Context: an optimization exercise on an open-source flow, tuned for a short achievable clock period and few clock cycles. The choices shown serve that exercise and are no tape-out recipe. RTL that was checked went through simulation tests only; none was proved equivalent to the original. Some runs may be left out. An edit can pass the tests and still lose a function that they never use. No functional check of the RTL was part of runs 8 to 10. Power is estimated from default activity; no workload was simulated.

### flow/run.sh
#!/bin/bash
# synth_recipe.tcl (not shown) runs the flow's synth.tcl, then flattens the netlist and writes it again
# the make line also repeats each setting of config.mk as NAME=value (left out here)
make -C /OpenROAD-flow-scripts/flow DESIGN_CONFIG=/design/flow/config.mk WORK_HOME=/design/flow/orfs CLKGATE_MAP_FILE= SYNTH_SCRIPT=/design/flow/synth_recipe.tcl finish
### flow/config.mk
export PLATFORM = sky130hd
export DESIGN_NAME = jericalla_evolucion
export DESIGN_NICKNAME = jericalla_evolucion
export VERILOG_FILES = /design/flow/design.v
export SDC_FILE = /design/flow/constraint.sdc
export NUM_CORES = 4
export LEC_CHECK = 0
export CAP_MARGIN = 20
export CORE_MARGIN = 2
export CORE_UTILIZATION = 40
export SLEW_MARGIN = 20
### flow/constraint.sdc
create_clock -name core_clock -period 10.0 [get_ports {clk}]
set_input_delay 2.0000 -clock core_clock [delete_from_list [all_inputs] [get_ports {clk}]]
set_output_delay 2.0000 -clock core_clock [all_outputs]
set_load 0.01 [all_outputs]
### flow/design.v
module contador_de_programa(
    input  wire       clk,
    input  wire       reset,
    input  wire [6:0] cantidad_instrucciones,
    output reg  [1:0] fase,
    output reg  [6:0] o_contador,
    output reg        done
);
wire [6:0] siguiente = o_contador + 7'd1;
always @(posedge clk) begin
    if (reset) begin
        fase       <= 2'd0;
        o_contador <= 7'd0;
        done       <= (cantidad_instrucciones == 7'd0);
    end else if (!done) begin
        if (fase == 2'd2) begin
            fase       <= 2'd0;
            o_contador <= siguiente;
            if (siguiente == cantidad_instrucciones)
                done <= 1'b1;
        end else begin
            fase <= fase + 2'd1;
        end
    end
end
endmodule
module unidad_control
(
    input  [3:0] instruction,
    output reg       write_enable_RB,
    output reg       read_ram,
    output reg       write_ram,
    output reg [3:0] alu_opcode,
    output reg       valido
);
always @* begin
    write_enable_RB = 1'b0;
    read_ram        = 1'b0;
    write_ram       = 1'b0;
    alu_opcode      = 4'b0000;
    valido          = 1'b1;
    case (instruction)
        4'b0000: begin write_enable_RB = 1'b1; alu_opcode = 4'b0000; end  
        4'b0001: begin write_enable_RB = 1'b1; alu_opcode = 4'b0001; end  
        4'b0010: begin write_enable_RB = 1'b1; alu_opcode = 4'b0010; end  
        4'b0011: begin write_enable_RB = 1'b1; alu_opcode = 4'b0110; end  
        4'b0100: begin write_enable_RB = 1'b1; alu_opcode = 4'b0111; end  
        4'b0101: begin write_enable_RB = 1'b1; alu_opcode = 4'b1100; end  
        4'b0110: write_ram = 1'b1;                                         
        4'b0111: read_ram  = 1'b1;                                         
        default: valido = 1'b0;                                            
    endcase
end
endmodule
module alu(
    input  [3:0]      op,
    input  [31:0]     din1_alu,
    input  [31:0]     din2_alu,
    output reg [31:0] result_alu
);
always @* begin
    case (op)
        4'b0000: result_alu = din1_alu & din2_alu;
        4'b0001: result_alu = din1_alu | din2_alu;
        4'b0010: result_alu = din1_alu + din2_alu;
        4'b0110: result_alu = din1_alu - din2_alu;
        4'b0111: result_alu = (din1_alu < din2_alu) ? 32'd1 : 32'd0;
        4'b1100: result_alu = ~(din1_alu | din2_alu);
        default: result_alu = 32'd0;
    endcase
end
endmodule
module banco_de_registros(
    input  wire        clk,
    input  wire        reset,
    input  wire [4:0]  read_address_1,
    input  wire [4:0]  read_address_2,
    input  wire [4:0]  write_address,
    input  wire [31:0] data_write,
    input  wire        write_enable,
    output wire [31:0] data_register_1,
    output wire [31:0] data_register_2
);
reg [31:0] mem [0:31];
function [31:0] valor_inicial(input [4:0] r);
    case (r)
        5'd0:  valor_inicial = 32'h000000DE;
        5'd1:  valor_inicial = 32'h0000006F;
        5'd2:  valor_inicial = 32'h00000064;
        5'd3:  valor_inicial = 32'h000000C8;
        5'd7:  valor_inicial = 32'h00000014;
        5'd8:  valor_inicial = 32'h00000015;
        5'd9:  valor_inicial = 32'h00000016;
        5'd10: valor_inicial = 32'h00000052;
        5'd11: valor_inicial = 32'h0000001B;
        5'd12: valor_inicial = 32'h7FFFFFF3;
        5'd16: valor_inicial = 32'h00000017;
        5'd17: valor_inicial = 32'h00000018;
        5'd18: valor_inicial = 32'h00000019;
        default: valor_inicial = 32'h00000000;
    endcase
endfunction
integer i;
always @(posedge clk) begin
    if (reset) begin
        for (i = 0; i < 32; i = i + 1)
            mem[i] <= valor_inicial(i[4:0]);
    end else if (write_enable) begin
        mem[write_address] <= data_write;
    end
end
assign data_register_1 = mem[read_address_1];
assign data_register_2 = mem[read_address_2];
endmodule
module ram(
    input  wire        clk,
    input  wire [31:0] address,
    input  wire [31:0] din,
    input  wire        write_enable,
    output wire [31:0] dout
);
reg [31:0] mem [0:31];
always @(posedge clk) begin
    if (write_enable)
        mem[address[4:0]] <= din;
end
assign dout = mem[address[4:0]];
endmodule
module jericalla_evolucion(
    input  wire        clk,
    input  wire        reset,
    input  wire [6:0]  cantidad_instrucciones,
    output wire [6:0]  imem_addr,
    input  wire [18:0] imem_data,
    output reg  [31:0] data_out,
    output reg         zf,
    output reg         valid,
    output wire        done
);
wire [1:0] fase;
wire [6:0] pc;
contador_de_programa contador_de_programa_inst(
    .clk(clk),
    .reset(reset),
    .cantidad_instrucciones(cantidad_instrucciones),
    .fase(fase),
    .o_contador(pc),
    .done(done)
);
assign imem_addr = pc;
wire       cu_we_rb, cu_read_ram, cu_write_ram, cu_valido;
wire [3:0] cu_alu_opcode;
unidad_control unidad_control_inst(
    .instruction(imem_data[18:15]),
    .write_enable_RB(cu_we_rb),
    .read_ram(cu_read_ram),
    .write_ram(cu_write_ram),
    .alu_opcode(cu_alu_opcode),
    .valido(cu_valido)
);
wire [31:0] rb_dr1, rb_dr2;
reg  [31:0] resultado;
reg        b1_we_rb, b1_read_ram, b1_write_ram, b1_valido;
reg [3:0]  b1_alu_opcode;
reg [4:0]  b1_rd;
reg [31:0] b1_dr1, b1_dr2;
reg        b2_we_rb, b2_valido;
reg [4:0]  b2_rd;
wire activo = !done;
banco_de_registros banco_de_registros_inst(
    .clk(clk),
    .reset(reset),
    .read_address_1(imem_data[9:5]),
    .read_address_2(imem_data[4:0]),
    .write_address(b2_rd),
    .data_write(resultado),
    .write_enable(activo && fase == 2'd2 && b2_we_rb),
    .data_register_1(rb_dr1),
    .data_register_2(rb_dr2)
);
wire [31:0] alu_result;
alu alu_inst(
    .op(b1_alu_opcode),
    .din1_alu(b1_dr1),
    .din2_alu(b1_dr2),
    .result_alu(alu_result)
);
wire [31:0] ram_dout;
ram ram_inst(
    .clk(clk),
    .address(b1_dr1),
    .din(b1_dr2),
    .write_enable(activo && fase == 2'd1 && b1_write_ram),
    .dout(ram_dout)
);
always @(posedge clk) begin
    if (reset) begin
        b1_we_rb  <= 1'b0;
        b1_read_ram <= 1'b0;
        b1_write_ram <= 1'b0;
        b1_valido <= 1'b0;
        b2_we_rb  <= 1'b0;
        b2_valido <= 1'b0;
        valid     <= 1'b0;
        zf        <= 1'b0;
    end else begin
        valid <= 1'b0;
        if (activo) begin
            case (fase)
                2'd0: begin
                    b1_we_rb      <= cu_we_rb;
                    b1_read_ram   <= cu_read_ram;
                    b1_write_ram  <= cu_write_ram;
                    b1_valido     <= cu_valido;
                    b1_alu_opcode <= cu_alu_opcode;
                    b1_rd         <= imem_data[14:10];
                    b1_dr1        <= rb_dr1;
                    b1_dr2        <= rb_dr2;
                end
                2'd1: begin
                    b2_we_rb  <= b1_we_rb;
                    b2_valido <= b1_valido;
                    b2_rd     <= b1_rd;
                    if (b1_read_ram)
                        resultado <= ram_dout;
                    else if (b1_write_ram)
                        resultado <= b1_dr2;
                    else
                        resultado <= alu_result;
                end
                default: begin
                    valid    <= b2_valido;
                    data_out <= resultado;
                    if (b2_we_rb)
                        zf <= (resultado == 32'd0);
                end
            endcase
        end
    end
end
endmodule
run_1/sizing.png
The bar under the picture is 200 um long.
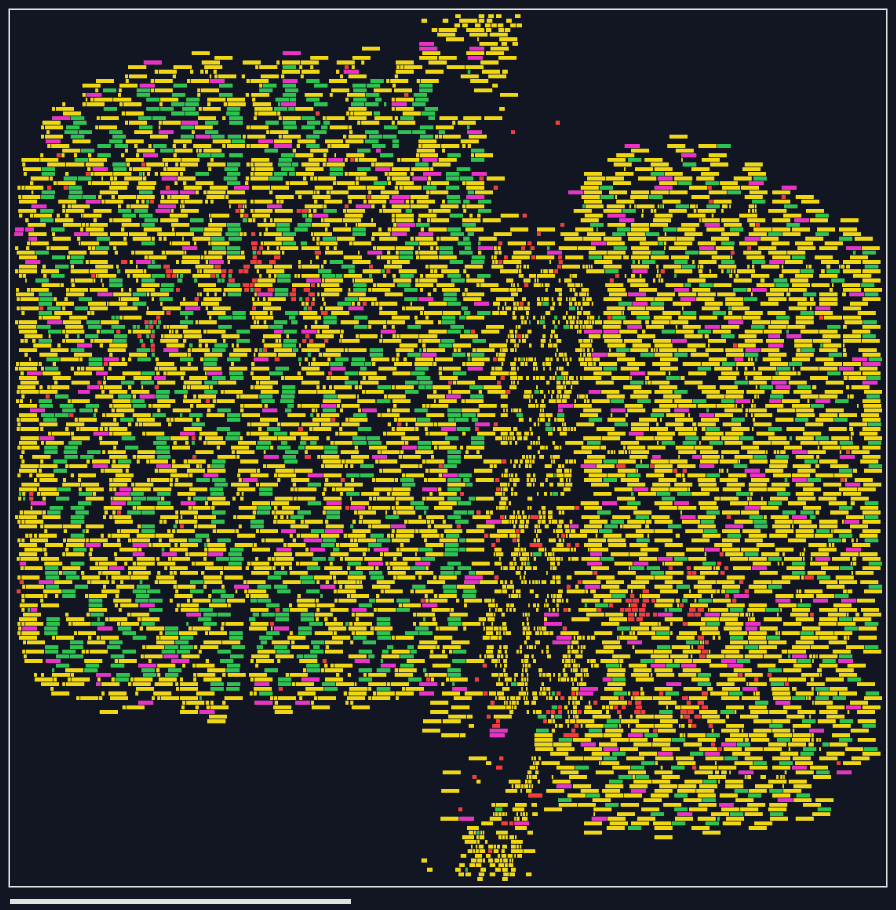
| color | size | cells |
|---|---|---|
| red | x3 and x4 | 289 |
| green | x2 | 1094 |
| magenta | x6 and larger | 285 |
| yellow | x1 and smaller | 4563 |

run_1/layers.png
The bar under the picture is 200 um long. Two of the layers only.
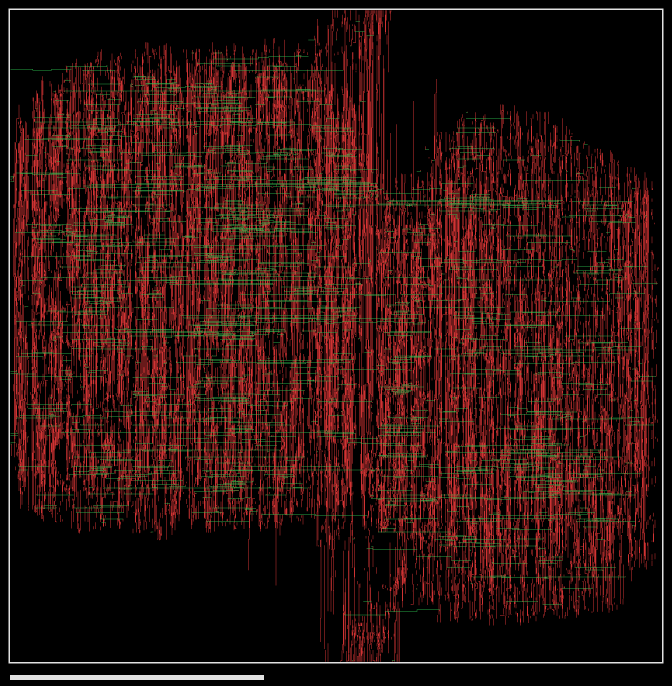
| color | layer | wire length |
|---|---|---|
| red | M2 | 163 mm |
| green | M3 | 25.8 mm |

run_1/top_view.png
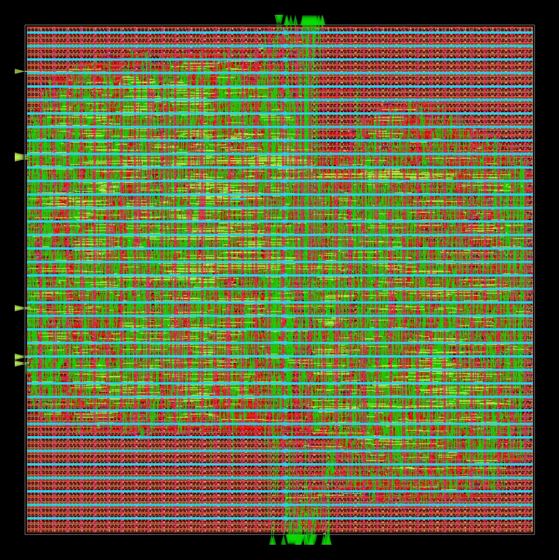
final cell count without fillers: 9642
Die Y-Extent: 513.6 um
Non-Filler Cell Area, Final: 116400 sq um
cell row count: 187

run_1/congestion_map.png
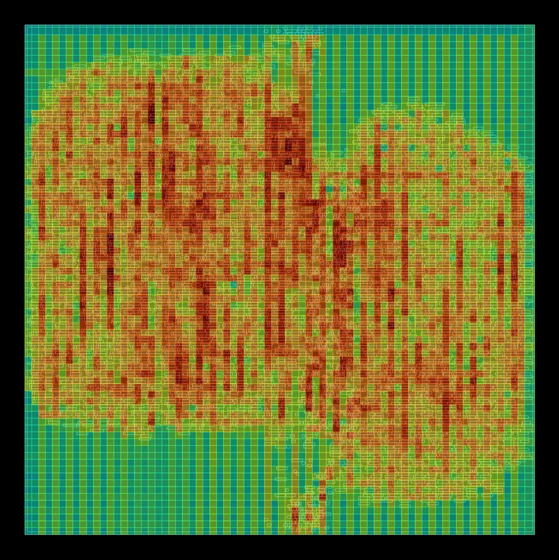
most crowded layer after global routing: met2
total global routing track utilization: 24.40%
routed len/inst: 33.65 um
final core utilization: 44.94%

==> out/results.ini, run 1 <==
[yosys]
synthMuxAreaShare_pct=20.56
synthesis.area_sq_um=103900
synth_xor_area_share_pct=0.2614
synth_seq_cells=2208
synth_nets=6177
synth_sequential_area_ratio_pct=63.67
syn-instance-count=6042
synth_top_flop_cell=edfxtp_1
synth_fa_ha_area_share_pct=1.303
synth-compound-area-share_pct=3.164
synthSimpleGateAreaFrac_pct=8.597
synthArstFlopShare_pct=0
synth.lib_cells_used.distinct=86
dominant_combinational_cell_family_by_area_after_synthesis=multiplexers
synth_enable_flop_cells=2190
yosys_synthesis_warning_count=6
post_synth.cell_area_avg_sq_um=17.19

[critical_path]
path_class=primary input to flop
reg2regPathDepth=6
setup.worst_path.start_class=primary input
setup.reg_to_reg.worst_slack_ns=5.09
timing.rr.end=banco_de_registros_inst.mem[28][8]
timing.critical_path.required_ns=10.47
crit_start=reset
worstPathMaxFanout=63
timing.critical_path.to=banco_de_registros_inst.mem[28][8]
critical_path_arrival_ns=5.95
timing.rr.start=contador_de_programa_inst.done
endpoint_kind=flop

[power]
p_total_mw=21.36
power_density_nw_per_um2=183.5
peakVddDrop_mv=0.1939
p_leak_nw=38.22

[cts]
clock_pin_transition_on_the_worst_setup_and_hold_timing_paths_ns=0.06
clock-sinks=2208
number_of_post_cts_setup_repair_buffers=0
clock_path_buffers=3
cts_max_level=4
worst_skew_pair.late_latency_ns=0.91
cts.hold.buffers_added=0
tritoncts.num_buffers=229
cts_repair_resize_count=0
ctsRootBufferMaster=clkbuf_16
cts_tree=done

[detailed_routing]
post_drt_via_cell_ratio=6.115
detailedRoute.firstIterationViolations=7319
total_wirelength_mm=324.4
remaining_drc_errors=0
drtPass1Iterations=5
vias=58963
final_antenna_net_count=0

[sta]
maxSlewViolCount=0
setup-violations-final=0
fin_skew_ns=0.06382
worst_hold_slack_ns=0.4197
final_period_minus_worst_setup_slack_ns=5.481
worst_pin_slew_ns=1.182
maximum_clock_frequency_mhz=182.5
final_hold_viol_count=0
slew_headroom_pct=21.22
layout_worst_path_cycle_share_pct=54.81
tns_ns=0

[final_layout]
non_clock_buffer_count=292
final.clkbuf_count=279
layout.cells.largest_class=sequential cells
diodes=9
nFlopsAndLatches=2208
seq_share_pct=56.81
seqCellArea_sq_um=66130
nFillCells=22074
area_of_the_multi_input_gates_sq_um=35740
final_layout_size_suffix_gt1_share_pct=26.77
mostFrequentLayoutCell=edfxtp_1
multi_input_cells=3214
finalNetCount=6177
area_share_nonclk_buffers_pct=2.154
non_clock_inverter_count=97
layout_common_cells=edfxtp_1, mux4_2, and2_1, clkbuf_16, buf_4
fraction_of_area_in_multi_input_gates_pct=30.70
synthToLayoutAreaGrowth_pct=12.08

[placement]
place.gp.congestion=0.8550
port_buffers=69
detailed_place_hpwl_mm=189.5
place_worst_setup_slack_ns=3.628
placedInstanceArea_sq_um=108900

[floorplanning]
fp.dieArea_sq_um=263700
initial_core_util_pct=40.10
die_w_um=513.6
core_area_sq_um=259000
tapCellCount=3402
ioPinCount=70

[global_route]
wire_length_of_the_first_global_routing_pass_mm=456.1
globalRoute.totalOverflow=0
grt_max_degree=129
grt_pass1_vias=60360
number_of_antenna_violations_at_the_first_check_in_global_routing=26

[run_status]
status=no timing/DRC/antenna violations

[min_path]
hold_class=flop to flop

[flow_run]
drv_cap=0

Testbench counts for the RTL of run 1, summed over its fixed seeds: cycles 15,903.
==> run 1: worst max-delay path, cell delays in order <==
cell      delay [ns]
buf_2           0.10
buf_4           0.20
nand3b_1        0.61
or3_4           0.96
nor2_4          0.96
or2_2           1.01
==> run 1: cells in the mapped netlist, types with 23 or more instances <==
library cell,number,share of area (%)
buf_2,83,0.40
o21ai_1,23,0.11
ha_1,105,1.3
a21oi_1,161,0.78
mux4_2,906,20
nor2_1,202,0.73
o21ai_0,41,0.20
or2_2,35,0.21
a22oi_1,42,0.30
or3_1,63,0.38
mux2_2,66,0.72
nand3_1,33,0.16
edfxtp_1,2190,63
a221oi_1,34,0.29
nor3_1,111,0.53
and2_1,874,5.3
buf_1,30,0.11
nand2_1,176,0.64
clkbuf_1,386,1.4
nand4_1,26,0.16
inv_1,91,0.33
==> run 1: registers in the layout (all words and copies together), names as in the netlist, 2 cells and up <==
register / flops
banco_de_registros_inst.mem: 1024
ram_inst.mem: 1024
b1_dr1: 32
b1_dr2: 32
data_out: 32
resultado: 32
contador_de_programa_inst.o_contador: 7
b1_rd: 5
b2_rd: 5
b1_alu_opcode: 4
contador_de_programa_inst.fase: 2
==> run 1: per-layer routing <==
layer	GRT usage, %	vias up	share of wire [%]
li1	-	24059	-
met1	31.13	31494	38
met2	41.80	2776	50
met3	4.158	632	8.0
met4	8.973	2	4.0
met5	0	-	0.0037
==> run 1: report_power, final <==
part / total (mW) / switching, mW / internal [mW]
Clock: 8.50 / 3.77 / 4.72
Sequential: 10.6 / 0.130 / 10.4
Combinational: 2.30 / 1.42 / 0.886
==> run 1: how the worst min path moves through the flow <==
| stage | startpoint | endpoint | slack [ns] | depth (start not counted) |
|---|---|---|---|---|
| 2_1_floorplan | b1_rd[0] | b2_rd[0] | 0.40 | 0 |
| 3_3_place_gp | b1_rd[2] | b2_rd[2] | 0.41 | 0 |
| 3_5_place_dp | b1_rd[3] | b2_rd[3] | 0.41 | 0 |
| 4_1_cts | b1_rd[3] | b2_rd[3] | 0.42 | 0 |
| 5_1_grt | b1_rd[4] | b2_rd[4] | 0.44 | 0 |
| 6_report | b1_rd[3] | b2_rd[3] | 0.42 | 0 |
==> run 1: logic make-up after synthesis <==
logic type,after synthesis
AOI/OAI and AO/OA,484
xor gates and xnor gates,31
adders and majority gates,107
buffers and inverters,620
DFF,2208
muxes,993
and+or+nand+nor,1599
## Run 2: files that changed since run 1, shown whole
==> flow/design.v <==
module contador_de_programa(
    input  wire       clk,
    input  wire       reset,
    input  wire [6:0] cantidad_instrucciones,
    output reg  [6:0] o_contador,    
    output reg  [6:0] n_r,           
    output reg        f_valido,      
    output reg        f_ultimo       
);
reg  [6:0] pc;
wire       activo    = (pc != n_r);
wire [6:0] siguiente = pc + 7'd1;
always @(posedge clk) begin
    if (reset) begin
        pc         <= 7'd0;
        o_contador <= 7'd0;
        n_r        <= cantidad_instrucciones;
    end else if (activo) begin
        pc         <= siguiente;
        o_contador <= siguiente;
    end
end
always @(posedge clk) begin
    f_valido <= activo;
    f_ultimo <= (siguiente == n_r);
end
endmodule
module unidad_control
(
    input  [3:0] instruction,
    output       op_and,
    output       op_or,
    output       op_add,
    output       op_sub,
    output       op_slt,
    output       op_nor,
    output       op_sw,
    output       op_lw,
    output       write_enable_RB,
    output       valido
);
assign op_and = (instruction == 4'd0);
assign op_or  = (instruction == 4'd1);
assign op_add = (instruction == 4'd2);
assign op_sub = (instruction == 4'd3);
assign op_slt = (instruction == 4'd4);
assign op_nor = (instruction == 4'd5);
assign op_sw  = (instruction == 4'd6);
assign op_lw  = (instruction == 4'd7);
assign write_enable_RB = (instruction <= 4'd5);
assign valido = !instruction[3];
endmodule
module alu(
    input         op_and,
    input         op_or,
    input         op_add,
    input         op_sub,
    input         op_slt,
    input         op_nor,
    input  [31:0] din1_alu,
    input  [31:0] din2_alu,
    output [31:0] result_alu,
    output        zero_alu
);
wire [31:0] a = din1_alu;
wire [31:0] b = din2_alu;
wire [31:0] r_and = a & b;
wire [31:0] r_or  = a | b;
wire [31:0] r_add = a + b;
wire [31:0] r_sub = a - b;
wire        lt    = (a < b);
assign result_alu = ({32{op_and}} & r_and)
                  | ({32{op_or}}  & r_or)
                  | ({32{op_nor}} & ~r_or)
                  | ({32{op_add}} & r_add)
                  | ({32{op_sub}} & r_sub)
                  | {31'd0, op_slt & lt};
wire [31:0] t = a ^ b;
wire        z_add = (t == {r_or[30:0], 1'b0});
assign zero_alu = (op_and & ~|r_and)
                | (op_or  & ~|r_or)
                | (op_nor & &r_or)
                | (op_add & z_add)
                | (op_sub & (a == b))
                | (op_slt & ~lt);
endmodule
module banco_de_registros(
    input  wire        clk,
    input  wire        reset,
    input  wire [4:0]  read_address_1,
    input  wire [4:0]  read_address_2,
    input  wire [4:0]  write_address,
    input  wire [31:0] data_write,
    input  wire        write_enable,
    output wire [31:0] data_register_1,
    output wire [31:0] data_register_2
);
reg [31:0] mem [0:31];
function [31:0] valor_inicial(input [4:0] r);
    case (r)
        5'd0:  valor_inicial = 32'h000000DE;
        5'd1:  valor_inicial = 32'h0000006F;
        5'd2:  valor_inicial = 32'h00000064;
        5'd3:  valor_inicial = 32'h000000C8;
        5'd7:  valor_inicial = 32'h00000014;
        5'd8:  valor_inicial = 32'h00000015;
        5'd9:  valor_inicial = 32'h00000016;
        5'd10: valor_inicial = 32'h00000052;
        5'd11: valor_inicial = 32'h0000001B;
        5'd12: valor_inicial = 32'h7FFFFFF3;
        5'd16: valor_inicial = 32'h00000017;
        5'd17: valor_inicial = 32'h00000018;
        5'd18: valor_inicial = 32'h00000019;
        default: valor_inicial = 32'h00000000;
    endcase
endfunction
integer i;
always @(posedge clk) begin
    if (reset) begin
        for (i = 0; i < 32; i = i + 1)
            mem[i] <= valor_inicial(i[4:0]);
    end else if (write_enable) begin
        mem[write_address] <= data_write;
    end
end
assign data_register_1 = mem[read_address_1];
assign data_register_2 = mem[read_address_2];
endmodule
module ram(
    input  wire        clk,
    input  wire [4:0]  address,
    input  wire [31:0] din,
    input  wire        write_enable,
    output wire [31:0] dout
);
reg [31:0] mem [0:31];
always @(posedge clk) begin
    if (write_enable)
        mem[address] <= din;
end
assign dout = mem[address];
endmodule
module jericalla_evolucion(
    input  wire        clk,
    input  wire        reset,
    input  wire [6:0]  cantidad_instrucciones,
    output wire [6:0]  imem_addr,
    input  wire [18:0] imem_data,
    output reg  [31:0] data_out,
    output reg         zf,
    output reg         valid,
    output reg         done
);
reg rst_r;
always @(posedge clk) rst_r <= reset;
wire [6:0] n_r;
wire       f_v, f_last;
contador_de_programa contador_de_programa_inst(
    .clk(clk),
    .reset(reset),
    .cantidad_instrucciones(cantidad_instrucciones),
    .o_contador(imem_addr),
    .n_r(n_r),
    .f_valido(f_v),
    .f_ultimo(f_last)
);
reg [18:0] ir;
always @(posedge clk) ir <= imem_data;
wire d_and, d_or, d_add, d_sub, d_slt, d_nor, d_sw, d_lw, d_we, d_res;
unidad_control unidad_control_inst(
    .instruction(ir[18:15]),
    .op_and(d_and), .op_or(d_or), .op_add(d_add), .op_sub(d_sub),
    .op_slt(d_slt), .op_nor(d_nor), .op_sw(d_sw), .op_lw(d_lw),
    .write_enable_RB(d_we),
    .valido(d_res)
);
wire [4:0] rs1 = ir[9:5];
wire [4:0] rs2 = ir[4:0];
reg        x_v, x_last, x_res, x_we;
reg        x_and, x_or, x_add, x_sub, x_slt, x_nor, x_sw, x_lw;
reg [4:0]  x_rd;
reg [31:0] x_a, x_b;
reg        w_we;
reg [4:0]  w_rd;
reg [31:0] w_val;
wire [31:0] rf_a, rf_b, alu_result;
wire        alu_zero;
banco_de_registros banco_de_registros_inst(
    .clk(clk),
    .reset(rst_r),
    .read_address_1(rs1),
    .read_address_2(rs2),
    .write_address(w_rd),
    .data_write(w_val),
    .write_enable(w_we),
    .data_register_1(rf_a),
    .data_register_2(rf_b)
);
wire fe_a = x_v && x_we && (x_rd == rs1);
wire fw_a = w_we && (w_rd == rs1);
wire fe_b = x_v && x_we && (x_rd == rs2);
wire fw_b = w_we && (w_rd == rs2);
wire [31:0] d_a = fe_a ? alu_result : fw_a ? w_val : rf_a;
wire [31:0] d_b = fe_b ? alu_result : fw_b ? w_val : rf_b;
always @(posedge clk) begin
    x_v    <= !rst_r && f_v;
    x_last <= f_last;
    x_res  <= d_res;
    x_we   <= d_we;
    x_and  <= d_and;
    x_or   <= d_or;
    x_add  <= d_add;
    x_sub  <= d_sub;
    x_slt  <= d_slt;
    x_nor  <= d_nor;
    x_sw   <= d_sw;
    x_lw   <= d_lw;
    x_rd   <= ir[14:10];
    x_a    <= d_a;
    x_b    <= d_b;
end
alu alu_inst(
    .op_and(x_and), .op_or(x_or), .op_add(x_add), .op_sub(x_sub),
    .op_slt(x_slt), .op_nor(x_nor),
    .din1_alu(x_a),
    .din2_alu(x_b),
    .result_alu(alu_result),
    .zero_alu(alu_zero)
);
wire [31:0] ram_dout;
ram ram_inst(
    .clk(clk),
    .address(x_a[4:0]),
    .din(x_b),
    .write_enable(!rst_r && x_v && x_sw),
    .dout(ram_dout)
);
always @(posedge clk) begin
    data_out <= x_lw ? ram_dout : x_sw ? x_b : alu_result;
    w_val    <= alu_result;
    w_rd     <= x_rd;
    if (rst_r) begin
        valid <= 1'b0;
        zf    <= 1'b0;
        done  <= (n_r == 7'd0);
        w_we  <= 1'b0;
    end else begin
        valid <= x_v && x_res;
        if (x_v && x_we)
            zf <= alu_zero;
        if (x_v && x_last)
            done <= 1'b1;
        w_we  <= x_v && x_we;
    end
end
endmodule
==> out/results.ini, run 2 <==
[yosys]
synthMuxAreaShare_pct=20.19  ; -0.37 points
synth_seq_cells=2238  ; +1.4%
synth_xor_area_share_pct=0.7150  ; +0.45 points
synth-compound-area-share_pct=4.007  ; +0.84 points
synth_top_flop_cell=edfxtp_1
synth_nets=6552  ; +6.1%
yosys_synthesis_warning_count=4  ; -2
yosysTopAreaCellShare_pct=58.60  ; -4.7 points
synthesis.area_sq_um=105400  ; +1.4%
synth_sequential_area_ratio_pct=62.06  ; -1.6 points
netlist_top_cells_count=edfxtp_1, and2_1, mux4_2, clkbuf_1, nand2_1
synthSimpleGateAreaFrac_pct=8.969  ; +0.37 points
synth_fa_ha_area_share_pct=1.463  ; +0.16 points
dominant_combinational_cell_family_by_area_after_synthesis=multiplexers
synthArstFlopShare_pct=0  ; unchanged
synth.lib_cells_used.distinct=95  ; +10%
cell_type_with_the_highest_aggregate_area_in_the_netlist=edfxtp_1
syn-instance-count=6402  ; +6.0%
synth_enable_flop_cells=2056  ; -6.1%
post_synth.cell_area_avg_sq_um=16.46  ; -4.3%
yosys.cell_count.top_type=edfxtp_1
synth_top_cells_by_area=edfxtp_1, mux4_2, and2_1

[final_layout]
synthToLayoutAreaGrowth_pct=11.70
finish.instance_area_sq_um=117700  ; +1.1%
finalNetCount=6508  ; +5.4%
layout_common_cells=edfxtp_1, and2_1, mux4_2, clkbuf_16, nand2_1
seqCellArea_sq_um=65460  ; -1.0%
mostFrequentLayoutCell=edfxtp_1
finish.utilization_pct=44.87  ; -0.076 points
nFillCells=22671  ; +2.7%
area_of_the_multi_input_gates_sq_um=37780  ; +5.7%
largestRegisters=banco_de_registros_inst.mem: 1024 flops, ram_inst.mem: 1024 flops

[cts]
cts_repair_resize_count=0  ; unchanged
ctsRootBufferMaster=clkbuf_16
cts_tree=done
cts_max_level=4  ; unchanged
clock_path_buffers=3  ; unchanged
clock-sinks=2238  ; +1.4%
clock_pin_transition_on_the_worst_setup_and_hold_timing_paths_ns=0.06  ; about the same
worst_skew_pair.late_latency_ns=0.91  ; about the same
tritoncts.num_buffers=224  ; -2.2%

[detailed_routing]
post_drt_via_cell_ratio=6.143  ; +0.45%
remaining_drc_errors=0  ; unchanged
final_antenna_net_count=0  ; unchanged
detailedRoute.firstIterationViolations=8393  ; +15%
vias=61908  ; +5.0%
post_drt_wl_per_cell_um=33.92  ; +0.82%
drtPass1Iterations=6  ; +1

[global_route]
grt.total_usage_pct=25.58  ; +1.2 points
wire_length_of_the_first_global_routing_pass_mm=481.3  ; +5.5%
grt_pass1_vias=62427  ; +3.4%
number_of_antenna_violations_at_the_first_check_in_global_routing=30  ; +15%
grt_max_degree=138  ; +7.0%

[critical_path]
worstPathMaxFanout=18  ; -71%
critical_path_arrival_ns=5.68  ; -0.27 ns
path_class=flop to flop
setup.worst_path.start_class=flop
endpoint_kind=flop
timing.critical_path.required_ns=10.71  ; +0.24 ns

[power]
power_density_nw_per_um2=194.3  ; +5.9%
switching_share_pct=27.69  ; +2.8 points
power.sequential.fraction_pct=48.5  ; -0.9 points
power_frac_comb_pct=15.2  ; +4.4 points
p_leak_nw=39.32  ; +2.9%
power.switching_mw=6.332  ; +19%
peakVddDrop_mv=0.2097  ; +8.2%
int_power_mw=16.53  ; +3.1%

[placement]
placedInstanceArea_sq_um=110400  ; +1.4%
port_buffers=69  ; unchanged
place_worst_setup_slack_ns=4.987  ; +1.359 ns
detailed_place_hpwl_mm=197.0  ; +3.9%
place.gp.congestion=0.9270  ; +8.4%

[sta]
tns_ns=0  ; unchanged
layout_worst_path_cycle_share_pct=49.67  ; -5.1 points
setup-violations-final=0  ; unchanged
worst_pin_slew_ns=1.089  ; -0.09243 ns
slew_headroom_pct=27.38  ; +6.2 points
maximum_clock_frequency_mhz=201.3  ; +10%
worst_hold_slack_ns=0.3294  ; -0.09034 ns
fin_skew_ns=0.04884  ; -0.01499 ns
final_hold_viol_count=0  ; unchanged
maxSlewViolCount=0  ; unchanged
final_period_minus_worst_setup_slack_ns=4.967  ; -0.5139 ns

[run_status]
status=no timing/DRC/antenna violations

[floorplanning]
ioPinCount=70  ; unchanged
die_w_um=517.2  ; +0.71%
fp.dieArea_sq_um=267500  ; +1.4%
initial_core_util_pct=40.17  ; +0.069 points
core_area_sq_um=262300  ; +1.3%

[flow_run]
drv_cap=0  ; unchanged

[min_path]
hold_class=flop to flop

Testbench counts for the RTL of run 2, summed over its fixed seeds: cycles 5,397.
run 2: path summary, 6_finish.rpt:
| path | startpoint | endpoint | slack (ns) | cells past startpoint |
|---|---|---|---|---|
| setup reg to reg | x_a[4] | x_a[24] | 5.03 | 12 |
| hold reg to reg | ir[10] | x_rd[0] | 0.33 | 0 |
| setup / recovery | x_a[4] | x_a[24] | 5.03 | 12 |
| hold / removal | ir[10] | x_rd[0] | 0.33 | 0 |
run 2: power by group through the flow:
stage | combinational, mW | clock, mW | sequential (mW)
detailed placement | 3.44 | 0 | 11.3
global placement | 3.42 | 0 | 11.3
global route | 3.67 | 8.74 | 11.1
CTS | 3.45 | 8.40 | 11.1
floorplan | 2.23 | 0 | 11.1
finish | 3.47 | 8.31 | 11.1
run 2: worst max-delay path, stage by stage (launching register included):
cell and delay [ns]:
dfxtp_1 0.81, clkinv_1 0.47, ha_1 0.64, nor2_2 0.14, a2111oi_2 0.44, o21ai_2 0.17, a31oi_2 0.33, o21ai_0 0.20
nor2_1 0.19, o21ai_0 0.13, xnor2_1 0.17, a221oi_1 0.87, o21ai_0 0.24
run 2: routing by layer:
layer / wire length (um) / vias to the layer above / share of wire (%) / track usage (%)
met4: 13520 / 2 / 4.0 / 9.400
met2: 167400 / 3261 / 49 / 42.53
li1: - / 25063 / - / -
met1: 131200 / 32889 / 38 / 33.68
met5: 13 / - / 0.0038 / 0
met3: 29770 / 693 / 8.7 / 4.416
run 2: cells by family (layout without fill, tap and decap cells):
kind of cell | after synthesis | in the layout
other cells | 0 | 13
simple gates | 1673 | 1673
buf+inv | 679 | 827
mux | 1003 | 1003
flops | 2238 | 2238
compound gates | 601 | 601
xor+xnor | 86 | 86
fa+ha+maj | 122 | 122
run 2: final cells by class:
| class | instances | share of cell area (%) |
|---|---|---|
| Antenna cell | 13 | 0.02764 |
| Clock buffer | 303 | 5.164 |
| Clock inverter | 115 | 0.9091 |
| Inverter | 137 | 0.4370 |
| Multi-Input combinational cell | 3485 | 32.10 |
| Sequential cell | 2238 | 55.63 |
| Tap cell | 3515 | 3.737 |
| Timing Repair Buffer | 272 | 1.993 |
run_2/sizing.png
The bar under the picture is 200 um long.
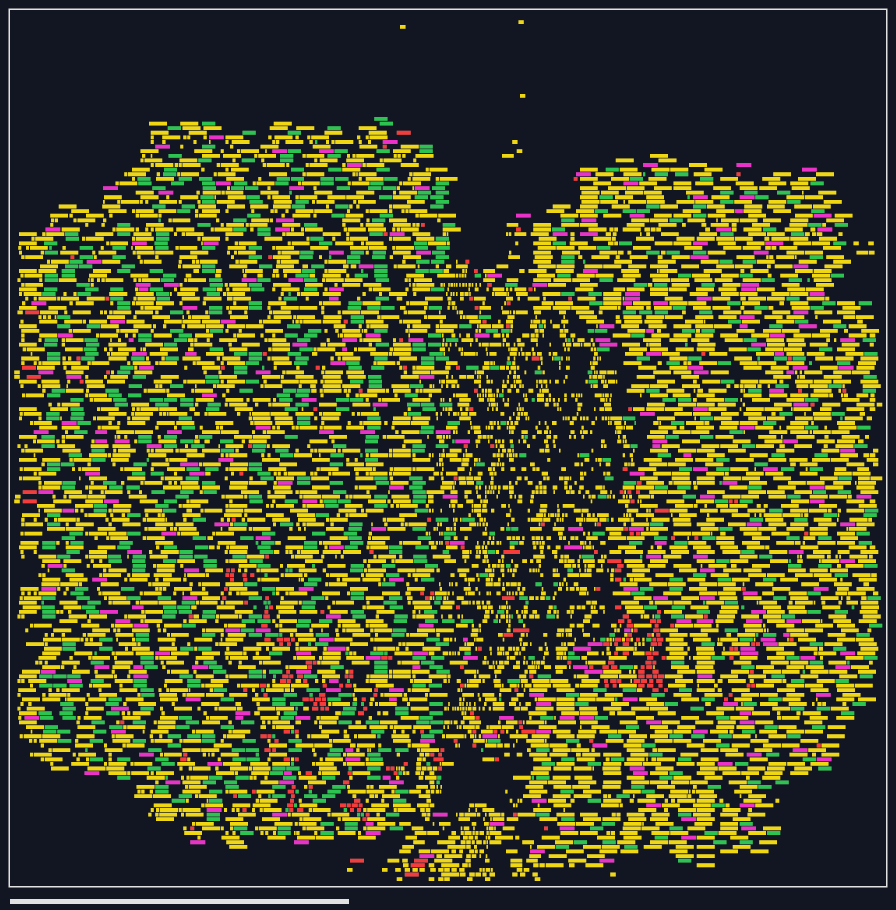
| color | size | cells |
|---|---|---|
| yellow | x1 and smaller | 4928 |
| red | x3 and x4 | 291 |
| green | x2 | 1055 |
| magenta | x6 and larger | 276 |

run_2/top_view.png
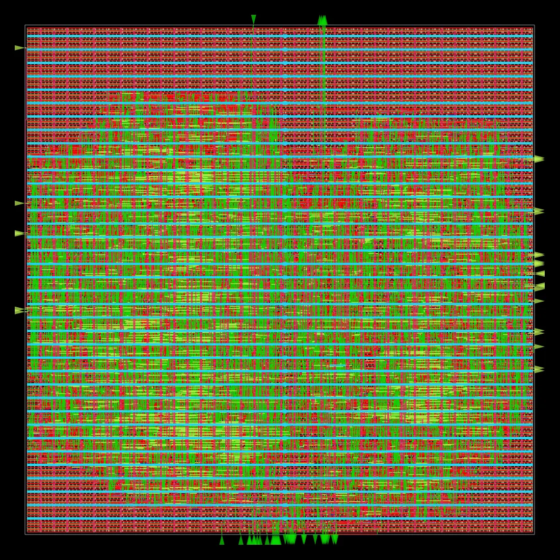
final cell count without fillers: 10078
Total Wirelength: 341.9 mm
Die Y-Extent: 517.2 um

==> run 3: changes to the inputs <==
==> flow/flow/run.sh (new file) <==
#!/bin/bash
# Standard ORFS layout (standard.sh, standard synthesis unchanged),
# with repair_timing aiming for a setup slack margin, so that the resizer
# works on paths well below the 10 ns clock. The SDC is not changed.
set -euo pipefail
MARGIN=${MARGIN:-7}
bash standard.sh SETUP_SLACK_MARGIN=$MARGIN finish > standard_make.log 2>&1
==> flow/standard.sh (new file) <==
#!/bin/bash
# synth_recipe.tcl (not shown) runs the flow's synth.tcl, then flattens the netlist and writes it again
# the make line also repeats each setting of config.mk as NAME=value (left out here)
make -C /OpenROAD-flow-scripts/flow DESIGN_CONFIG=/design/flow/config.mk WORK_HOME=/design/flow/orfs CLKGATE_MAP_FILE= SYNTH_SCRIPT=/design/flow/synth_recipe.tcl "${@:-finish}"
removed: flow/run.sh
run_3/sizing.png
The bar under the picture is 200 um long.
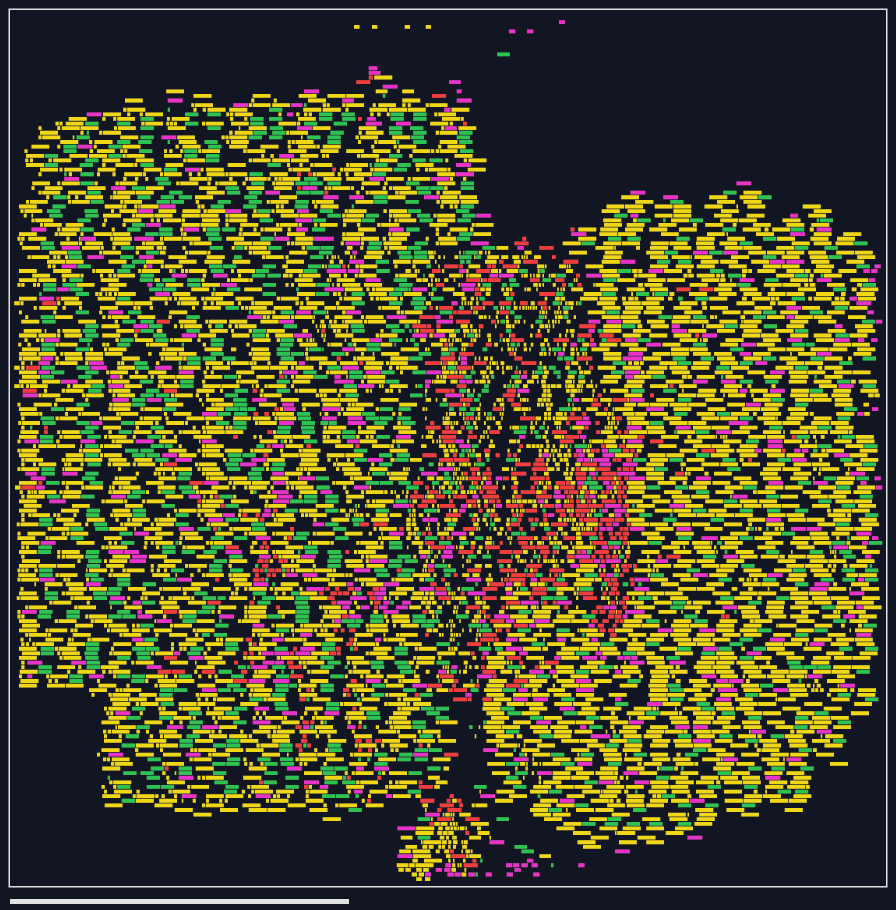
| color | size | cells |
|---|---|---|
| magenta | x6 and larger | 538 |
| yellow | x1 and smaller | 4508 |
| red | x3 and x4 | 600 |
| green | x2 | 1227 |

==> out/results.ini, run 3 <==
[global_route]
globalRoute.busiestLayer=met2
grt_use_met1_pct=36.97  ; +3.3 points
grt_max_degree=72  ; -48%
grt_pass1_vias=65037  ; +4.2%
groute.layer.met2.usage_pct=43.89  ; +1.4 points
wire_length_of_the_first_global_routing_pass_mm=516.6  ; +7.3%
grt.total_usage_pct=27.71  ; +2.1 points
gr-usage-met3_pct=5.810  ; +1.4 points
number_of_antenna_violations_at_the_first_check_in_global_routing=32  ; +6.7%
globalRoute.totalOverflow=0

[yosys]
synth_top_cells_by_area=edfxtp_1, mux4_2, and2_1
yosys.cell_count.top_type=edfxtp_1
synth_enable_flop_cells=2056  ; unchanged
yosys_synthesis_warning_count=4  ; unchanged
synth_sequential_area_ratio_pct=62.06  ; unchanged
syn-instance-count=6402  ; unchanged
synth_seq_cells=2238  ; unchanged
synth.lib_cells_used.distinct=95  ; unchanged
synth_top_flop_cell=edfxtp_1
synthArstFlopShare_pct=0  ; unchanged
cell_type_with_the_highest_aggregate_area_in_the_netlist=edfxtp_1
post_synth.cell_area_avg_sq_um=16.46  ; unchanged
netlist_top_cells_count=edfxtp_1, and2_1, mux4_2, clkbuf_1, nand2_1
synth_nets=6552  ; unchanged
yosysTopAreaCellShare_pct=58.60  ; unchanged
synthesis.area_sq_um=105400  ; unchanged

[floorplanning]
initial_core_util_pct=40.17  ; unchanged
ioPinCount=70  ; unchanged
die_w_um=517.2  ; unchanged
fp.dieArea_sq_um=267500  ; unchanged
die_y_um=517.2  ; unchanged
core.rowCount=188
core_area_sq_um=262300  ; unchanged

[power]
switching_share_pct=28.60  ; +0.90 points
power.switching_mw=6.965  ; +10%
int_power_mw=17.39  ; +5.2%
power.sequential.fraction_pct=45.6  ; -2.9 points
peakVddDrop_mv=0.1963  ; -6.4%
power_density_nw_per_um2=194.9  ; +0.33%
power_frac_comb_pct=19.0  ; +3.8 points
p_leak_nw=42.19  ; +7.3%

[cts]
worst_skew_pair.late_latency_ns=0.90  ; about the same
ctsRootBufferMaster=clkbuf_16
cts_tree=done
clock_path_buffers=3  ; unchanged
tritoncts.num_buffers=232  ; +3.6%
clock_pin_transition_on_the_worst_setup_and_hold_timing_paths_ns=0.06  ; about the same

[critical_path]
timing.critical_path.required_ns=8.00  ; -2.71 ns
timing.rr.start=x_b[1]
critical_path_arrival_ns=1.45  ; -4.23 ns
endpoint_kind=output pin
timing.critical_path.to=data_out[20]
critical_path.cell_chain=buf_6
worst_path_dominant_cell_family=flip-flops
path_class=flop to output pin
worstPathMaxFanout=1  ; -17
timing.rr.end=data_out[28]
cp_num_buf_inv=1  ; unchanged
cp_num_cells=1  ; -11
critical_path.max_stage_delay_ns=0.44  ; -0.43 ns
reg2regPathDepth=14  ; +2

[run_status]
status=no timing/DRC/antenna violations

[detailed_routing]
final_antenna_net_count=0  ; unchanged
wl_met3_mm=39.49  ; +33%
m1WireLength_mm=140.6  ; +7.2%
remaining_drc_errors=0  ; unchanged
post_drt_wl_per_cell_um=35.89  ; +5.8%
highest-signal-layer=met5
routed-wl-met2_mm=174.1  ; +4.0%
post_drt_via_cell_ratio=6.278  ; +2.2%
drtPass1Iterations=6  ; unchanged
detailedRoute.firstIterationViolations=9408  ; +12%
total_wirelength_mm=373.3  ; +9.2%
vias=65292  ; +5.5%

[placement]
place.gp.congestion=0.9059  ; -2.3%
detailed_place_hpwl_mm=195.6  ; -0.72%

[min_path]
hold_class=flop to flop

[sta]
layout_worst_path_cycle_share_pct=34.47  ; -15 points
fin_skew_ns=0.07039  ; +0.02155 ns
slew_headroom_pct=17.12  ; -10 points
final_period_minus_worst_setup_slack_ns=3.447  ; -1.520 ns
tns_ns=0  ; unchanged
maxSlewViolCount=0  ; unchanged
worst_pin_slew_ns=1.242  ; +0.1525 ns
setup-violations-final=0  ; unchanged

[final_layout]
largestRegisters=banco_de_registros_inst.mem: 1024 flops, ram_inst.mem: 1024 flops
mostFrequentLayoutCell=edfxtp_1
finish.utilization_pct=47.64  ; +2.8 points
finalNonFillerCells=10400  ; +3.2%
finalNetCount=6820  ; +4.8%

[flow_run]
drv_cap=0  ; unchanged

run_3/layers.png
The bar under the picture is 200 um long. Two of the layers only.
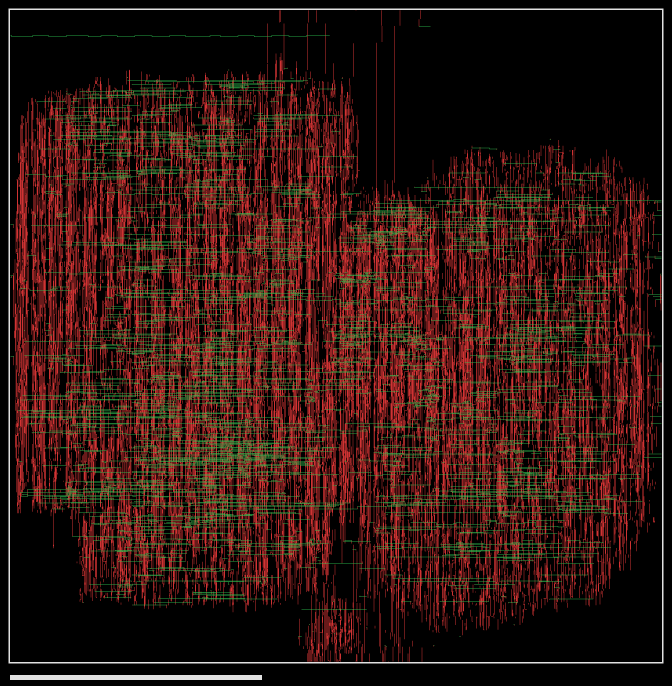
| color | layer | wire length |
|---|---|---|
| red | M2 | 174 mm |
| green | M3 | 39.5 mm |

-- run 3: logic make-up (layout without fill, tap and decap cells) --
| group | Yosys count | in the layout | synth area share, % |
|---|---|---|---|
| compound gates | 601 | 601 | 4.007 |
| other cells | 0 | 12 | 0 |
| buf+inv | 679 | 1137 | 2.589 |
| flops | 2238 | 2238 | 62.06 |
| simple gates | 1673 | 1686 | 8.969 |
| mux | 1003 | 1003 | 20.19 |
| fa+ha+maj | 122 | 122 | 1.463 |
| xor+xnor | 86 | 86 | 0.7150 |
-- run 3: how the worst min path moves through the flow --
stage / start / cells past startpoint / slack, ns / end
3_3_place_gp: contador_de_programa_inst.f_ultimo / 0 / 0.31 / x_last
2_1_floorplan: contador_de_programa_inst.f_ultimo / 0 / 0.31 / x_last
3_5_place_dp: contador_de_programa_inst.f_ultimo / 0 / 0.31 / x_last
5_1_grt: contador_de_programa_inst.f_ultimo / 0 / 0.34 / x_last
4_1_cts: contador_de_programa_inst.f_ultimo / 0 / 0.33 / x_last
6_report: contador_de_programa_inst.f_ultimo / 0 / 0.33 / x_last
-- run 3: area by class of cell --
cell class,count,area [sq um]
antenna,12,30.03
clock buffer,286,6131
clock inverter,151,1324
fill,21951,137300
inverter,137,580.6
multi-input combinational,3498,40060
sequential,2238,65710
tap,3515,4398
timing repair buffer,562,6698
timing repair inverter,1,8.758
-- run 3: through the flow --
step	power [mW]	hold WS, ns	setup slack, ns	area [sq um]
4_1_cts	24.04	0.3282	6.485	123200
6_report	24.36	0.3258	6.553	124900
3_5_place_dp	14.76	0.3138	4.967	110300
2_1_floorplan	13.34	0.3096	6.821	105700
5_1_grt	25.01	0.3355	6.495	124900
3_3_place_gp	14.73	0.3139	4.998	110300
-- run 3: what timing repair did --
action | in CTS | in global routing
hold endpoints to repair | 0 | 0
pin swaps | 115 | 131
gates resized for setup | 760 | 283
cloned | 38 | 10
buffers inserted | 232 | 60
setup endpoints to repair | 1600 | 538
-- run 3: power by group through the flow --
| stage | registers, mW | logic (mW) | clock network [mW] |
|---|---|---|---|
| 5_1_grt | 11.1 | 4.79 | 9.07 |
| 3_3_place_gp | 11.4 | 3.28 | 0 |
| 4_1_cts | 11.1 | 4.26 | 8.69 |
| 6_report | 11.1 | 4.62 | 8.63 |
| 2_1_floorplan | 11.1 | 2.28 | 0 |
| 3_5_place_dp | 11.5 | 3.28 | 0 |
==> run 4: changes to the inputs <==
--- a/flow/config.mk
+++ b/flow/config.mk
@@ -8,4 +8,5 @@
 export CAP_MARGIN = 20
 export CORE_MARGIN = 2
-export CORE_UTILIZATION = 40
+export CORE_UTILIZATION = 65
+export PLACE_DENSITY = 0.75
 export SLEW_MARGIN = 20
run_4/gates.png
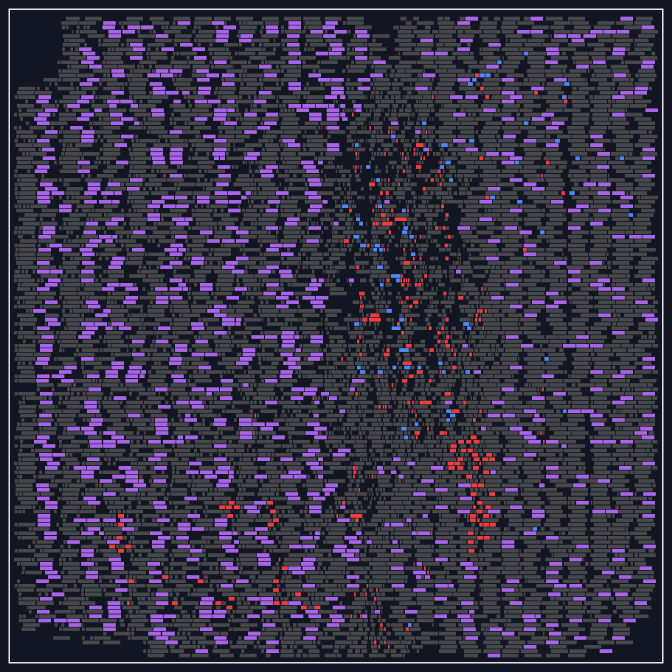
| color | family | cells |
|---|---|---|
| red | nor cells | 264 |
| blue | non-inverting ao/oa cells | 72 |
| purple | mux cells | 1003 |

==> out/results.ini, run 4 <==
[run_status]
status=no timing/DRC/antenna violations

[yosys]
yosysTopAreaCellShare_pct=58.60  ; unchanged
yosys_synthesis_warning_count=4  ; unchanged
cell_type_with_the_highest_aggregate_area_in_the_netlist=edfxtp_1
synth_nets=6552  ; unchanged
syn-instance-count=6402  ; unchanged
synthesis.area_sq_um=105400  ; unchanged
synth_top_cells_by_area=edfxtp_1, mux4_2, and2_1
synthArstFlopShare_pct=0  ; unchanged
synth_seq_cells=2238  ; unchanged
synth_enable_flop_cells=2056  ; unchanged
synth_top_flop_cell=edfxtp_1
yosys.cell_count.top_type=edfxtp_1
post_synth.cell_area_avg_sq_um=16.46  ; unchanged
synth.lib_cells_used.distinct=95  ; unchanged
netlist_top_cells_count=edfxtp_1, and2_1, mux4_2, clkbuf_1, nand2_1
synth_sequential_area_ratio_pct=62.06  ; unchanged

[sta]
worst_pin_slew_ns=1.299  ; +0.05675 ns
maxSlewViolCount=0  ; unchanged
slew_headroom_pct=13.11  ; -4.0 points
setup-violations-final=0  ; unchanged
fin_skew_ns=0.04955  ; -0.02083 ns
tns_ns=0  ; unchanged
final.setup.worst_slack_ns=6.549  ; -0.004760 ns
layout_worst_path_cycle_share_pct=34.52  ; +0.048 points
final_period_minus_worst_setup_slack_ns=3.452  ; +0.004760 ns

[power]
int_power_mw=16.99  ; -2.3%
power_frac_comb_pct=18.4  ; -0.6 points
power.sequential.fraction_pct=47.0  ; +1.4 points
p_leak_nw=41.34  ; -2.0%
power.switching_mw=6.736  ; -3.3%
switching_share_pct=28.39  ; -0.20 points
p_clk_mw=8.20  ; -5.0%
dominant_power_group=sequential cells
seq-power_mw=11.1  ; about the same
power_density_nw_per_um2=195.8  ; +0.46%

[floorplanning]
ioPinCount=70  ; unchanged
die_w_um=406.6  ; -21%
core_area_sq_um=160800  ; -39%
initial_core_util_pct=65.54  ; +25 points
core.rowCount=147  ; -22%
fp.dieArea_sq_um=165300  ; -38%

[cts]
cts_tree=done
worst_skew_pair.late_latency_ns=0.94  ; +0.04 ns
tritoncts.num_buffers=217  ; -6.5%
ctsRootBufferMaster=clkbuf_16
clock_pin_transition_on_the_worst_setup_and_hold_timing_paths_ns=0.08  ; +0.02 ns

[global_route]
grt_max_degree=131  ; +82%
number_of_antenna_violations_at_the_first_check_in_global_routing=18  ; -44%
grt.total_usage_pct=44.08  ; +16 points
grt_pass1_vias=66315  ; +2.0%
globalRoute.totalOverflow=0  ; unchanged
wire_length_of_the_first_global_routing_pass_mm=498.2  ; -3.6%

[critical_path]
worst_path_dominant_cell_family=flip-flops
cp_num_buf_inv=1  ; unchanged
critical_path.cell_chain=buf_8
worstPathMaxFanout=1  ; unchanged
critical_path_arrival_ns=1.45  ; about the same
timing.rr.start=x_b[7]
timing.critical_path.required_ns=8.00  ; about the same
endpoint_kind=output pin

[final_layout]
finish.utilization_pct=75.36  ; +28 points
finalNonFillerCells=8949  ; -14%
mostFrequentLayoutCell=edfxtp_1
largestRegisters=banco_de_registros_inst.mem: 1024 flops, ram_inst.mem: 1024 flops

[placement]
place_worst_setup_slack_ns=5.101  ; +0.1339 ns
detailed_place_hpwl_mm=179.0  ; -8.5%
place.gp.congestion=0.9781  ; +8.0%

[detailed_routing]
final_antenna_net_count=0  ; unchanged
post_drt_via_cell_ratio=7.496  ; +19%
detailedRoute.firstIterationViolations=11843  ; +26%
total_wirelength_mm=361.9  ; -3.0%
remaining_drc_errors=0  ; unchanged
vias=67079  ; +2.7%
post_drt_wl_per_cell_um=40.44  ; +13%

[min_path]
hold_class=flop to flop
worst_hold_startpoint=ir[11]

run_4/sizing.png
The bar under the picture is 100 um long.
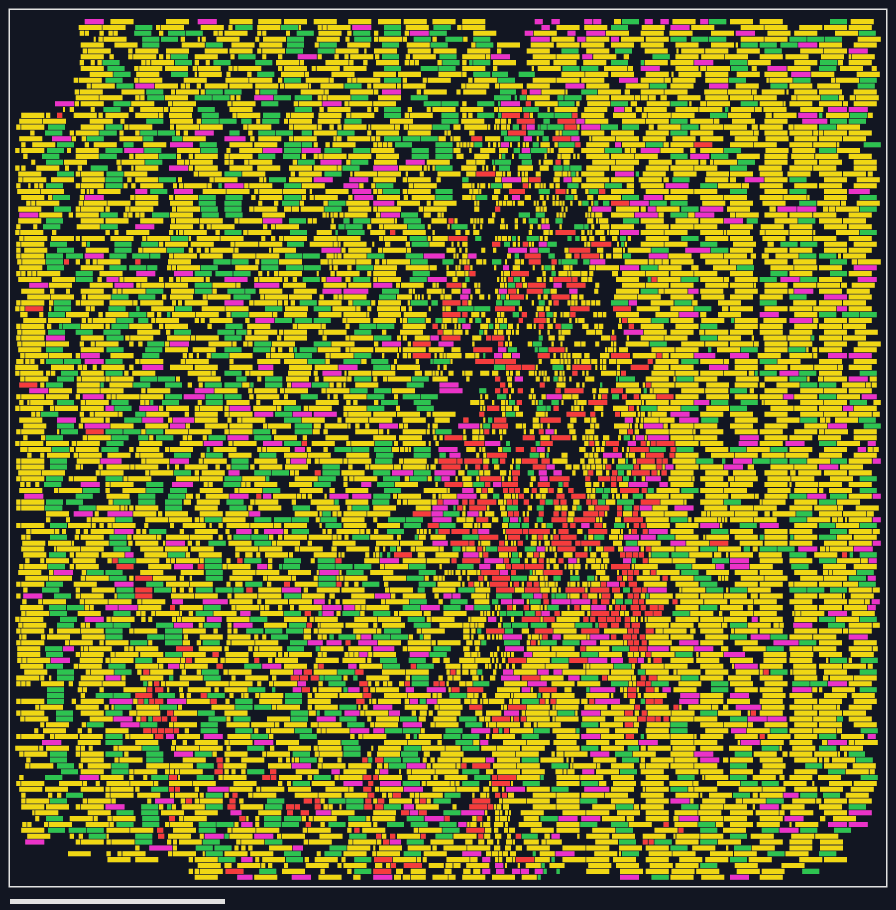
| color | size | cells |
|---|---|---|
| magenta | x6 and larger | 468 |
| yellow | x1 and smaller | 4560 |
| red | x3 and x4 | 534 |
| green | x2 | 1211 |

-- run 4: timing repair --
action,in CTS,in global routing
gates cloned,31,6
hold buffers,0,0
buffers inserted,199,47
setup endpoints to repair,1700,726
pin swaps,94,98
gates resized for setup,691,190
-- run 4: final cells by class --
class / count / area (sq um)
multi-input cells: 3495 / 39530
repair buffers: 494 / 5599
clock buffers: 286 / 5883
fillers: 9314 / 39610
flip-flops and latches: 2238 / 65680
clock inverters: 121 / 1110
diodes: 16 / 40.04
well taps: 2160 / 2703
repair inverters: 2 / 13.76
inverters: 137 / 584.3
-- run 4: final timing paths --
path                                      to  slack (ns)  depth (start not counted)
worst max-delay path            data_out[22]        6.55                          1
worst min-delay path                 x_rd[1]        0.33                          0
worst max register to register  data_out[26]        6.58                         16
worst min register to register       x_rd[1]        0.33                          0
-- run 4: metal layers --
layer	part of all wire [%]	track usage, %	up-vias
met2	46	67.76	6236
met1	32	55.77	33768
met5	0.015	0	-
li1	-	-	25545
met4	8.1	28.51	8
met3	14	12.26	1522
-- run 4: per-stage QoR --
| step | power [mW] | hold slack, ns | cell area (sq um) |
|---|---|---|---|
| global route | 24.19 | 0.3409 | 121100 |
| CTS | 23.29 | 0.3306 | 119900 |
| floorplan | 13.34 | 0.3096 | 105700 |
| finish | 23.72 | 0.3286 | 121100 |
| global placement | 14.57 | 0.3123 | 108600 |
| detailed placement | 14.61 | 0.3164 | 108600 |
-- run 4: kinds of logic after synthesis --
| family | count (synthesis) | share of synthesized area (%) |
|---|---|---|
| DFF | 2238 | 62.06 |
| and+or+nand+nor | 1673 | 8.969 |
| muxes | 1003 | 20.19 |
| buffers and inverters | 679 | 2.589 |
| AOI/OAI and AO/OA | 601 | 4.007 |
| adders and majority gates | 122 | 1.463 |
| xor gates and xnor gates | 86 | 0.7150 |
-- run 4: worst reg2reg max path, stage by stage (launching register included) --
cell       delay (ns)
dfxtp_4          0.35
buf_4            0.13
ha_1             0.30
a21oi_4          0.22
o31ai_4          0.10
a2111oi_4        0.42
buf_4            0.19
a2bb2oi_4        0.08
a2111o_1         0.45
buf_6            0.15
nand4_1          0.07
o211ai_1         0.17
a211oi_4         0.25
buf_6            0.15
inv_2            0.04
mux2i_1          0.14
o21ai_1          0.07
==> run 5: changes to the inputs <==
--- a/flow/design.v
+++ b/flow/design.v
@@ -51,4 +51,29 @@
 assign valido = !instruction[3];
 endmodule
+module ks_add(input [31:0] a, input [31:0] b, input cin, output [31:0] s, output cout);
+wire [31:0] p0 = a ^ b;
+wire [31:0] g0 = a & b;
+wire [31:0] G [0:5];
+wire [31:0] P [0:5];
+assign G[0] = {g0[31:1], g0[0] | (p0[0] & cin)};
+assign P[0] = p0;
+genvar l, i;
+generate
+  for (l = 0; l < 5; l = l + 1) begin : lv
+    for (i = 0; i < 32; i = i + 1) begin : bt
+      if (i >= (1 << l)) begin : c
+        assign G[l+1][i] = G[l][i] | (P[l][i] & G[l][i - (1 << l)]);
+        assign P[l+1][i] = P[l][i] & P[l][i - (1 << l)];
+      end else begin : n
+        assign G[l+1][i] = G[l][i];
+        assign P[l+1][i] = P[l][i];
+      end
+    end
+  end
+endgenerate
+wire [31:0] c = {G[5][30:0], cin};
+assign s = p0 ^ c;
+assign cout = G[5][31];
+endmodule
 module alu(
     input         op_and,
@@ -67,7 +92,9 @@
 wire [31:0] r_and = a & b;
 wire [31:0] r_or  = a | b;
-wire [31:0] r_add = a + b;
-wire [31:0] r_sub = a - b;
-wire        lt    = (a < b);
+wire [31:0] r_add, r_sub;
+wire        c_add, c_sub;
+ks_add u_add(.a(a), .b(b),  .cin(1'b0), .s(r_add), .cout(c_add));
+ks_add u_sub(.a(a), .b(~b), .cin(1'b1), .s(r_sub), .cout(c_sub));
+wire lt = ~c_sub;
 assign result_alu = ({32{op_and}} & r_and)
                   | ({32{op_or}}  & r_or)
--- a/flow/config.mk
+++ b/flow/config.mk
@@ -9,4 +9,6 @@
 export CORE_MARGIN = 2
 export CORE_UTILIZATION = 65
+export CTS_CLUSTER_DIAMETER = 150
+export CTS_CLUSTER_SIZE = 24
 export PLACE_DENSITY = 0.75
 export SLEW_MARGIN = 20
run_5/pinout.png
The bar under the picture is 100 um long. Pins as bars across the die edge, other pins in gray.
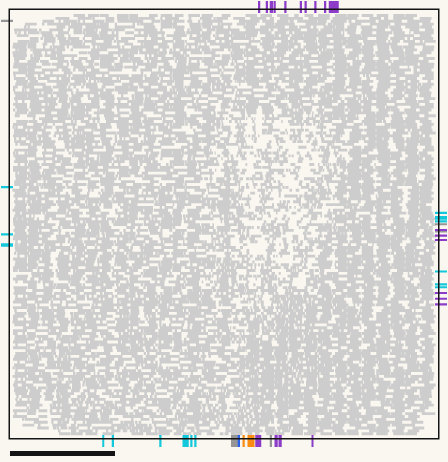
| color | port | pins | direction | edge |
|---|---|---|---|---|
| cyan | imem_data | 19 | input | 8 south, 7 east, 4 west |
| orange | imem_addr | 7 | output | south |
| blue | reset | 1 | input | south |
| purple | data_out | 32 | output | 17 north, 9 south, 6 east |
all pins by edge: 33 south, 17 north, 15 east, 5 west

==> out/results.ini, run 5 <==
[cts]
cts_tree=done
cts_max_level=3
clock-sinks=2238
ctsRootBufferMaster=clkbuf_16
tritoncts.num_buffers=103  ; -53%
clock_pin_transition_on_the_worst_setup_and_hold_timing_paths_ns=0.10  ; +0.02 ns
clock_path_buffers=3
worst_skew_pair.late_latency_ns=0.78  ; -0.16 ns

[yosys]
synth_nets=6524  ; -0.43%
yosysTopAreaCellShare_pct=58.64  ; about the same
synth.lib_cells_used.distinct=90  ; -5.3%
yosys_synthesis_warning_count=5  ; +1
synth_top_flop_cell=edfxtp_1
synthesis.area_sq_um=105300  ; about the same
syn-instance-count=6375  ; -0.42%
synth_top_cells_by_area=edfxtp_1, mux4_2, and2_1
synth_sequential_area_ratio_pct=62.10  ; about the same
cell_type_with_the_highest_aggregate_area_in_the_netlist=edfxtp_1
synthArstFlopShare_pct=0  ; unchanged
synth_enable_flop_cells=2056  ; unchanged
yosys.cell_count.top_type=edfxtp_1
netlist_top_cells_count=edfxtp_1, and2_1, mux4_2, clkbuf_1, nand2_1
post_synth.cell_area_avg_sq_um=16.51  ; +0.36%
synth_seq_cells=2238  ; unchanged

[global_route]
gr-usage-met3_pct=8.642  ; -3.6 points
grt_use_met1_pct=55.27  ; -0.50 points
globalRoute.busiestLayer=met2
wire_length_of_the_first_global_routing_pass_mm=472.1  ; -5.2%
globalRoute.totalOverflow=0  ; unchanged
grt_max_degree=75  ; -43%
grt.total_usage_pct=41.28  ; -2.8 points
groute.layer.met2.usage_pct=65.68  ; -2.1 points
grt_pass1_vias=63484  ; -4.3%
number_of_antenna_violations_at_the_first_check_in_global_routing=9  ; -9

[power]
p_total_mw=20.53  ; -13%
p_leak_nw=39.61  ; -4.2%
peakVddDrop_mv=0.1506
power_density_nw_per_um2=175.0  ; -11%

[final_layout]
mostFrequentLayoutCell=edfxtp_1
finalNonFillerCells=8726  ; -2.5%
synthToLayoutAreaGrowth_pct=11.42
largestRegisters=banco_de_registros_inst.mem: 1024 flops, ram_inst.mem: 1024 flops
area_of_the_multi_input_gates_sq_um=39390  ; -0.34%
seqCellArea_sq_um=65700  ; about the same
final_layout_size_suffix_gt1_share_pct=30.61
finalNetCount=6623
nFillCells=9754  ; +4.7%
layout_common_cells=edfxtp_1, and2_1, mux4_2, buf_4, nand2_1

[critical_path]
critical_path_arrival_ns=1.35  ; -0.10 ns
worstPathMaxFanout=1  ; unchanged
critical_path.cell_chain=buf_6
cp_num_buf_inv=1  ; unchanged
cp_num_cells=1  ; unchanged
timing.critical_path.required_ns=8.00  ; about the same
setup.worst_path.start_class=flop
worst_path_max_delay_cell=dfxtp_4
worst_path_dominant_cell_family=flip-flops
endpoint_kind=output pin
path_class=flop to output pin
reg2regPathDepth=14  ; -2
critical_path.max_stage_delay_ns=0.46

[sta]
grt_setup_unrepaired=yes
setup-violations-final=0  ; unchanged
maximum_clock_frequency_mhz=298.2
final_hold_viol_count=0
tns_ns=0  ; unchanged
worst_pin_slew_ns=1.158  ; -0.1402 ns
layout_worst_path_cycle_share_pct=33.53  ; -0.98 points
slew_headroom_pct=22.67  ; +9.6 points
maxSlewViolCount=0  ; unchanged
final_period_minus_worst_setup_slack_ns=3.353  ; -0.09836 ns
fin_skew_ns=0.03914  ; -0.01042 ns

[detailed_routing]
drtPass1Iterations=6
post_drt_wl_per_cell_um=38.97  ; -3.6%
remaining_drc_errors=0  ; unchanged
final_antenna_net_count=0  ; unchanged
vias=64634  ; -3.6%
post_drt_via_cell_ratio=7.407  ; -1.2%
detailedRoute.firstIterationViolations=10620  ; -10%

[run_status]
status=no timing/DRC/antenna violations

[placement]
placedInstanceArea_sq_um=108500  ; about the same
placedCellCount=8233
place.gp.congestion=0.9910  ; +1.3%
port_buffers=69
detailed_place_hpwl_mm=185.4  ; +3.6%

[floorplanning]
core_area_sq_um=160800  ; unchanged
initial_core_util_pct=65.49  ; about the same
core.rowCount=147  ; unchanged
fp.dieArea_sq_um=165200  ; about the same
die_w_um=406.5  ; about the same

[min_path]
hold_class=flop to flop
min_path_cells=0  ; unchanged

[flow_run]
drv_cap=0

Testbench counts for the RTL of run 5, summed over its fixed seeds: cycles 5,397.
run_5/top_view.png
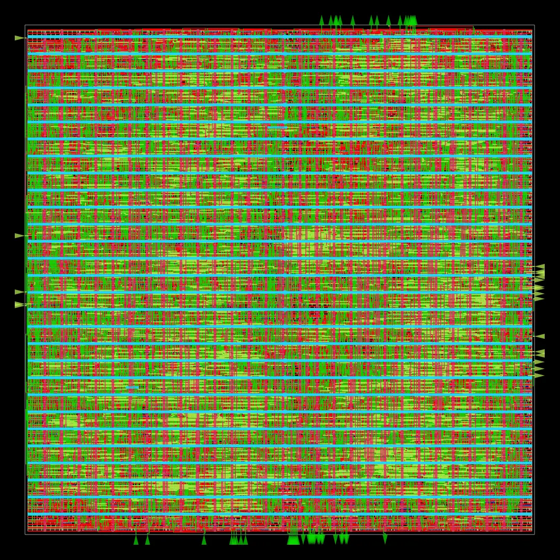
Total Wirelength: 340.0 mm
I/O Pins: 70
Die Y-Extent: 406.5 um
final core utilization: 72.97%
Non-Filler Cell Area, Final: 117300 sq um

run 5: changes by cell type after synthesis, sizes merged, moves of 9 or more:
cell and delta:
nand3 -11, a21oi +24, a21o +9, mux2i -10, xor2 -21, xnor2 +23, nand2 -35, inv -10
o21ai -53, o211ai +28, clkbuf +9, nand4 -9, o2111ai +9
run 5: path summary, 6_finish.rpt:
kind / start / end / slack, ns
min reg2reg: ir[10] / x_rd[0] / 0.34
max reg2reg: x_a[2] / x_b[25] / 6.90
max: data_out[7] / data_out[7] / 6.65
min: ir[10] / x_rd[0] / 0.34
run 5: cell families (layout without fill, tap and decap cells):
logic type               Yosys count  in the layout  synth area share [%]
AO/OA/AOI/OAI                    628            628                 4.183
XOR/XNOR                          88             88                0.7321
adder cells (fa/ha/maj)          121            121                 1.445
buffers and inverters            674            857                 2.544
flip-flops                      2238           2238                 62.10
multiplexers                     990            990                 20.08
other                              0              5                     0
AND/OR/NAND/NOR                 1636           1639                 8.911
run 5: area by class of cell:
| cell class | instances | share of cell area, % |
|---|---|---|
| flip-flops and latches | 2238 | 56.01 |
| multi-input cells | 3466 | 33.58 |
| repair buffers | 535 | 5.069 |
| clock buffers | 182 | 2.450 |
| well taps | 2160 | 2.304 |
| inverters | 129 | 0.4587 |
| clock inverters | 10 | 0.1035 |
| repair inverters | 1 | 0.01387 |
| diodes | 5 | 0.01067 |
run 5: routing by layer:
metal	up-vias	wire length [um]
met5	-	22
met4	4	19750
met3	999	43810
met2	5043	161600
met1	33356	114800
li1	25232	-
run 5: repair_timing:
action / 4_1_cts / 5_1_grt
hold buffers: 0 / 0
resized for setup: 659 / 156
buffers inserted: 166 / 96
pin swaps: 65 / 81
gates cloned: 23 / 10
endpoints found under the setup margin: 1287 / 526
run 5: power breakdown:
part	total, mW	internal, mW	switching (mW)	leakage, nW
registers	11.1	10.6	0.514	21.3
logic	4.48	1.91	2.57	16.9
clock network	4.91	1.98	2.92	1.42
run 5: stage by stage:
stage | hold slack [ns] | setup WS [ns]
after global placement | 0.3110 | 5.311
after global routing | 0.3422 | 6.657
final | 0.3356 | 6.647
after floorplan | 0.3096 | 6.947
after detailed placement | 0.3121 | 5.282
after CTS | 0.3340 | 6.633
run_5/sizing.png
The bar under the picture is 100 um long.
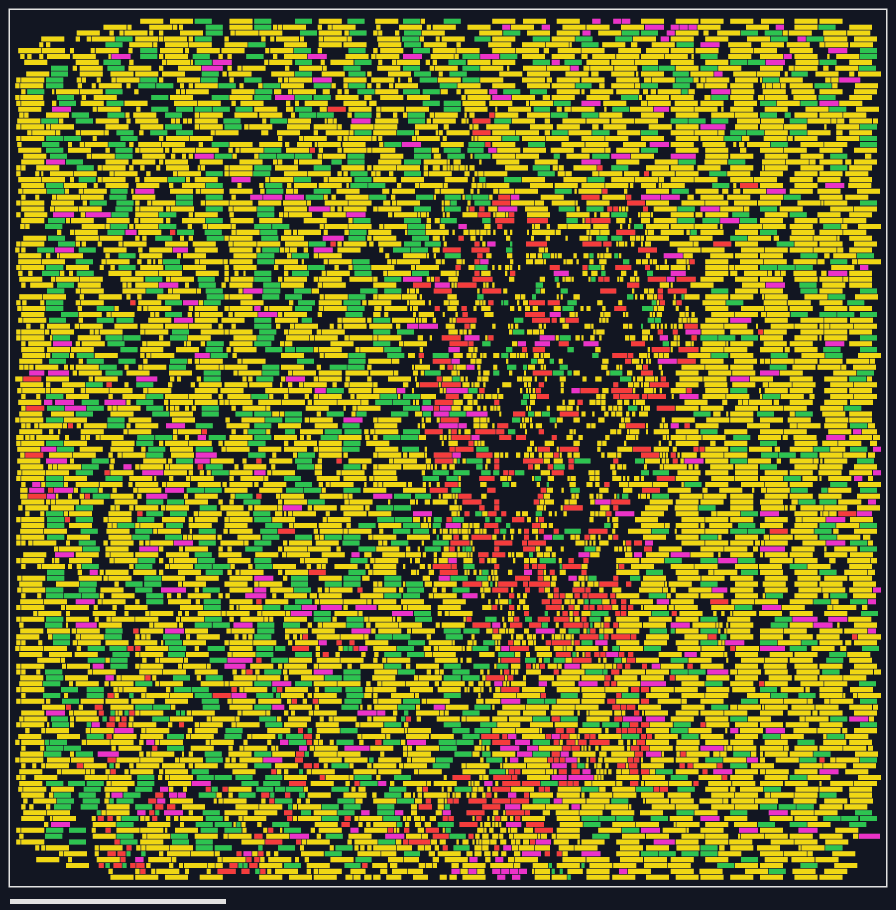

==> run 6: changes to the inputs <==
--- a/flow/flow/run.sh
+++ b/flow/flow/run.sh
@@ -4,4 +4,4 @@
 # works on paths well below the 10 ns clock. The SDC is not changed.
 set -euo pipefail
-MARGIN=${MARGIN:-7}
+MARGIN=${MARGIN:-6.8}
 bash standard.sh SETUP_SLACK_MARGIN=$MARGIN finish > standard_make.log 2>&1
run_6/sizing.png
The bar under the picture is 100 um long.
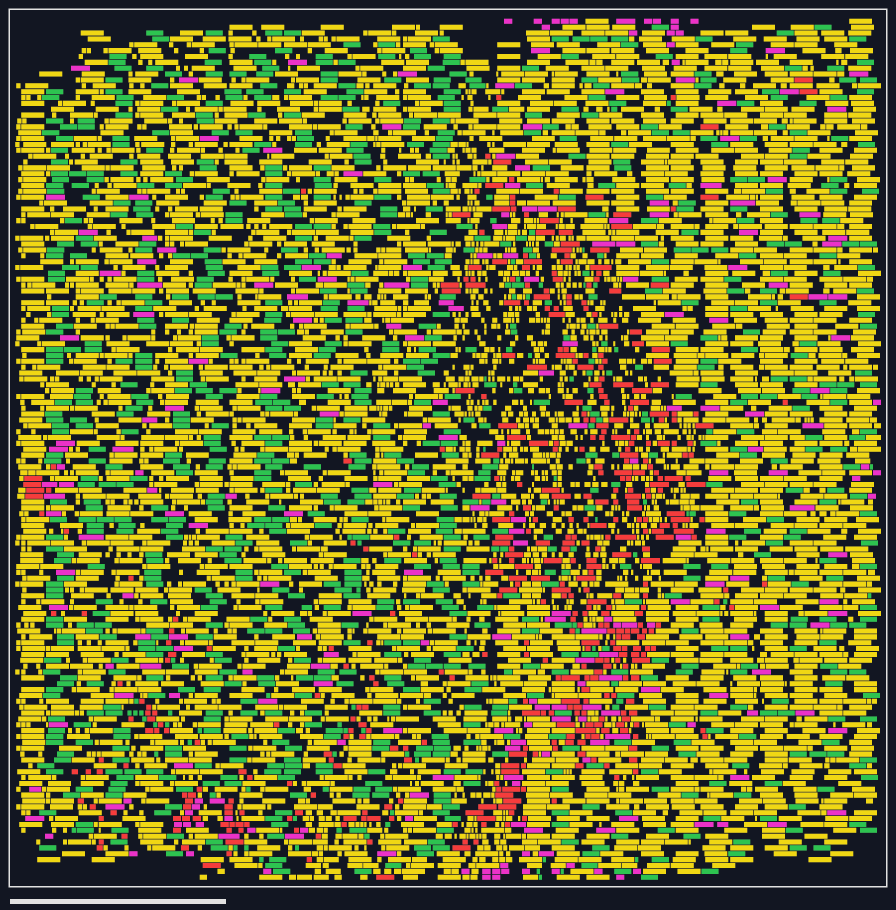
| color | size | cells |
|---|---|---|
| yellow | x1 and smaller | 4667 |
| green | x2 | 1068 |
| magenta | x6 and larger | 257 |
| red | x3 and x4 | 463 |

run_6/congestion_map.png
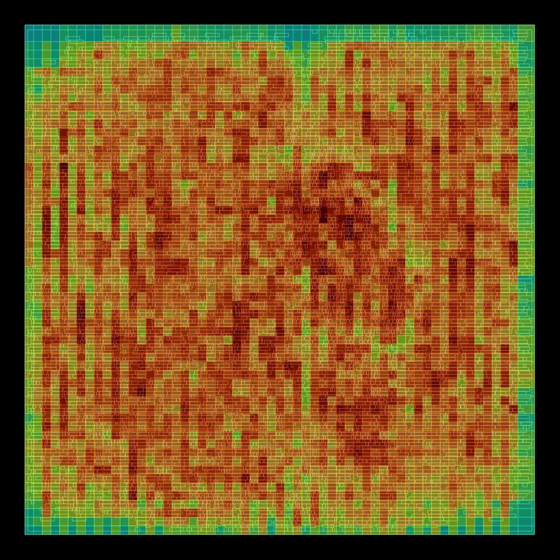
routed len/inst: 38.26 um
total global routing track utilization: 39.90%
met2 track demand over resource in global routing: 64.35%
final core utilization: 71.83%

==> out/results.ini, run 6 <==
[final_layout]
finalNetCount=6524  ; -1.5%
synthToLayoutAreaGrowth_pct=9.677
layout_common_cells=edfxtp_1, and2_1, mux4_2, buf_4, nand2_1
finalNonFillerCells=8619  ; -1.2%
final_layout_size_suffix_gt1_share_pct=27.70  ; -2.9 points
nFillCells=9924  ; +1.7%
largestRegisters=banco_de_registros_inst.mem: 1024 flops, ram_inst.mem: 1024 flops
finish.instance_area_sq_um=115500  ; -1.6%
mostFrequentLayoutCell=edfxtp_1

[global_route]
wire_length_of_the_first_global_routing_pass_mm=459.8  ; -2.6%
grt_pass1_vias=62898  ; -0.92%
number_of_antenna_violations_at_the_first_check_in_global_routing=10  ; +1
globalRoute.totalOverflow=0  ; unchanged
grt_max_degree=117  ; +56%

[cts]
clock-sinks=2238  ; unchanged
worst_skew_pair.late_latency_ns=0.81  ; +0.03 ns
cts_tree=done
cts.hold.buffers_added=0  ; unchanged
clock_pin_transition_on_the_worst_setup_and_hold_timing_paths_ns=0.12  ; +0.02 ns
clock_path_buffers=3  ; unchanged
ctsRootBufferMaster=clkbuf_16
tritoncts.num_buffers=103  ; unchanged
cts_max_level=3  ; unchanged

[detailed_routing]
post_drt_via_cell_ratio=7.417  ; +0.14%
final_antenna_net_count=0  ; unchanged
remaining_drc_errors=0  ; unchanged
detailedRoute.firstIterationViolations=9964  ; -6.2%
total_wirelength_mm=329.8  ; -3.0%
vias=63930  ; -1.1%
drtPass1Iterations=8  ; +2

[critical_path]
critical_path_arrival_ns=1.38  ; +0.03 ns
cp_num_buf_inv=1  ; unchanged
endpoint_kind=output pin
worstPathMaxFanout=1  ; unchanged
timing.rr.start=ir[9]
path_class=flop to output pin
critical_path.max_stage_delay_ns=0.44  ; -0.02 ns
timing.rr.end=x_a[12]
setup.worst_path.start_class=flop
worst_path_max_delay_cell=dfxtp_4
timing.critical_path.required_ns=8.00  ; about the same
worst_path_dominant_cell_family=flip-flops
setup.reg_to_reg.worst_slack_ns=6.72  ; -0.18 ns
critical_path.cell_chain=buf_6
reg2regPathDepth=6  ; -8

[placement]
port_buffers=69  ; unchanged
placedInstanceArea_sq_um=108600  ; about the same
placedCellCount=8251  ; +0.22%
place_worst_setup_slack_ns=5.182  ; -0.09956 ns
detailed_place_hpwl_mm=183.2  ; -1.2%
place.gp.congestion=1.033  ; +4.3%

[yosys]
synthesis.area_sq_um=105300  ; unchanged
netlist_top_cells_count=edfxtp_1, and2_1, mux4_2, clkbuf_1, nand2_1
synth.lib_cells_used.distinct=90  ; unchanged
cell_type_with_the_highest_aggregate_area_in_the_netlist=edfxtp_1
post_synth.cell_area_avg_sq_um=16.51  ; unchanged
synth_enable_flop_cells=2056  ; unchanged
synth_sequential_area_ratio_pct=62.10  ; unchanged
synth_top_flop_cell=edfxtp_1
synthArstFlopShare_pct=0  ; unchanged
yosys_synthesis_warning_count=5  ; unchanged
synth_top_cells_by_area=edfxtp_1, mux4_2, and2_1
synth_nets=6524  ; unchanged
synth_seq_cells=2238  ; unchanged
yosys.cell_count.top_type=edfxtp_1
syn-instance-count=6375  ; unchanged
yosysTopAreaCellShare_pct=58.64  ; unchanged

[power]
p_leak_nw=38.89  ; -1.8%
power_density_nw_per_um2=175.4  ; +0.23%
p_total_mw=20.25  ; -1.3%
peakVddDrop_mv=0.1471  ; -2.3%

[sta]
slew_headroom_pct=27.21  ; +4.5 points
final.setup.worst_slack_ns=6.623  ; -0.02430 ns
layout_worst_path_cycle_share_pct=33.77  ; +0.24 points
final_hold_viol_count=0  ; unchanged
final_period_minus_worst_setup_slack_ns=3.377  ; +0.02430 ns
worst_hold_slack_ns=0.3340  ; -0.001608 ns
tns_ns=0  ; unchanged
fin_skew_ns=0.04644  ; +0.007305 ns
maximum_clock_frequency_mhz=296.1  ; -0.72%
grt_setup_unrepaired=yes
worst_pin_slew_ns=1.092  ; -0.06660 ns
maxSlewViolCount=0  ; unchanged
setup-violations-final=0  ; unchanged

[min_path]
hold_class=flop to flop
min_path_cells=0  ; unchanged
worstHoldEndpoint=x_rd[2]
worst_hold_startpoint=ir[12]

[floorplanning]
die_w_um=406.5  ; unchanged
fp.dieArea_sq_um=165200  ; unchanged
core_area_sq_um=160800  ; unchanged
ioPinCount=70  ; unchanged
die_y_um=406.5  ; unchanged
core.rowCount=147  ; unchanged
initial_core_util_pct=65.49  ; unchanged

[flow_run]
drv_cap=0  ; unchanged

[run_status]
status=no timing/DRC/antenna violations

[run 6: cell types whose count changed in the layout (fill, tap and decap cells not counted), sizes merged]
| cell | before | now |
|---|---|---|
| buf | 488 | 388 |
| bufbuf | 11 | 7 |
| clkbuf | 191 | 194 |
| clkinv | 11 | 7 |
| clkinvlp | 1 | 3 |
| diode | 5 | 4 |
| inv | 128 | 127 |
| nand3 | 35 | 32 |
| nor2 | 165 | 166 |
[run 6: where the power goes]
| part | internal (mW) | total (mW) | leakage, nW | switching [mW] |
|---|---|---|---|---|
| clock network | 1.99 | 4.94 | 1.43 | 2.95 |
| registers | 10.6 | 11.2 | 21.3 | 0.538 |
| logic | 1.76 | 4.15 | 16.2 | 2.39 |
[run 6: routing by layer]
layer  track usage (%)  up-vias  part of all wire [%]
met5                 0        -                0.0039
met4             19.68        2                   6.3
met3             8.171     1115                    12
met2             64.35     5022                    48
met1             52.49    32770                    33
li1                  -    25021                     -
[run 6: layout make-up]
| cell class | count | area (sq um) | area share, % |
|---|---|---|---|
| sequential | 2238 | 65650 | 56.85 |
| inverter | 129 | 501.7 | 0.4345 |
| timing repair buffer | 439 | 4800 | 4.157 |
| multi-input combinational | 3464 | 38790 | 33.60 |
| tap | 2160 | 2703 | 2.341 |
| antenna | 4 | 10.01 | 0.008669 |
| clock buffer | 177 | 2855 | 2.473 |
| clock inverter | 8 | 160.2 | 0.1387 |
[run 6: cell families (layout without fill, tap and decap cells)]
logic type / Yosys count / count (layout) / share of synthesized area (%)
flops: 2238 / 2238 / 62.10
simple gates: 1636 / 1637 / 8.911
mux: 990 / 990 / 20.08
buf+inv: 674 / 753 / 2.544
compound gates: 628 / 628 / 4.183
fa+ha+maj: 121 / 121 / 1.445
xor+xnor: 88 / 88 / 0.7321
other cells: 0 / 4 / 0
[run 6: worst max path at each step]
stage          slack, ns  cells after the start      endpoint    startpoint
4_1_cts             6.59                      1  data_out[18]  data_out[18]
2_1_floorplan       6.80                     16       x_a[19]        x_a[1]
3_3_place_gp        5.02                     10       x_a[28]       x_b[21]
6_report            6.62                      1  data_out[18]  data_out[18]
5_1_grt             6.62                      1  data_out[13]  data_out[13]
3_5_place_dp        5.18                      8  data_out[25]        x_a[0]
[run 6: what timing repair did]
item                        CTS  global route
buffers inserted             70            81
cloned                       13            15
pin swaps                    35            41
setup endpoints to repair  1303           407
gates resized for setup     536           124
==> run 7: changes to the inputs <==
--- a/flow/flow/run.sh
+++ b/flow/flow/run.sh
@@ -4,4 +4,4 @@
 # works on paths well below the 10 ns clock. The SDC is not changed.
 set -euo pipefail
-MARGIN=${MARGIN:-6.8}
+MARGIN=${MARGIN:-7.3}
 bash standard.sh SETUP_SLACK_MARGIN=$MARGIN finish > standard_make.log 2>&1
run_7/layers.png
The bar under the picture is 100 um long. Two of the layers only.
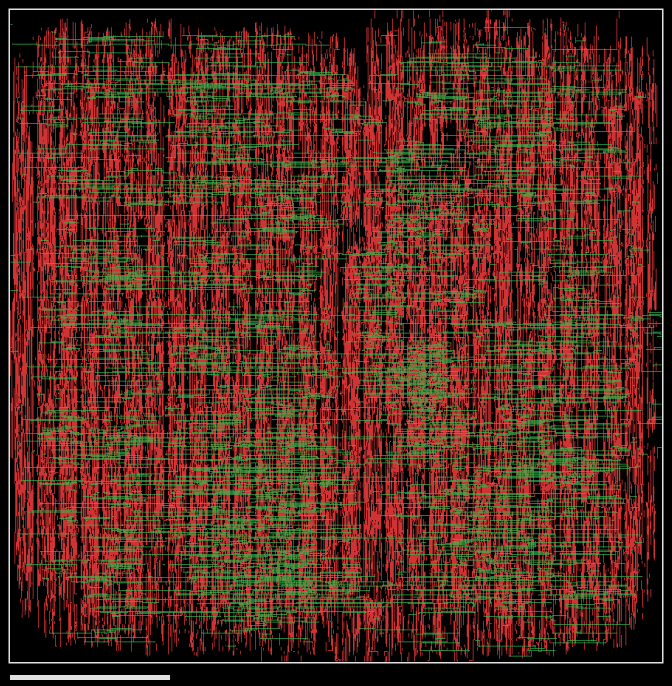
| color | layer | wire length |
|---|---|---|
| red | M2 | 166 mm |
| green | M3 | 49.4 mm |

==> out/results.ini, run 7 <==
[cts]
tritoncts.num_buffers=103  ; unchanged
cts_max_level=3  ; unchanged
clock_path_buffers=3  ; unchanged
worst_skew_pair.late_latency_ns=0.82  ; about the same
clock-sinks=2238  ; unchanged
cts.hold.buffers_added=0  ; unchanged
clock_pin_transition_on_the_worst_setup_and_hold_timing_paths_ns=0.11  ; about the same
cts_tree=done
ctsRootBufferMaster=clkbuf_16

[global_route]
wire_length_of_the_first_global_routing_pass_mm=489.1  ; +6.4%
gr-usage-met3_pct=11.25  ; +3.1 points
number_of_antenna_violations_at_the_first_check_in_global_routing=5  ; -5
grt.total_usage_pct=42.99  ; +3.1 points
globalRoute.busiestLayer=met2
grt_max_degree=68  ; -42%
groute.layer.met2.usage_pct=66.85  ; +2.5 points
globalRoute.totalOverflow=0  ; unchanged
grt_pass1_vias=65179  ; +3.6%
grt_use_met1_pct=55.59  ; +3.1 points

[final_layout]
finalNetCount=6781  ; +3.9%
mostFrequentLayoutCell=edfxtp_1
largestRegisters=banco_de_registros_inst.mem: 1024 flops, ram_inst.mem: 1024 flops
final_layout_size_suffix_gt1_share_pct=33.95  ; +6.2 points
layout_common_cells=edfxtp_1, and2_1, mux4_2, buf_4, nand2_1
finalNonFillerCells=8887  ; +3.1%
synthToLayoutAreaGrowth_pct=14.88
nFillCells=9256  ; -6.7%

[sta]
setup-violations-final=0  ; unchanged
tns_ns=0  ; unchanged
maxSlewViolCount=0  ; unchanged
final.setup.worst_slack_ns=6.631  ; +0.008920 ns
slew_headroom_pct=24.36  ; -2.9 points
maximum_clock_frequency_mhz=296.9  ; +0.26%
layout_worst_path_cycle_share_pct=33.69  ; -0.089 points
final_hold_viol_count=0  ; unchanged
fin_skew_ns=0.03035  ; -0.01609 ns
final_period_minus_worst_setup_slack_ns=3.369  ; -0.008920 ns
worst_hold_slack_ns=0.3356  ; +0.001649 ns
grt_setup_unrepaired=yes
worst_pin_slew_ns=1.135  ; +0.04278 ns

[yosys]
synth_top_flop_cell=edfxtp_1
synth_xor_area_share_pct=0.7321  ; unchanged
synth_seq_cells=2238  ; unchanged
synthSimpleGateAreaFrac_pct=8.911  ; unchanged
cell_type_with_the_highest_aggregate_area_in_the_netlist=edfxtp_1
synth.lib_cells_used.distinct=90  ; unchanged
synth-compound-area-share_pct=4.183  ; unchanged
synth_sequential_area_ratio_pct=62.10  ; unchanged
yosys.cell_count.top_type=edfxtp_1
synthArstFlopShare_pct=0  ; unchanged
yosysTopAreaCellShare_pct=58.64  ; unchanged
synth_fa_ha_area_share_pct=1.445  ; unchanged
dominant_combinational_cell_family_by_area_after_synthesis=multiplexers
post_synth.cell_area_avg_sq_um=16.51  ; unchanged
synth_top_cells_by_area=edfxtp_1, mux4_2, and2_1
netlist_top_cells_count=edfxtp_1, and2_1, mux4_2, clkbuf_1, nand2_1
syn-instance-count=6375  ; unchanged
yosys_synthesis_warning_count=5  ; unchanged
synthesis.area_sq_um=105300  ; unchanged
synthMuxAreaShare_pct=20.08  ; unchanged
synth_enable_flop_cells=2056  ; unchanged
synth_nets=6524  ; unchanged

[critical_path]
reg2regPathDepth=12  ; +6
critical_path.cell_chain=buf_6
timing.rr.end=data_out[22]
endpoint_kind=output pin
worst_path_dominant_cell_family=flip-flops
crit_start=data_out[26]
timing.critical_path.required_ns=8.00  ; about the same
critical_path.max_stage_delay_ns=0.44  ; about the same
critical_path_arrival_ns=1.37  ; about the same
worst_path_max_delay_cell=dfxtp_4
setup.worst_path.start_class=flop
cp_num_buf_inv=1  ; unchanged
worstPathMaxFanout=1  ; unchanged
timing.rr.start=x_b[1]
path_class=flop to output pin
setup.reg_to_reg.worst_slack_ns=6.91  ; +0.19 ns

[floorplanning]
core.rowCount=147  ; unchanged
ioPinCount=70  ; unchanged
core_area_sq_um=160800  ; unchanged
initial_core_util_pct=65.49  ; unchanged

[power]
p_leak_nw=41.13  ; +5.8%
p_total_mw=21.09  ; +4.1%
power_density_nw_per_um2=174.4  ; -0.59%
peakVddDrop_mv=0.1853  ; +26%

[detailed_routing]
final_antenna_net_count=0  ; unchanged
detailedRoute.firstIterationViolations=11585  ; +16%
vias=67153  ; +5.0%
drtPass1Iterations=9  ; +1
remaining_drc_errors=0  ; unchanged
post_drt_wl_per_cell_um=40.25  ; +5.2%
post_drt_via_cell_ratio=7.556  ; +1.9%

[placement]
detailed_place_hpwl_mm=180.7  ; -1.4%
placedCellCount=8218  ; -0.40%
place_worst_setup_slack_ns=5.515  ; +0.3323 ns
port_buffers=69  ; unchanged
place.gp.congestion=1.013  ; -2.0%

[min_path]
worstHoldEndpoint=x_last
hold_class=flop to flop
min_path_cells=0  ; unchanged
worst_hold_startpoint=contador_de_programa_inst.f_ultimo

[run_status]
status=no timing/DRC/antenna violations

[flow_run]
drv_cap=0  ; unchanged

run_7/top_view.png
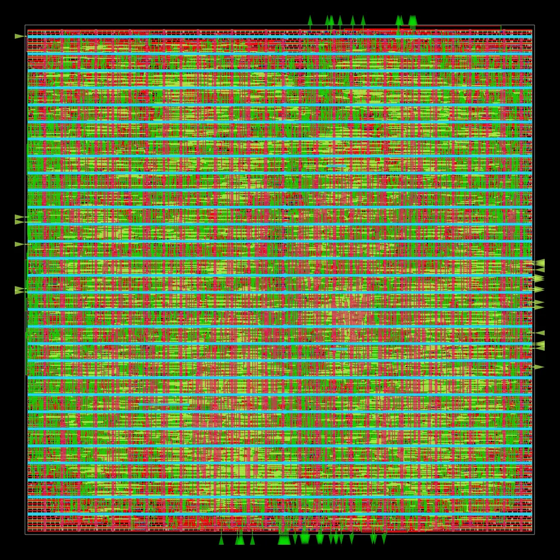
full die area: 165200 sq um
width of the die: 406.5 um
Total Wirelength: 357.7 mm

-- run 7: logic make-up (layout without fill, tap and decap cells) --
logic type / count (synthesis) / in the layout
adder cells (fa/ha/maj): 121 / 121
AO/OA/AOI/OAI: 628 / 628
XOR/XNOR: 88 / 88
flip-flops: 2238 / 2238
buffers and inverters: 674 / 1010
other: 0 / 8
AND/OR/NAND/NOR: 1636 / 1644
multiplexers: 990 / 990
-- run 7: cell type report --
| type | count | area [sq um] | area share, % |
|---|---|---|---|
| diodes | 8 | 20.02 | 0.01655 |
| clock buffers | 184 | 2882 | 2.382 |
| clock inverters | 8 | 167.7 | 0.1386 |
| inverters | 129 | 559.3 | 0.4624 |
| multi-input cells | 3471 | 40190 | 33.23 |
| flip-flops and latches | 2238 | 65710 | 54.33 |
| well taps | 2160 | 2703 | 2.235 |
| repair buffers | 688 | 8693 | 7.188 |
| repair inverters | 1 | 16.27 | 0.01345 |
-- run 7: how the worst max path moves through the flow --
stage	end	slack (ns)	depth (start not counted)
2_1_floorplan	ram_inst.mem[0][0]	6.97	8
3_3_place_gp	x_a[25]	5.56	8
3_5_place_dp	x_a[25]	5.51	8
4_1_cts	data_out[21]	6.62	1
5_1_grt	data_out[26]	6.61	1
6_report	data_out[26]	6.63	1
-- run 7: per-stage QoR --
step | util [%] | area, sq um
2_1_floorplan | - | 105700
3_3_place_gp | 67.54 | 108600
3_5_place_dp | 67.54 | 108600
4_1_cts | 73.87 | 118700
5_1_grt | 75.22 | 120900
6_report | 75.24 | 120900
-- run 7: power by group --
part | internal [mW] | total, mW | switching [mW]
logic | 2.15 | 4.96 | 2.81
clock network | 2.00 | 4.99 | 2.99
registers | 10.6 | 11.1 | 0.505
-- run 7: what timing repair did --
item,CTS,global route
buffers inserted,294,98
pin swaps,113,143
resized for setup,902,257
cloned,61,16
hold endpoints to repair,0,0
endpoints found under the setup margin,2245,703
-- run 7: metal layers --
| layer | vias to the layer above | routed length, um |
|---|---|---|
| li1 | 25601 | - |
| met5 | - | 64 |
| met3 | 1408 | 49370 |
| met4 | 6 | 27060 |
| met1 | 34102 | 114800 |
| met2 | 6036 | 166400 |
run_7/pinout.png
The bar under the picture is 100 um long. Pins as bars across the die edge, other pins in gray.
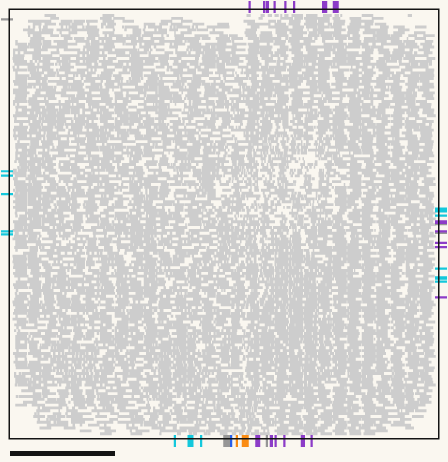

==> run 8: changes to the inputs <==
--- a/flow/design.v
+++ b/flow/design.v
@@ -156,7 +156,8 @@
 module ram(
     input  wire        clk,
-    input  wire [4:0]  address,
+    input  wire [4:0]  write_address,
     input  wire [31:0] din,
     input  wire        write_enable,
+    input  wire [4:0]  read_address,
     output wire [31:0] dout
 );
@@ -164,7 +165,7 @@
 always @(posedge clk) begin
     if (write_enable)
-        mem[address] <= din;
-end
-assign dout = mem[address];
+        mem[write_address] <= din;
+end
+assign dout = mem[read_address];
 endmodule
 module jericalla_evolucion(
@@ -204,8 +205,9 @@
 wire [4:0] rs1 = ir[9:5];
 wire [4:0] rs2 = ir[4:0];
-reg        x_v, x_last, x_res, x_we;
+reg        x_vres, x_vwe, x_vsw, x_fin;   
 reg        x_and, x_or, x_add, x_sub, x_slt, x_nor, x_sw, x_lw;
 reg [4:0]  x_rd;
 reg [31:0] x_a, x_b;
+reg [31:0] x_m;                          
 reg        w_we;
 reg [4:0]  w_rd;
@@ -224,15 +226,26 @@
     .data_register_2(rf_b)
 );
-wire fe_a = x_v && x_we && (x_rd == rs1);
+wire fe_a = x_vwe && (x_rd == rs1);
 wire fw_a = w_we && (w_rd == rs1);
-wire fe_b = x_v && x_we && (x_rd == rs2);
+wire fe_b = x_vwe && (x_rd == rs2);
 wire fw_b = w_we && (w_rd == rs2);
 wire [31:0] d_a = fe_a ? alu_result : fw_a ? w_val : rf_a;
 wire [31:0] d_b = fe_b ? alu_result : fw_b ? w_val : rf_b;
-always @(posedge clk) begin
-    x_v    <= !rst_r && f_v;
-    x_last <= f_last;
-    x_res  <= d_res;
-    x_we   <= d_we;
+wire [31:0] ram_dout;
+ram ram_inst(
+    .clk(clk),
+    .write_address(x_a[4:0]),
+    .din(x_b),
+    .write_enable(x_vsw),
+    .read_address(d_a[4:0]),
+    .dout(ram_dout)
+);
+wire fm = x_vsw && (x_a[4:0] == d_a[4:0]);
+wire d_go = !rst_r && f_v;
+always @(posedge clk) begin
+    x_vres <= d_go && d_res;
+    x_vwe  <= d_go && d_we;
+    x_vsw  <= d_go && d_sw;
+    x_fin  <= d_go && f_last;
     x_and  <= d_and;
     x_or   <= d_or;
@@ -246,4 +259,5 @@
     x_a    <= d_a;
     x_b    <= d_b;
+    x_m    <= fm ? x_b : ram_dout;
 end
 alu alu_inst(
@@ -255,14 +269,6 @@
     .zero_alu(alu_zero)
 );
-wire [31:0] ram_dout;
-ram ram_inst(
-    .clk(clk),
-    .address(x_a[4:0]),
-    .din(x_b),
-    .write_enable(!rst_r && x_v && x_sw),
-    .dout(ram_dout)
-);
-always @(posedge clk) begin
-    data_out <= x_lw ? ram_dout : x_sw ? x_b : alu_result;
+always @(posedge clk) begin
+    data_out <= x_lw ? x_m : x_sw ? x_b : alu_result;
     w_val    <= alu_result;
     w_rd     <= x_rd;
@@ -273,11 +279,11 @@
         w_we  <= 1'b0;
     end else begin
-        valid <= x_v && x_res;
-        if (x_v && x_we)
+        valid <= x_vres;
+        if (x_vwe)
             zf <= alu_zero;
-        if (x_v && x_last)
+        if (x_fin)
             done <= 1'b1;
-        w_we  <= x_v && x_we;
-    end
-end
-endmodule
+        w_we  <= x_vwe;
+    end
+end
+endmodule
--- a/flow/flow/run.sh
+++ b/flow/flow/run.sh
@@ -4,4 +4,4 @@
 # works on paths well below the 10 ns clock. The SDC is not changed.
 set -euo pipefail
-MARGIN=${MARGIN:-7.3}
+MARGIN=${MARGIN:-7}
 bash standard.sh SETUP_SLACK_MARGIN=$MARGIN finish > standard_make.log 2>&1
run_8/pinout.png
The bar under the picture is 100 um long. Pins as bars across the die edge, other pins in gray.
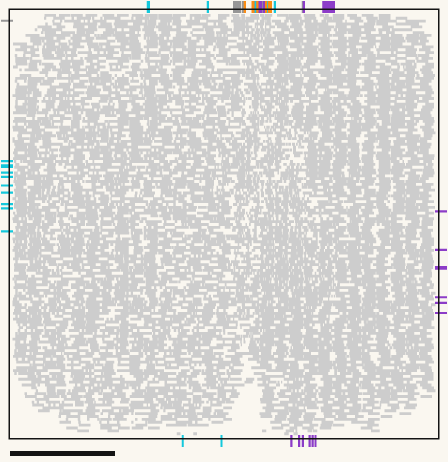
| color | port | pins | direction | edge |
|---|---|---|---|---|
| blue | reset | 1 | input | north |
| purple | data_out | 32 | output | 19 north, 7 east, 6 south |
| orange | imem_addr | 7 | output | north |
| cyan | imem_data | 19 | input | 10 west, 7 north, 2 south |

run_8/sizing.png
The bar under the picture is 100 um long.
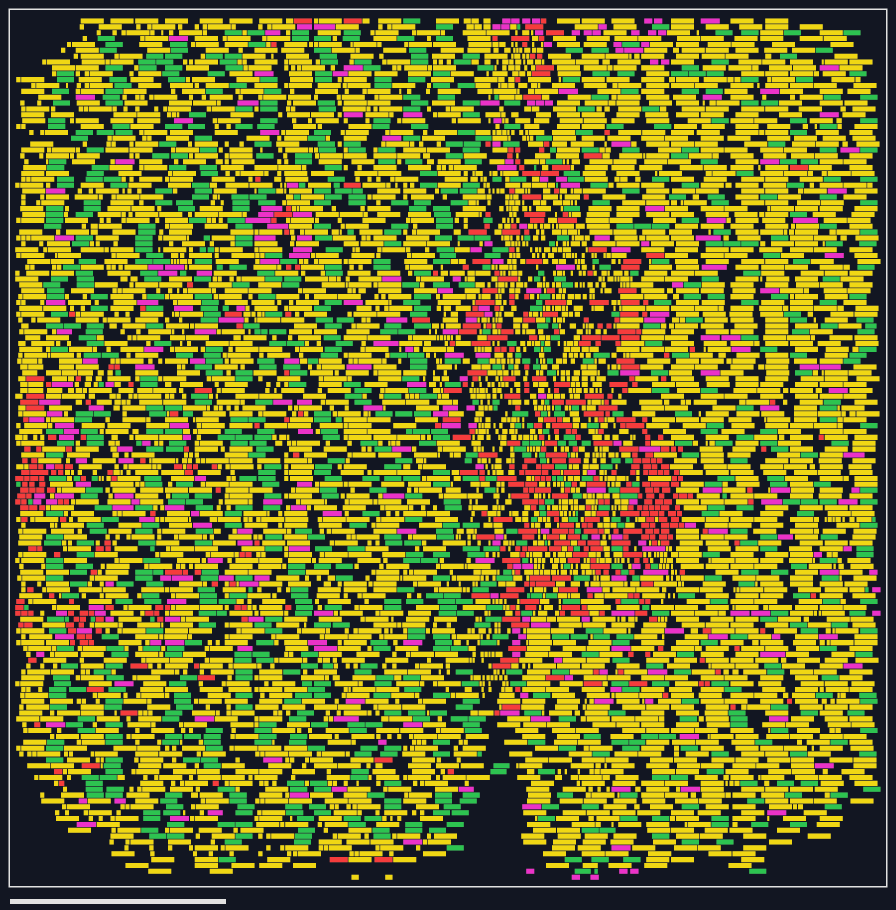
| color | size | cells |
|---|---|---|
| red | x3 and x4 | 527 |
| green | x2 | 1095 |
| yellow | x1 and smaller | 4583 |
| magenta | x6 and larger | 298 |

==> out/results.ini, run 8 <==
[sta]
maxSlewViolCount=0  ; unchanged
final_period_minus_worst_setup_slack_ns=3.374  ; +0.005090 ns
slew_headroom_pct=24.20  ; -0.16 points
tns_ns=0  ; unchanged
fin_skew_ns=0.03625  ; +0.005905 ns
worst_pin_slew_ns=1.135  ; +0.0008053 ns
maximum_clock_frequency_mhz=296.4  ; -0.15%

[final_layout]
mostFrequentLayoutCell=edfxtp_1
final_layout_size_suffix_gt1_share_pct=29.52  ; -4.4 points
largestRegisters=banco_de_registros_inst.mem: 1024 flops, ram_inst.mem: 1024 flops
finalNetCount=6563  ; -3.2%
finish.instance_area_sq_um=116700  ; -3.5%

[critical_path]
critical_path_arrival_ns=1.37  ; about the same
timing.critical_path.required_ns=8.00  ; about the same
worstPathMaxFanout=1  ; unchanged
path_class=flop to output pin
critical_path.max_stage_delay_ns=0.41  ; -0.03 ns
setup.reg_to_reg.worst_slack_ns=6.90  ; about the same
worst_path_max_delay_cell=edfxtp_1
critical_path.cell_chain=buf_2
cp_num_buf_inv=1  ; unchanged
setup.worst_path.start_class=flop

[yosys]
synth.lib_cells_used.distinct=92  ; +2.2%
synthesis.area_sq_um=105200  ; about the same
cell_type_with_the_highest_aggregate_area_in_the_netlist=edfxtp_1
syn-instance-count=6362  ; -0.20%
netlist_top_cells_count=edfxtp_1, and2_1, mux4_2, clkbuf_1, nor2_1

[power]
p_total_mw=20.28  ; -3.8%
p_leak_nw=39.05  ; -5.1%
peakVddDrop_mv=0.1845  ; -0.45%

[floorplanning]
ioPinCount=70  ; unchanged
die_w_um=406.3  ; about the same
core_area_sq_um=160600  ; -0.11%
fp.dieArea_sq_um=165100  ; about the same

[flow_run]
drv_cap=0  ; unchanged

[cts]
cts.hold.buffers_added=0  ; unchanged
clock_path_buffers=3  ; unchanged
clock-sinks=2238  ; unchanged
tritoncts.num_buffers=103  ; unchanged
clock_pin_transition_on_the_worst_setup_and_hold_timing_paths_ns=0.10  ; about the same
ctsRootBufferMaster=clkbuf_16

[placement]
port_buffers=69  ; unchanged
place.gp.congestion=1.020  ; +0.73%
placedCellCount=8206  ; -0.15%
detailed_place_hpwl_mm=178.0  ; -1.5%

[global_route]
grt.total_usage_pct=42.36  ; -0.64 points
grt_pass1_vias=63873  ; -2.0%
globalRoute.totalOverflow=0  ; unchanged

[run_status]
status=no timing/DRC/antenna violations

[detailed_routing]
vias=65773  ; -2.1%

## run 8: cell count changes in the layout (fill, tap and decap cells not counted), moves of 22 or more
cell      previous run  this run
a21oi_1             70       112
buf_16              69        20
buf_4              320       257
buf_6              139        83
inv_2               28         6
mux2i_1             68       101
nor2_1              80       139
o211ai_1            79        22
o21ai_0             34        75
o21ai_1             43        10
o21ai_2             42         6
or2_4               14        37
## run 8: worst paths after layout
path	from	endpoint	cells after the start
worst min register to register	ir[11]	x_rd[1]	0
worst max-delay path	done	done	1
worst max register to register	ir[0]	x_b[2]	8
worst min-delay path	ir[11]	x_rd[1]	0
## run 8: what timing repair did
| action | CTS | global route |
|---|---|---|
| resized for setup | 592 | 171 |
| pin swaps | 55 | 76 |
| gates cloned | 27 | 9 |
| setup buffers | 157 | 70 |
| endpoints found under the setup margin | 943 | 384 |
## run 8: layout make-up
cell class | instances | area [sq um]
clock buffers | 186 | 2889
clock inverters | 8 | 162.7
multi-input cells | 3476 | 39330
fillers | 9609 | 43840
flip-flops and latches | 2238 | 65690
well taps | 2160 | 2703
diodes | 14 | 35.03
inverters | 120 | 513.0
repair inverters | 1 | 5.005
repair buffers | 474 | 5401
## run 8: worst register-to-register path, delay by kind of cell, from the launching register on
kind                   cells  cell delay (ns)
and+or+nand+nor            1             0.09
buffers and inverters      2             0.40
DFF                        1             0.45
AOI/OAI and AO/OA          2             0.25
muxes                      3             1.74
## run 8: metal layers
metal	track usage [%]	part of all wire [%]	vias to the layer above
met5	0	0.030	-
met4	23.82	7.3	14
met3	11.40	15	1326
met2	64.96	46	6162
met1	55.56	32	33221
li1	-	-	25050
## run 8: logic make-up after synthesis
kind of cell	after synthesis	synth area share, %
flops	2238	62.15
mux	1017	20.35
simple gates	1642	8.872
compound gates	595	3.925
xor+xnor	90	0.7493
fa+ha+maj	121	1.446
buf+inv	659	2.506
## run 8: where the power goes
group | leakage, nW | switching (mW) | total, mW | internal, mW
combinational | 16.3 | 2.37 | 4.11 | 1.74
sequential | 21.3 | 0.545 | 11.2 | 10.6
clock | 1.44 | 2.99 | 4.99 | 2.00
==> run 9: changes to the inputs <==
--- a/flow/design.v
+++ b/flow/design.v
@@ -273,17 +273,8 @@
     w_val    <= alu_result;
     w_rd     <= x_rd;
-    if (rst_r) begin
-        valid <= 1'b0;
-        zf    <= 1'b0;
-        done  <= (n_r == 7'd0);
-        w_we  <= 1'b0;
-    end else begin
-        valid <= x_vres;
-        if (x_vwe)
-            zf <= alu_zero;
-        if (x_fin)
-            done <= 1'b1;
-        w_we  <= x_vwe;
-    end
-end
-endmodule
+    valid <= !rst_r && x_vres;
+    zf    <= !rst_r && ((x_vwe && alu_zero) || (!x_vwe && zf));
+    done  <= rst_r ? (n_r == 7'd0) : (done || x_fin);
+    w_we  <= !rst_r && x_vwe;
+end
+endmodule
==> out/results.ini, run 9 <==
[detailed_routing]
m1WireLength_mm=113.9  ; +2.7%
drtPass1Iterations=8
highest-signal-layer=met5
total_wirelength_mm=354.4
wl_met3_mm=45.64  ; -12%
routed-wl-met2_mm=164.3  ; +2.6%
vias=65082  ; -1.1%

[run_status]
status=no timing/DRC/antenna violations

[power]
peakVddDrop_mv=0.1662  ; -9.9%
power_density_nw_per_um2=176.6
p_leak_nw=39.19  ; +0.36%

[sta]
fin_skew_ns=0.03793  ; +0.001682 ns
slew_headroom_pct=19.12  ; -5.1 points
worst_pin_slew_ns=1.211  ; +0.07606 ns
layout_worst_path_cycle_share_pct=33.64
final_period_minus_worst_setup_slack_ns=3.364  ; -0.009840 ns
maximum_clock_frequency_mhz=297.3  ; +0.29%
tns_ns=0  ; unchanged
maxSlewViolCount=0  ; unchanged
final_hold_viol_count=0

[yosys]
yosysTopAreaCellShare_pct=58.81
synth_nets=6498
synth_top_flop_cell=edfxtp_1
synth.lib_cells_used.distinct=84  ; -8.7%
synth_seq_cells=2238
synthesis.area_sq_um=104900  ; -0.26%
yosys_synthesis_warning_count=5
syn-instance-count=6366  ; +0.063%
synth_top_cells_by_area=edfxtp_1, mux4_2, and2_1
netlist_top_cells_count=edfxtp_1, and2_1, mux4_2, clkbuf_1, nor2_1
synth_sequential_area_ratio_pct=62.30
synth_enable_flop_cells=2055
cell_type_with_the_highest_aggregate_area_in_the_netlist=edfxtp_1

[final_layout]
final_layout_size_suffix_gt1_share_pct=30.69  ; +1.2 points
layout_common_cells=edfxtp_1, and2_1, mux4_2, buf_4, nor2_1
largestRegisters=banco_de_registros_inst.mem: 1024 flops, ram_inst.mem: 1024 flops
seqCellArea_sq_um=65670  ; about the same
finalNetCount=6599  ; +0.55%
mostFrequentLayoutCell=edfxtp_1
area_of_the_multi_input_gates_sq_um=39210  ; -0.32%
nFillCells=9804  ; +2.0%

[global_route]
grt_pass1_vias=64032  ; +0.25%
globalRoute.totalOverflow=0  ; unchanged

[placement]
place_worst_setup_slack_ns=5.040
place.gp.congestion=1.027  ; +0.68%
port_buffers=69  ; unchanged
detailed_place_hpwl_mm=195.1  ; +9.6%

[critical_path]
worstPathMaxFanout=1  ; unchanged
setup.worst_path.start_class=flop
critical_path_arrival_ns=1.36  ; about the same
timing.rr.start=x_a[3]
critical_path.cell_chain=buf_6
timing.critical_path.required_ns=8.00  ; about the same
cp_num_buf_inv=1  ; unchanged
path_class=flop to output pin
critical_path.max_stage_delay_ns=0.45  ; +0.04 ns
crit_start=data_out[19]
worst_path_dominant_cell_family=flip-flops
worst_path_max_delay_cell=dfxtp_4

[cts]
tritoncts.num_buffers=103  ; unchanged
clock-sinks=2238  ; unchanged
clock_path_buffers=3  ; unchanged
cts_tree=done
clock_pin_transition_on_the_worst_setup_and_hold_timing_paths_ns=0.10  ; about the same
cts_max_level=3
ctsRootBufferMaster=clkbuf_16

[floorplanning]
ioPinCount=70  ; unchanged
core_area_sq_um=160400  ; -0.11%
initial_core_util_pct=65.42
fp.dieArea_sq_um=164700  ; -0.25%
die_w_um=405.8  ; -0.13%

[flow_run]
drv_cap=0  ; unchanged

[min_path]
worst_hold_startpoint=ir[12]

[run 9: cell count changes after synthesis, moves of 29 or more]
cell | previous run | this run
a21oi_1 | 147 | 177
buf_1 | 29 | 93
buf_2 | 103 | 8
nor2_1 | 211 | 243
clkbuf_1 | 401 | 433
nand2_1 | 162 | 133
[run 9: kinds of logic (layout without fill, tap and decap cells)]
| kind of cell | Yosys count | after routing | synth area share (%) |
|---|---|---|---|
| other | 0 | 2 | 0 |
| buffers and inverters | 657 | 840 | 2.382 |
| multiplexers | 1024 | 1024 | 20.49 |
| flip-flops | 2238 | 2238 | 62.30 |
| AO/OA/AOI/OAI | 579 | 579 | 3.754 |
| XOR/XNOR | 85 | 85 | 0.7095 |
| AND/OR/NAND/NOR | 1679 | 1679 | 9.114 |
| adder cells (fa/ha/maj) | 104 | 104 | 1.247 |
[run 9: path summary, 6_finish.rpt]
check / end / slack (ns) / depth (start not counted)
worst min register to register: x_rd[2] / 0.34 / 0
worst max-delay path: data_out[19] / 6.64 / 1
worst min-delay path: x_rd[2] / 0.34 / 0
worst max register to register: data_out[31] / 6.66 / 13
[run 9: what timing repair did]
| item | in CTS | in global routing |
|---|---|---|
| pin swaps | 66 | 63 |
| cloned | 12 | 9 |
| endpoints found under the setup margin | 1369 | 345 |
| hold buffers | 0 | 0 |
| setup buffers | 195 | 48 |
| resized for setup | 702 | 152 |
[run 9: metrics by stage]
stage / total power [mW] / instances / cell area [sq um]
after floorplan: 13.35 / 6366 / 105400
after detailed placement: 14.86 / 8258 / 108600
final: 20.65 / 8711 / 117000
after global placement: 14.81 / 8258 / 108600
after CTS: 20.26 / 8652 / 115700
after global routing: 21.04 / 8709 / 117000
[run 9: cell type report]
type / instances / share of cell area [%]
repair buffers: 534 / 5.017
multi-input cells: 3471 / 33.52
diodes: 2 / 0.004279
clock inverters: 8 / 0.1369
flip-flops and latches: 2238 / 56.15
inverters: 119 / 0.4204
well taps: 2160 / 2.311
clock buffers: 179 / 2.447
[run 9: metal layers]
| layer | vias to the layer above | global-route usage (%) |
|---|---|---|
| met1 | 33230 | 55.43 |
| met2 | 5431 | 67.30 |
| met4 | 6 | 28.57 |
| met3 | 1268 | 9.978 |
| li1 | 25147 | - |
| met5 | - | 0 |
[run 9: report_power, final]
group          switching, mW  internal (mW)  total [mW]
combinational           2.87           1.88        4.75
sequential             0.328           10.6        11.0
clock                   2.95           1.99        4.94
run_9/layers.png
The bar under the picture is 100 um long. Two of the layers only.
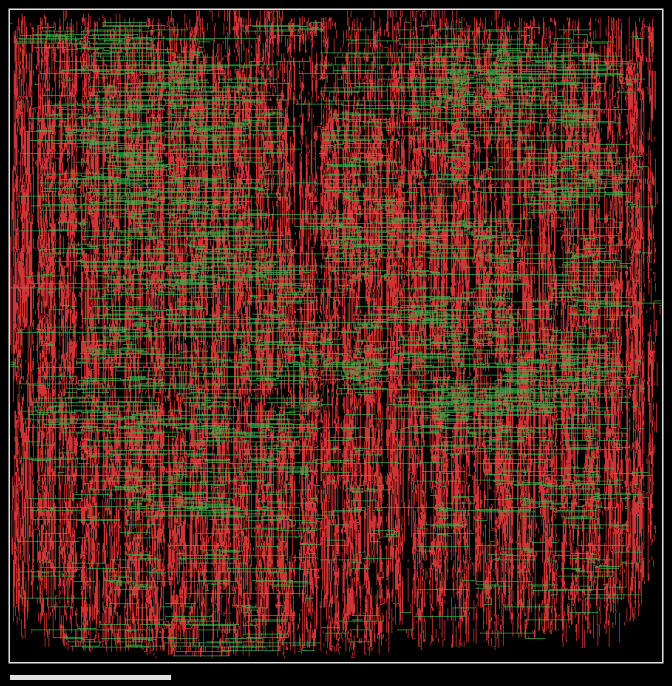
| color | layer | wire length |
|---|---|---|
| green | M3 | 45.6 mm |
| red | M2 | 164 mm |

run_9/congestion_map.png
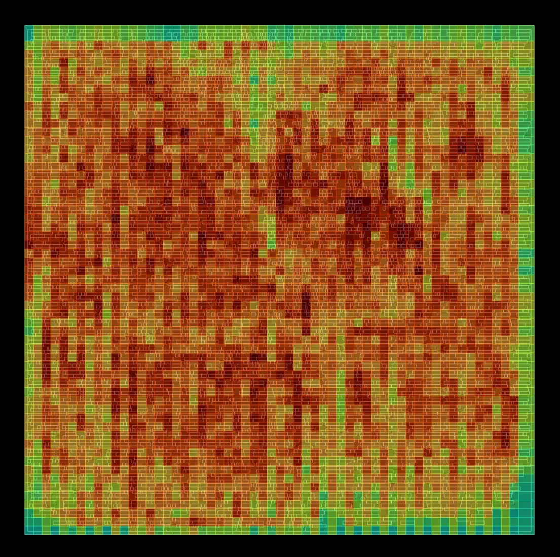
final core utilization: 72.93%
total global routing track utilization: 43.32%
met2 track demand over resource in global routing: 67.30%
M1 GR Usage: 55.43%
routed len/inst: 40.68 um

run_9/pinout.png
The bar under the picture is 100 um long. Pins as bars across the die edge, other pins in gray.
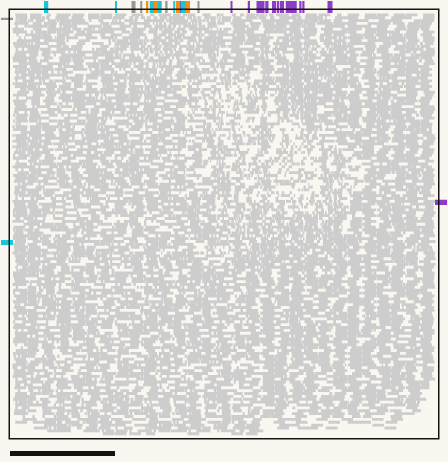

==> run 10: changes to the inputs <==
--- a/flow/design.v
+++ b/flow/design.v
@@ -85,5 +85,8 @@
     input  [31:0] din1_alu,
     input  [31:0] din2_alu,
-    output [31:0] result_alu,
+    output [31:0] r_add,
+    output [31:0] r_sub,
+    output [31:0] r_logic,
+    output        lt,
     output        zero_alu
 );
@@ -92,15 +95,11 @@
 wire [31:0] r_and = a & b;
 wire [31:0] r_or  = a | b;
-wire [31:0] r_add, r_sub;
 wire        c_add, c_sub;
 ks_add u_add(.a(a), .b(b),  .cin(1'b0), .s(r_add), .cout(c_add));
 ks_add u_sub(.a(a), .b(~b), .cin(1'b1), .s(r_sub), .cout(c_sub));
-wire lt = ~c_sub;
-assign result_alu = ({32{op_and}} & r_and)
-                  | ({32{op_or}}  & r_or)
-                  | ({32{op_nor}} & ~r_or)
-                  | ({32{op_add}} & r_add)
-                  | ({32{op_sub}} & r_sub)
-                  | {31'd0, op_slt & lt};
+assign lt = ~c_sub;
+assign r_logic = ({32{op_and}} & r_and)
+               | ({32{op_or}}  & r_or)
+               | ({32{op_nor}} & ~r_or);
 wire [31:0] t = a ^ b;
 wire        z_add = (t == {r_or[30:0], 1'b0});
@@ -205,14 +204,16 @@
 wire [4:0] rs1 = ir[9:5];
 wire [4:0] rs2 = ir[4:0];
-reg        x_vres, x_vwe, x_vsw, x_fin;   
-reg        x_and, x_or, x_add, x_sub, x_slt, x_nor, x_sw, x_lw;
+reg        x_vres, x_vwe, x_vsw;         
+reg        x_and, x_or, x_add, x_sub, x_slt, x_nor, x_lg, x_sw, x_lw;
 reg [4:0]  x_rd;
 reg [31:0] x_a, x_b;
+reg [31:0] x_bs;                         
 reg [31:0] x_m;                          
 reg        w_we;
 reg [4:0]  w_rd;
 reg [31:0] w_val;
-wire [31:0] rf_a, rf_b, alu_result;
-wire        alu_zero;
+wire [31:0] rf_a, rf_b;
+wire [31:0] r_add, r_sub, r_logic;
+wire        r_lt, alu_zero;
 banco_de_registros banco_de_registros_inst(
     .clk(clk),
@@ -227,14 +228,26 @@
 );
 wire fe_a = x_vwe && (x_rd == rs1);
-wire fw_a = w_we && (w_rd == rs1);
+wire fw_a = !fe_a && w_we && (w_rd == rs1);
+wire fr_a = !fe_a && !fw_a;
 wire fe_b = x_vwe && (x_rd == rs2);
-wire fw_b = w_we && (w_rd == rs2);
-wire [31:0] d_a = fe_a ? alu_result : fw_a ? w_val : rf_a;
-wire [31:0] d_b = fe_b ? alu_result : fw_b ? w_val : rf_b;
+wire fw_b = !fe_b && w_we && (w_rd == rs2);
+wire fr_b = !fe_b && !fw_b;
+wire [31:0] d_a = ({32{fe_a && x_add}} & r_add)
+                | ({32{fe_a && x_sub}} & r_sub)
+                | ({32{fe_a && x_lg}}  & r_logic)
+                | {31'd0, fe_a && x_slt && r_lt}
+                | ({32{fw_a}} & w_val)
+                | ({32{fr_a}} & rf_a);
+wire [31:0] d_b = ({32{fe_b && x_add}} & r_add)
+                | ({32{fe_b && x_sub}} & r_sub)
+                | ({32{fe_b && x_lg}}  & r_logic)
+                | {31'd0, fe_b && x_slt && r_lt}
+                | ({32{fw_b}} & w_val)
+                | ({32{fr_b}} & rf_b);
 wire [31:0] ram_dout;
 ram ram_inst(
     .clk(clk),
     .write_address(x_a[4:0]),
-    .din(x_b),
+    .din(x_bs),
     .write_enable(x_vsw),
     .read_address(d_a[4:0]),
@@ -243,9 +256,11 @@
 wire fm = x_vsw && (x_a[4:0] == d_a[4:0]);
 wire d_go = !rst_r && f_v;
+reg done_pre;
+always @(posedge clk)
+    done_pre <= rst_r ? (n_r == 7'd0) : (done_pre || (f_v && f_last));
 always @(posedge clk) begin
     x_vres <= d_go && d_res;
     x_vwe  <= d_go && d_we;
     x_vsw  <= d_go && d_sw;
-    x_fin  <= d_go && f_last;
     x_and  <= d_and;
     x_or   <= d_or;
@@ -254,4 +269,5 @@
     x_slt  <= d_slt;
     x_nor  <= d_nor;
+    x_lg   <= d_and || d_or || d_nor;
     x_sw   <= d_sw;
     x_lw   <= d_lw;
@@ -259,5 +275,7 @@
     x_a    <= d_a;
     x_b    <= d_b;
-    x_m    <= fm ? x_b : ram_dout;
+    if (d_sw)
+        x_bs <= d_b;
+    x_m    <= fm ? x_bs : ram_dout;
 end
 alu alu_inst(
@@ -266,15 +284,22 @@
     .din1_alu(x_a),
     .din2_alu(x_b),
-    .result_alu(alu_result),
+    .r_add(r_add),
+    .r_sub(r_sub),
+    .r_logic(r_logic),
+    .lt(r_lt),
     .zero_alu(alu_zero)
 );
-always @(posedge clk) begin
-    data_out <= x_lw ? x_m : x_sw ? x_b : alu_result;
+wire [31:0] alu_result = ({32{x_add}} & r_add)
+                       | ({32{x_sub}} & r_sub)
+                       | ({32{x_lg}}  & r_logic)
+                       | {31'd0, x_slt && r_lt};
+always @(posedge clk) begin
+    data_out <= ({32{x_lw}} & x_m) | ({32{x_sw}} & x_bs) | alu_result;
     w_val    <= alu_result;
     w_rd     <= x_rd;
-    valid <= !rst_r && x_vres;
-    zf    <= !rst_r && ((x_vwe && alu_zero) || (!x_vwe && zf));
-    done  <= rst_r ? (n_r == 7'd0) : (done || x_fin);
-    w_we  <= !rst_r && x_vwe;
-end
-endmodule
+    valid    <= !rst_r && x_vres;
+    zf       <= !rst_r && ((x_vwe && alu_zero) || (!x_vwe && zf));
+    done     <= rst_r ? (n_r == 7'd0) : done_pre;
+    w_we     <= !rst_r && x_vwe;
+end
+endmodule
run_10/pinout.png
The bar under the picture is 100 um long. Pins as bars across the die edge, other pins in gray.
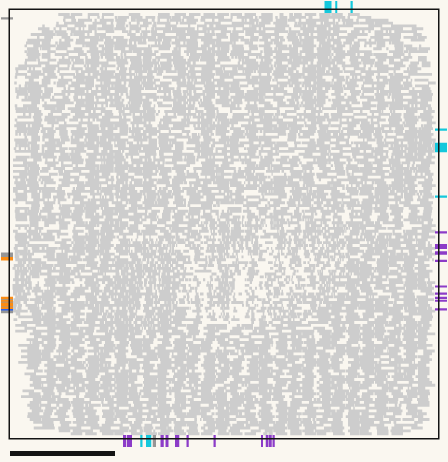
| color | port | pins | direction | edge |
|---|---|---|---|---|
| blue | reset | 1 | input | west |
| purple | data_out | 32 | output | 20 south, 12 east |
| cyan | imem_data | 19 | input | 8 east, 7 north, 4 south |
| orange | imem_addr | 7 | output | west |

==> out/results.ini, run 10 <==
[detailed_routing]
post_drt_wl_per_cell_um=40.65  ; about the same
remaining_drc_errors=0
vias=67638  ; +3.9%
detailedRoute.firstIterationViolations=12819
post_drt_via_cell_ratio=7.654
final_antenna_net_count=0
drtPass1Iterations=7  ; -1
total_wirelength_mm=359.2  ; +1.4%

[cts]
clock_pin_transition_on_the_worst_setup_and_hold_timing_paths_ns=0.11  ; about the same
cts.hold.buffers_added=0  ; unchanged
clock-sinks=2271  ; +1.5%
tritoncts.num_buffers=104  ; +0.97%
cts_tree=done
cts_max_level=3  ; unchanged
ctsRootBufferMaster=clkbuf_16
worst_skew_pair.late_latency_ns=0.81
clock_path_buffers=3  ; unchanged

[final_layout]
largestRegisters=banco_de_registros_inst.mem: 1024 flops, ram_inst.mem: 1024 flops
layout_common_cells=edfxtp_1, and2_1, mux4_2, buf_4, a22oi_1
finish.utilization_pct=73.55  ; +0.62 points
finish.instance_area_sq_um=119600  ; +2.2%
seqCellArea_sq_um=66530  ; +1.3%
final_layout_size_suffix_gt1_share_pct=31.04  ; +0.35 points
synthToLayoutAreaGrowth_pct=12.58
area_of_the_multi_input_gates_sq_um=40330  ; +2.9%
mostFrequentLayoutCell=edfxtp_1
nFillCells=9721  ; -0.85%
finalNetCount=6691  ; +1.4%

[power]
peakVddDrop_mv=0.1639  ; -1.4%
power_density_nw_per_um2=182.6  ; +3.4%
p_leak_nw=40.03  ; +2.1%
p_total_mw=21.83  ; +5.7%

[placement]
placedInstanceArea_sq_um=110000  ; +1.4%
port_buffers=69  ; unchanged
detailed_place_hpwl_mm=196.2  ; +0.56%
place.gp.congestion=1.019  ; -0.74%

[yosys]
yosysTopAreaCellShare_pct=59.00  ; +0.19 points
synthesis.area_sq_um=106200  ; +1.2%
netlist_top_cells_count=edfxtp_1, and2_1, mux4_2, clkbuf_1, nor2_1
synth_nets=6560  ; +0.95%
yosys.cell_count.top_type=edfxtp_1
synthArstFlopShare_pct=0
synth.lib_cells_used.distinct=88  ; +4.8%
cell_type_with_the_highest_aggregate_area_in_the_netlist=edfxtp_1
synth_sequential_area_ratio_pct=62.47  ; +0.17 points
yosys_synthesis_warning_count=5  ; unchanged
synth_top_cells_by_area=edfxtp_1, mux4_2, and2_1
post_synth.cell_area_avg_sq_um=16.51
syn-instance-count=6432  ; +1.0%
synth_top_flop_cell=edfxtp_1
synth_enable_flop_cells=2087  ; +1.6%
synth_seq_cells=2271  ; +1.5%

[floorplanning]
fp.dieArea_sq_um=166700  ; +1.2%
die_w_um=408.2  ; +0.61%
core_area_sq_um=162600  ; +1.4%
ioPinCount=70  ; unchanged
initial_core_util_pct=65.33  ; -0.092 points
die_y_um=408.2
core.rowCount=148

[sta]
worst_pin_slew_ns=1.219  ; +0.007650 ns
slew_headroom_pct=18.72  ; -0.40 points
layout_worst_path_cycle_share_pct=33.84  ; +0.20 points
setup-violations-final=0
maximum_clock_frequency_mhz=295.5  ; -0.60%
final_period_minus_worst_setup_slack_ns=3.384  ; +0.02023 ns
final_hold_viol_count=0  ; unchanged
grt_setup_unrepaired=yes
fin_skew_ns=0.03220  ; -0.005733 ns
maxSlewViolCount=0  ; unchanged
tns_ns=0  ; unchanged
worst_hold_slack_ns=0.3378

[critical_path]
endpoint_kind=flop
critical_path_arrival_ns=3.91  ; +2.55 ns
crit_start=x_a[3]
setup.worst_path.start_class=flop
path_class=flop to flop
timing.critical_path.required_ns=10.53  ; +2.53 ns
timing.rr.start=x_a[3]
worstPathMaxFanout=5  ; +4

[global_route]
number_of_antenna_violations_at_the_first_check_in_global_routing=28
grt_pass1_vias=65335  ; +2.0%
globalRoute.totalOverflow=0  ; unchanged
grt_max_degree=77
grt_use_met1_pct=59.32  ; +3.9 points
groute.layer.met2.usage_pct=61.86  ; -5.4 points
wire_length_of_the_first_global_routing_pass_mm=492.7
globalRoute.busiestLayer=met2
gr-usage-met3_pct=12.97  ; +3.0 points
grt.total_usage_pct=42.54  ; -0.78 points

[flow_run]
drv_cap=0  ; unchanged

[min_path]
worst_hold_startpoint=ir[13]
hold_class=flop to flop

[run_status]
status=no timing/DRC/antenna violations

run_10/sizing.png
The bar under the picture is 100 um long.
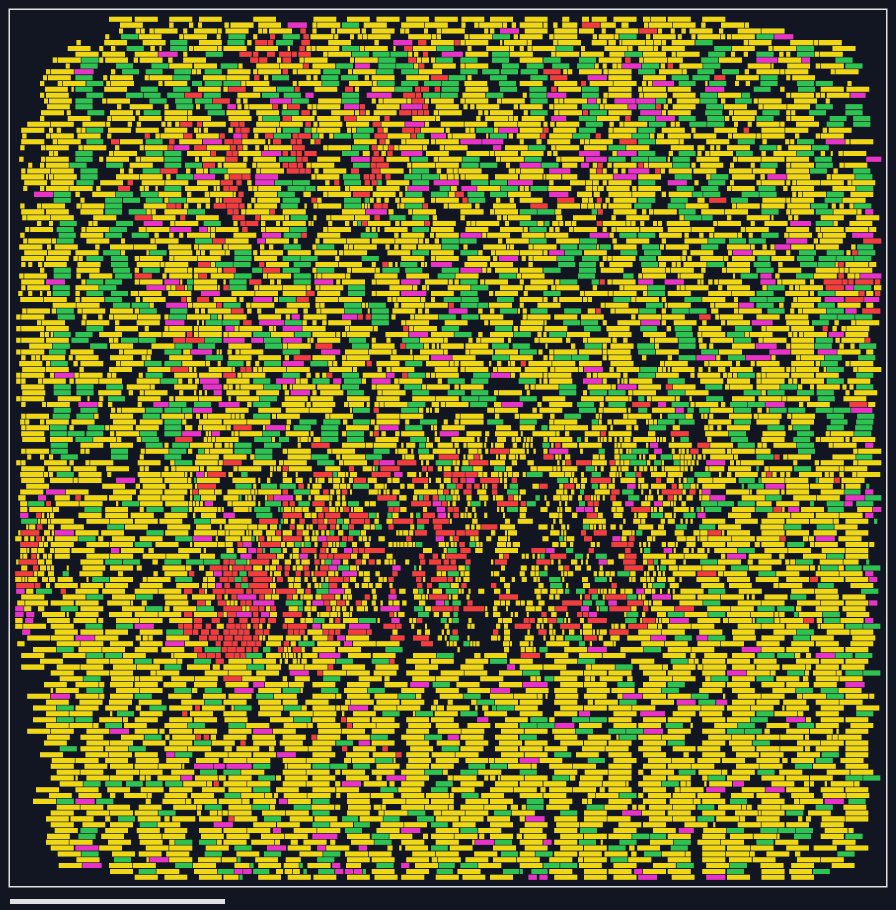
| color | size | cells |
|---|---|---|
| magenta | x6 and larger | 310 |
| yellow | x1 and smaller | 4587 |
| red | x3 and x4 | 623 |
| green | x2 | 1132 |

[run 10: changes by cell type after synthesis, moves of 34 or more]
cell and change:
buf_1 -34, mux2i_1 -37, o21ai_0 +50, a21oi_1 -56, nor2_1 -40, a22oi_1 +40
a221o_1 +37, buf_2 +66
[run 10: power by group]
| group | total [mW] | internal, mW | switching (mW) |
|---|---|---|---|
| Clock | 5.04 | 2.04 | 3.00 |
| Sequential | 11.1 | 10.6 | 0.482 |
| Combinational | 5.67 | 2.41 | 3.26 |
[run 10: worst max-delay path: stages, from the launching register on]
cell        delay [ns]
dfxtp_4           0.49
clkinvlp_4        0.18
ha_4              0.27
a211o_1           0.28
a21oi_2           0.20
o221a_4           0.28
o21ai_4           0.07
a2111o_2          0.53
a41oi_2           0.23
xnor2_1           0.11
a21oi_2           0.16
buf_6             0.15
o221ai_2          0.12
[run 10: kinds of logic after synthesis]
family,after synthesis,synth area share [%]
flops,2271,62.47
compound gates,644,4.299
simple gates,1663,8.928
xor+xnor,104,0.8575
fa+ha+maj,100,1.185
buf+inv,669,2.457
mux,981,19.80
[run 10: worst paths after layout]
path	end	slack [ns]	cells past startpoint
worst max-delay path	x_bs[25]	6.62	12
worst max register to register	x_bs[25]	6.62	12
worst min-delay path	x_rd[3]	0.34	0
worst min register to register	x_rd[3]	0.34	0
[run 10: per-layer routing]
metal,part of all wire [%],up-vias,wire (um)
met5,0.046,-,165
met4,6.4,20,22930
met3,16,1244,58850
met2,44,6352,157400
met1,33,34401,119900
li1,-,25621,-
[run 10: final cells by class]
class	instances	share of cell area, %
sequential	2271	55.64
inverter	123	0.4311
clock buffer	187	2.437
timing repair buffer	571	5.330
antenna	10	0.02093
clock inverter	8	0.1444
tap	2175	2.276
multi-input combinational	3492	33.72
[run 10: repair_timing]
action,in CTS,in global routing
setup buffers,195,74
pin swaps,105,85
endpoints found under the setup margin,1456,434
gates resized for setup,630,212
cloned,30,19
[run 10: stage by stage]
| step | setup WS, ns | std cells |
|---|---|---|
| 6_report | 6.616 | 8837 |
| 3_5_place_dp | 5.351 | 8302 |
| 3_3_place_gp | 5.160 | 8301 |
| 4_1_cts | 6.649 | 8722 |
| 5_1_grt | 6.667 | 8828 |
| 2_1_floorplan | 6.172 | 6432 |

## afterwards: timing with drivers on the ports
No port has a modelled driver above. Below, the same layouts with a new extraction and two added sets of constraints. Step 1, drivers: a clkbuf_16 drives clk and a buf_2 each remaining input, both assumed. Step 2 moves the port delays by t, midway between the first and last clock arrival at a register: inputs arrive t later, outputs are due t later. That takes back most of the time a late clock gives input paths. Three values: ideal ports, drivers, drivers and shift; two values: the first two.
| run | t, ns | setup slack, ns | worst register clock-pin slew, ns |
|---|---|---|---|
| run 1 | 0.988 | 4.519 / 4.601 / 3.613 | 0.07 / 0.07 |
| run 2 | 0.978 | 5.033 / 5.033 / 5.033 | 0.07 / 0.07 |
| run 3 | 0.966 | 6.553 / 6.452 / 6.663 | 0.08 / 0.08 |
| run 4 | 1.003 | 6.548 / 6.458 / 6.578 | 0.08 / 0.08 |
| run 5 | 0.852 | 6.647 / 6.557 / 6.744 | 0.11 / 0.11 |
| run 6 | 0.870 | 6.623 / 6.536 / 6.720 | 0.12 / 0.12 |
| run 7 | 0.891 | 6.631 / 6.538 / 6.742 | 0.12 / 0.12 |
| run 8 | 0.895 | 6.626 / 6.532 / 6.765 | 0.12 / 0.12 |
| run 9 | 0.893 | 6.636 / 6.541 / 6.657 | 0.12 / 0.12 |
| run 10 | 0.891 | 6.616 / 6.575 / 6.616 | 0.12 / 0.12 |
After both steps setup and hold are still met in every run listed. The setup slack of run 1, which loses most, moves by +0.082 ns with the drivers and by -0.906 ns with both steps.
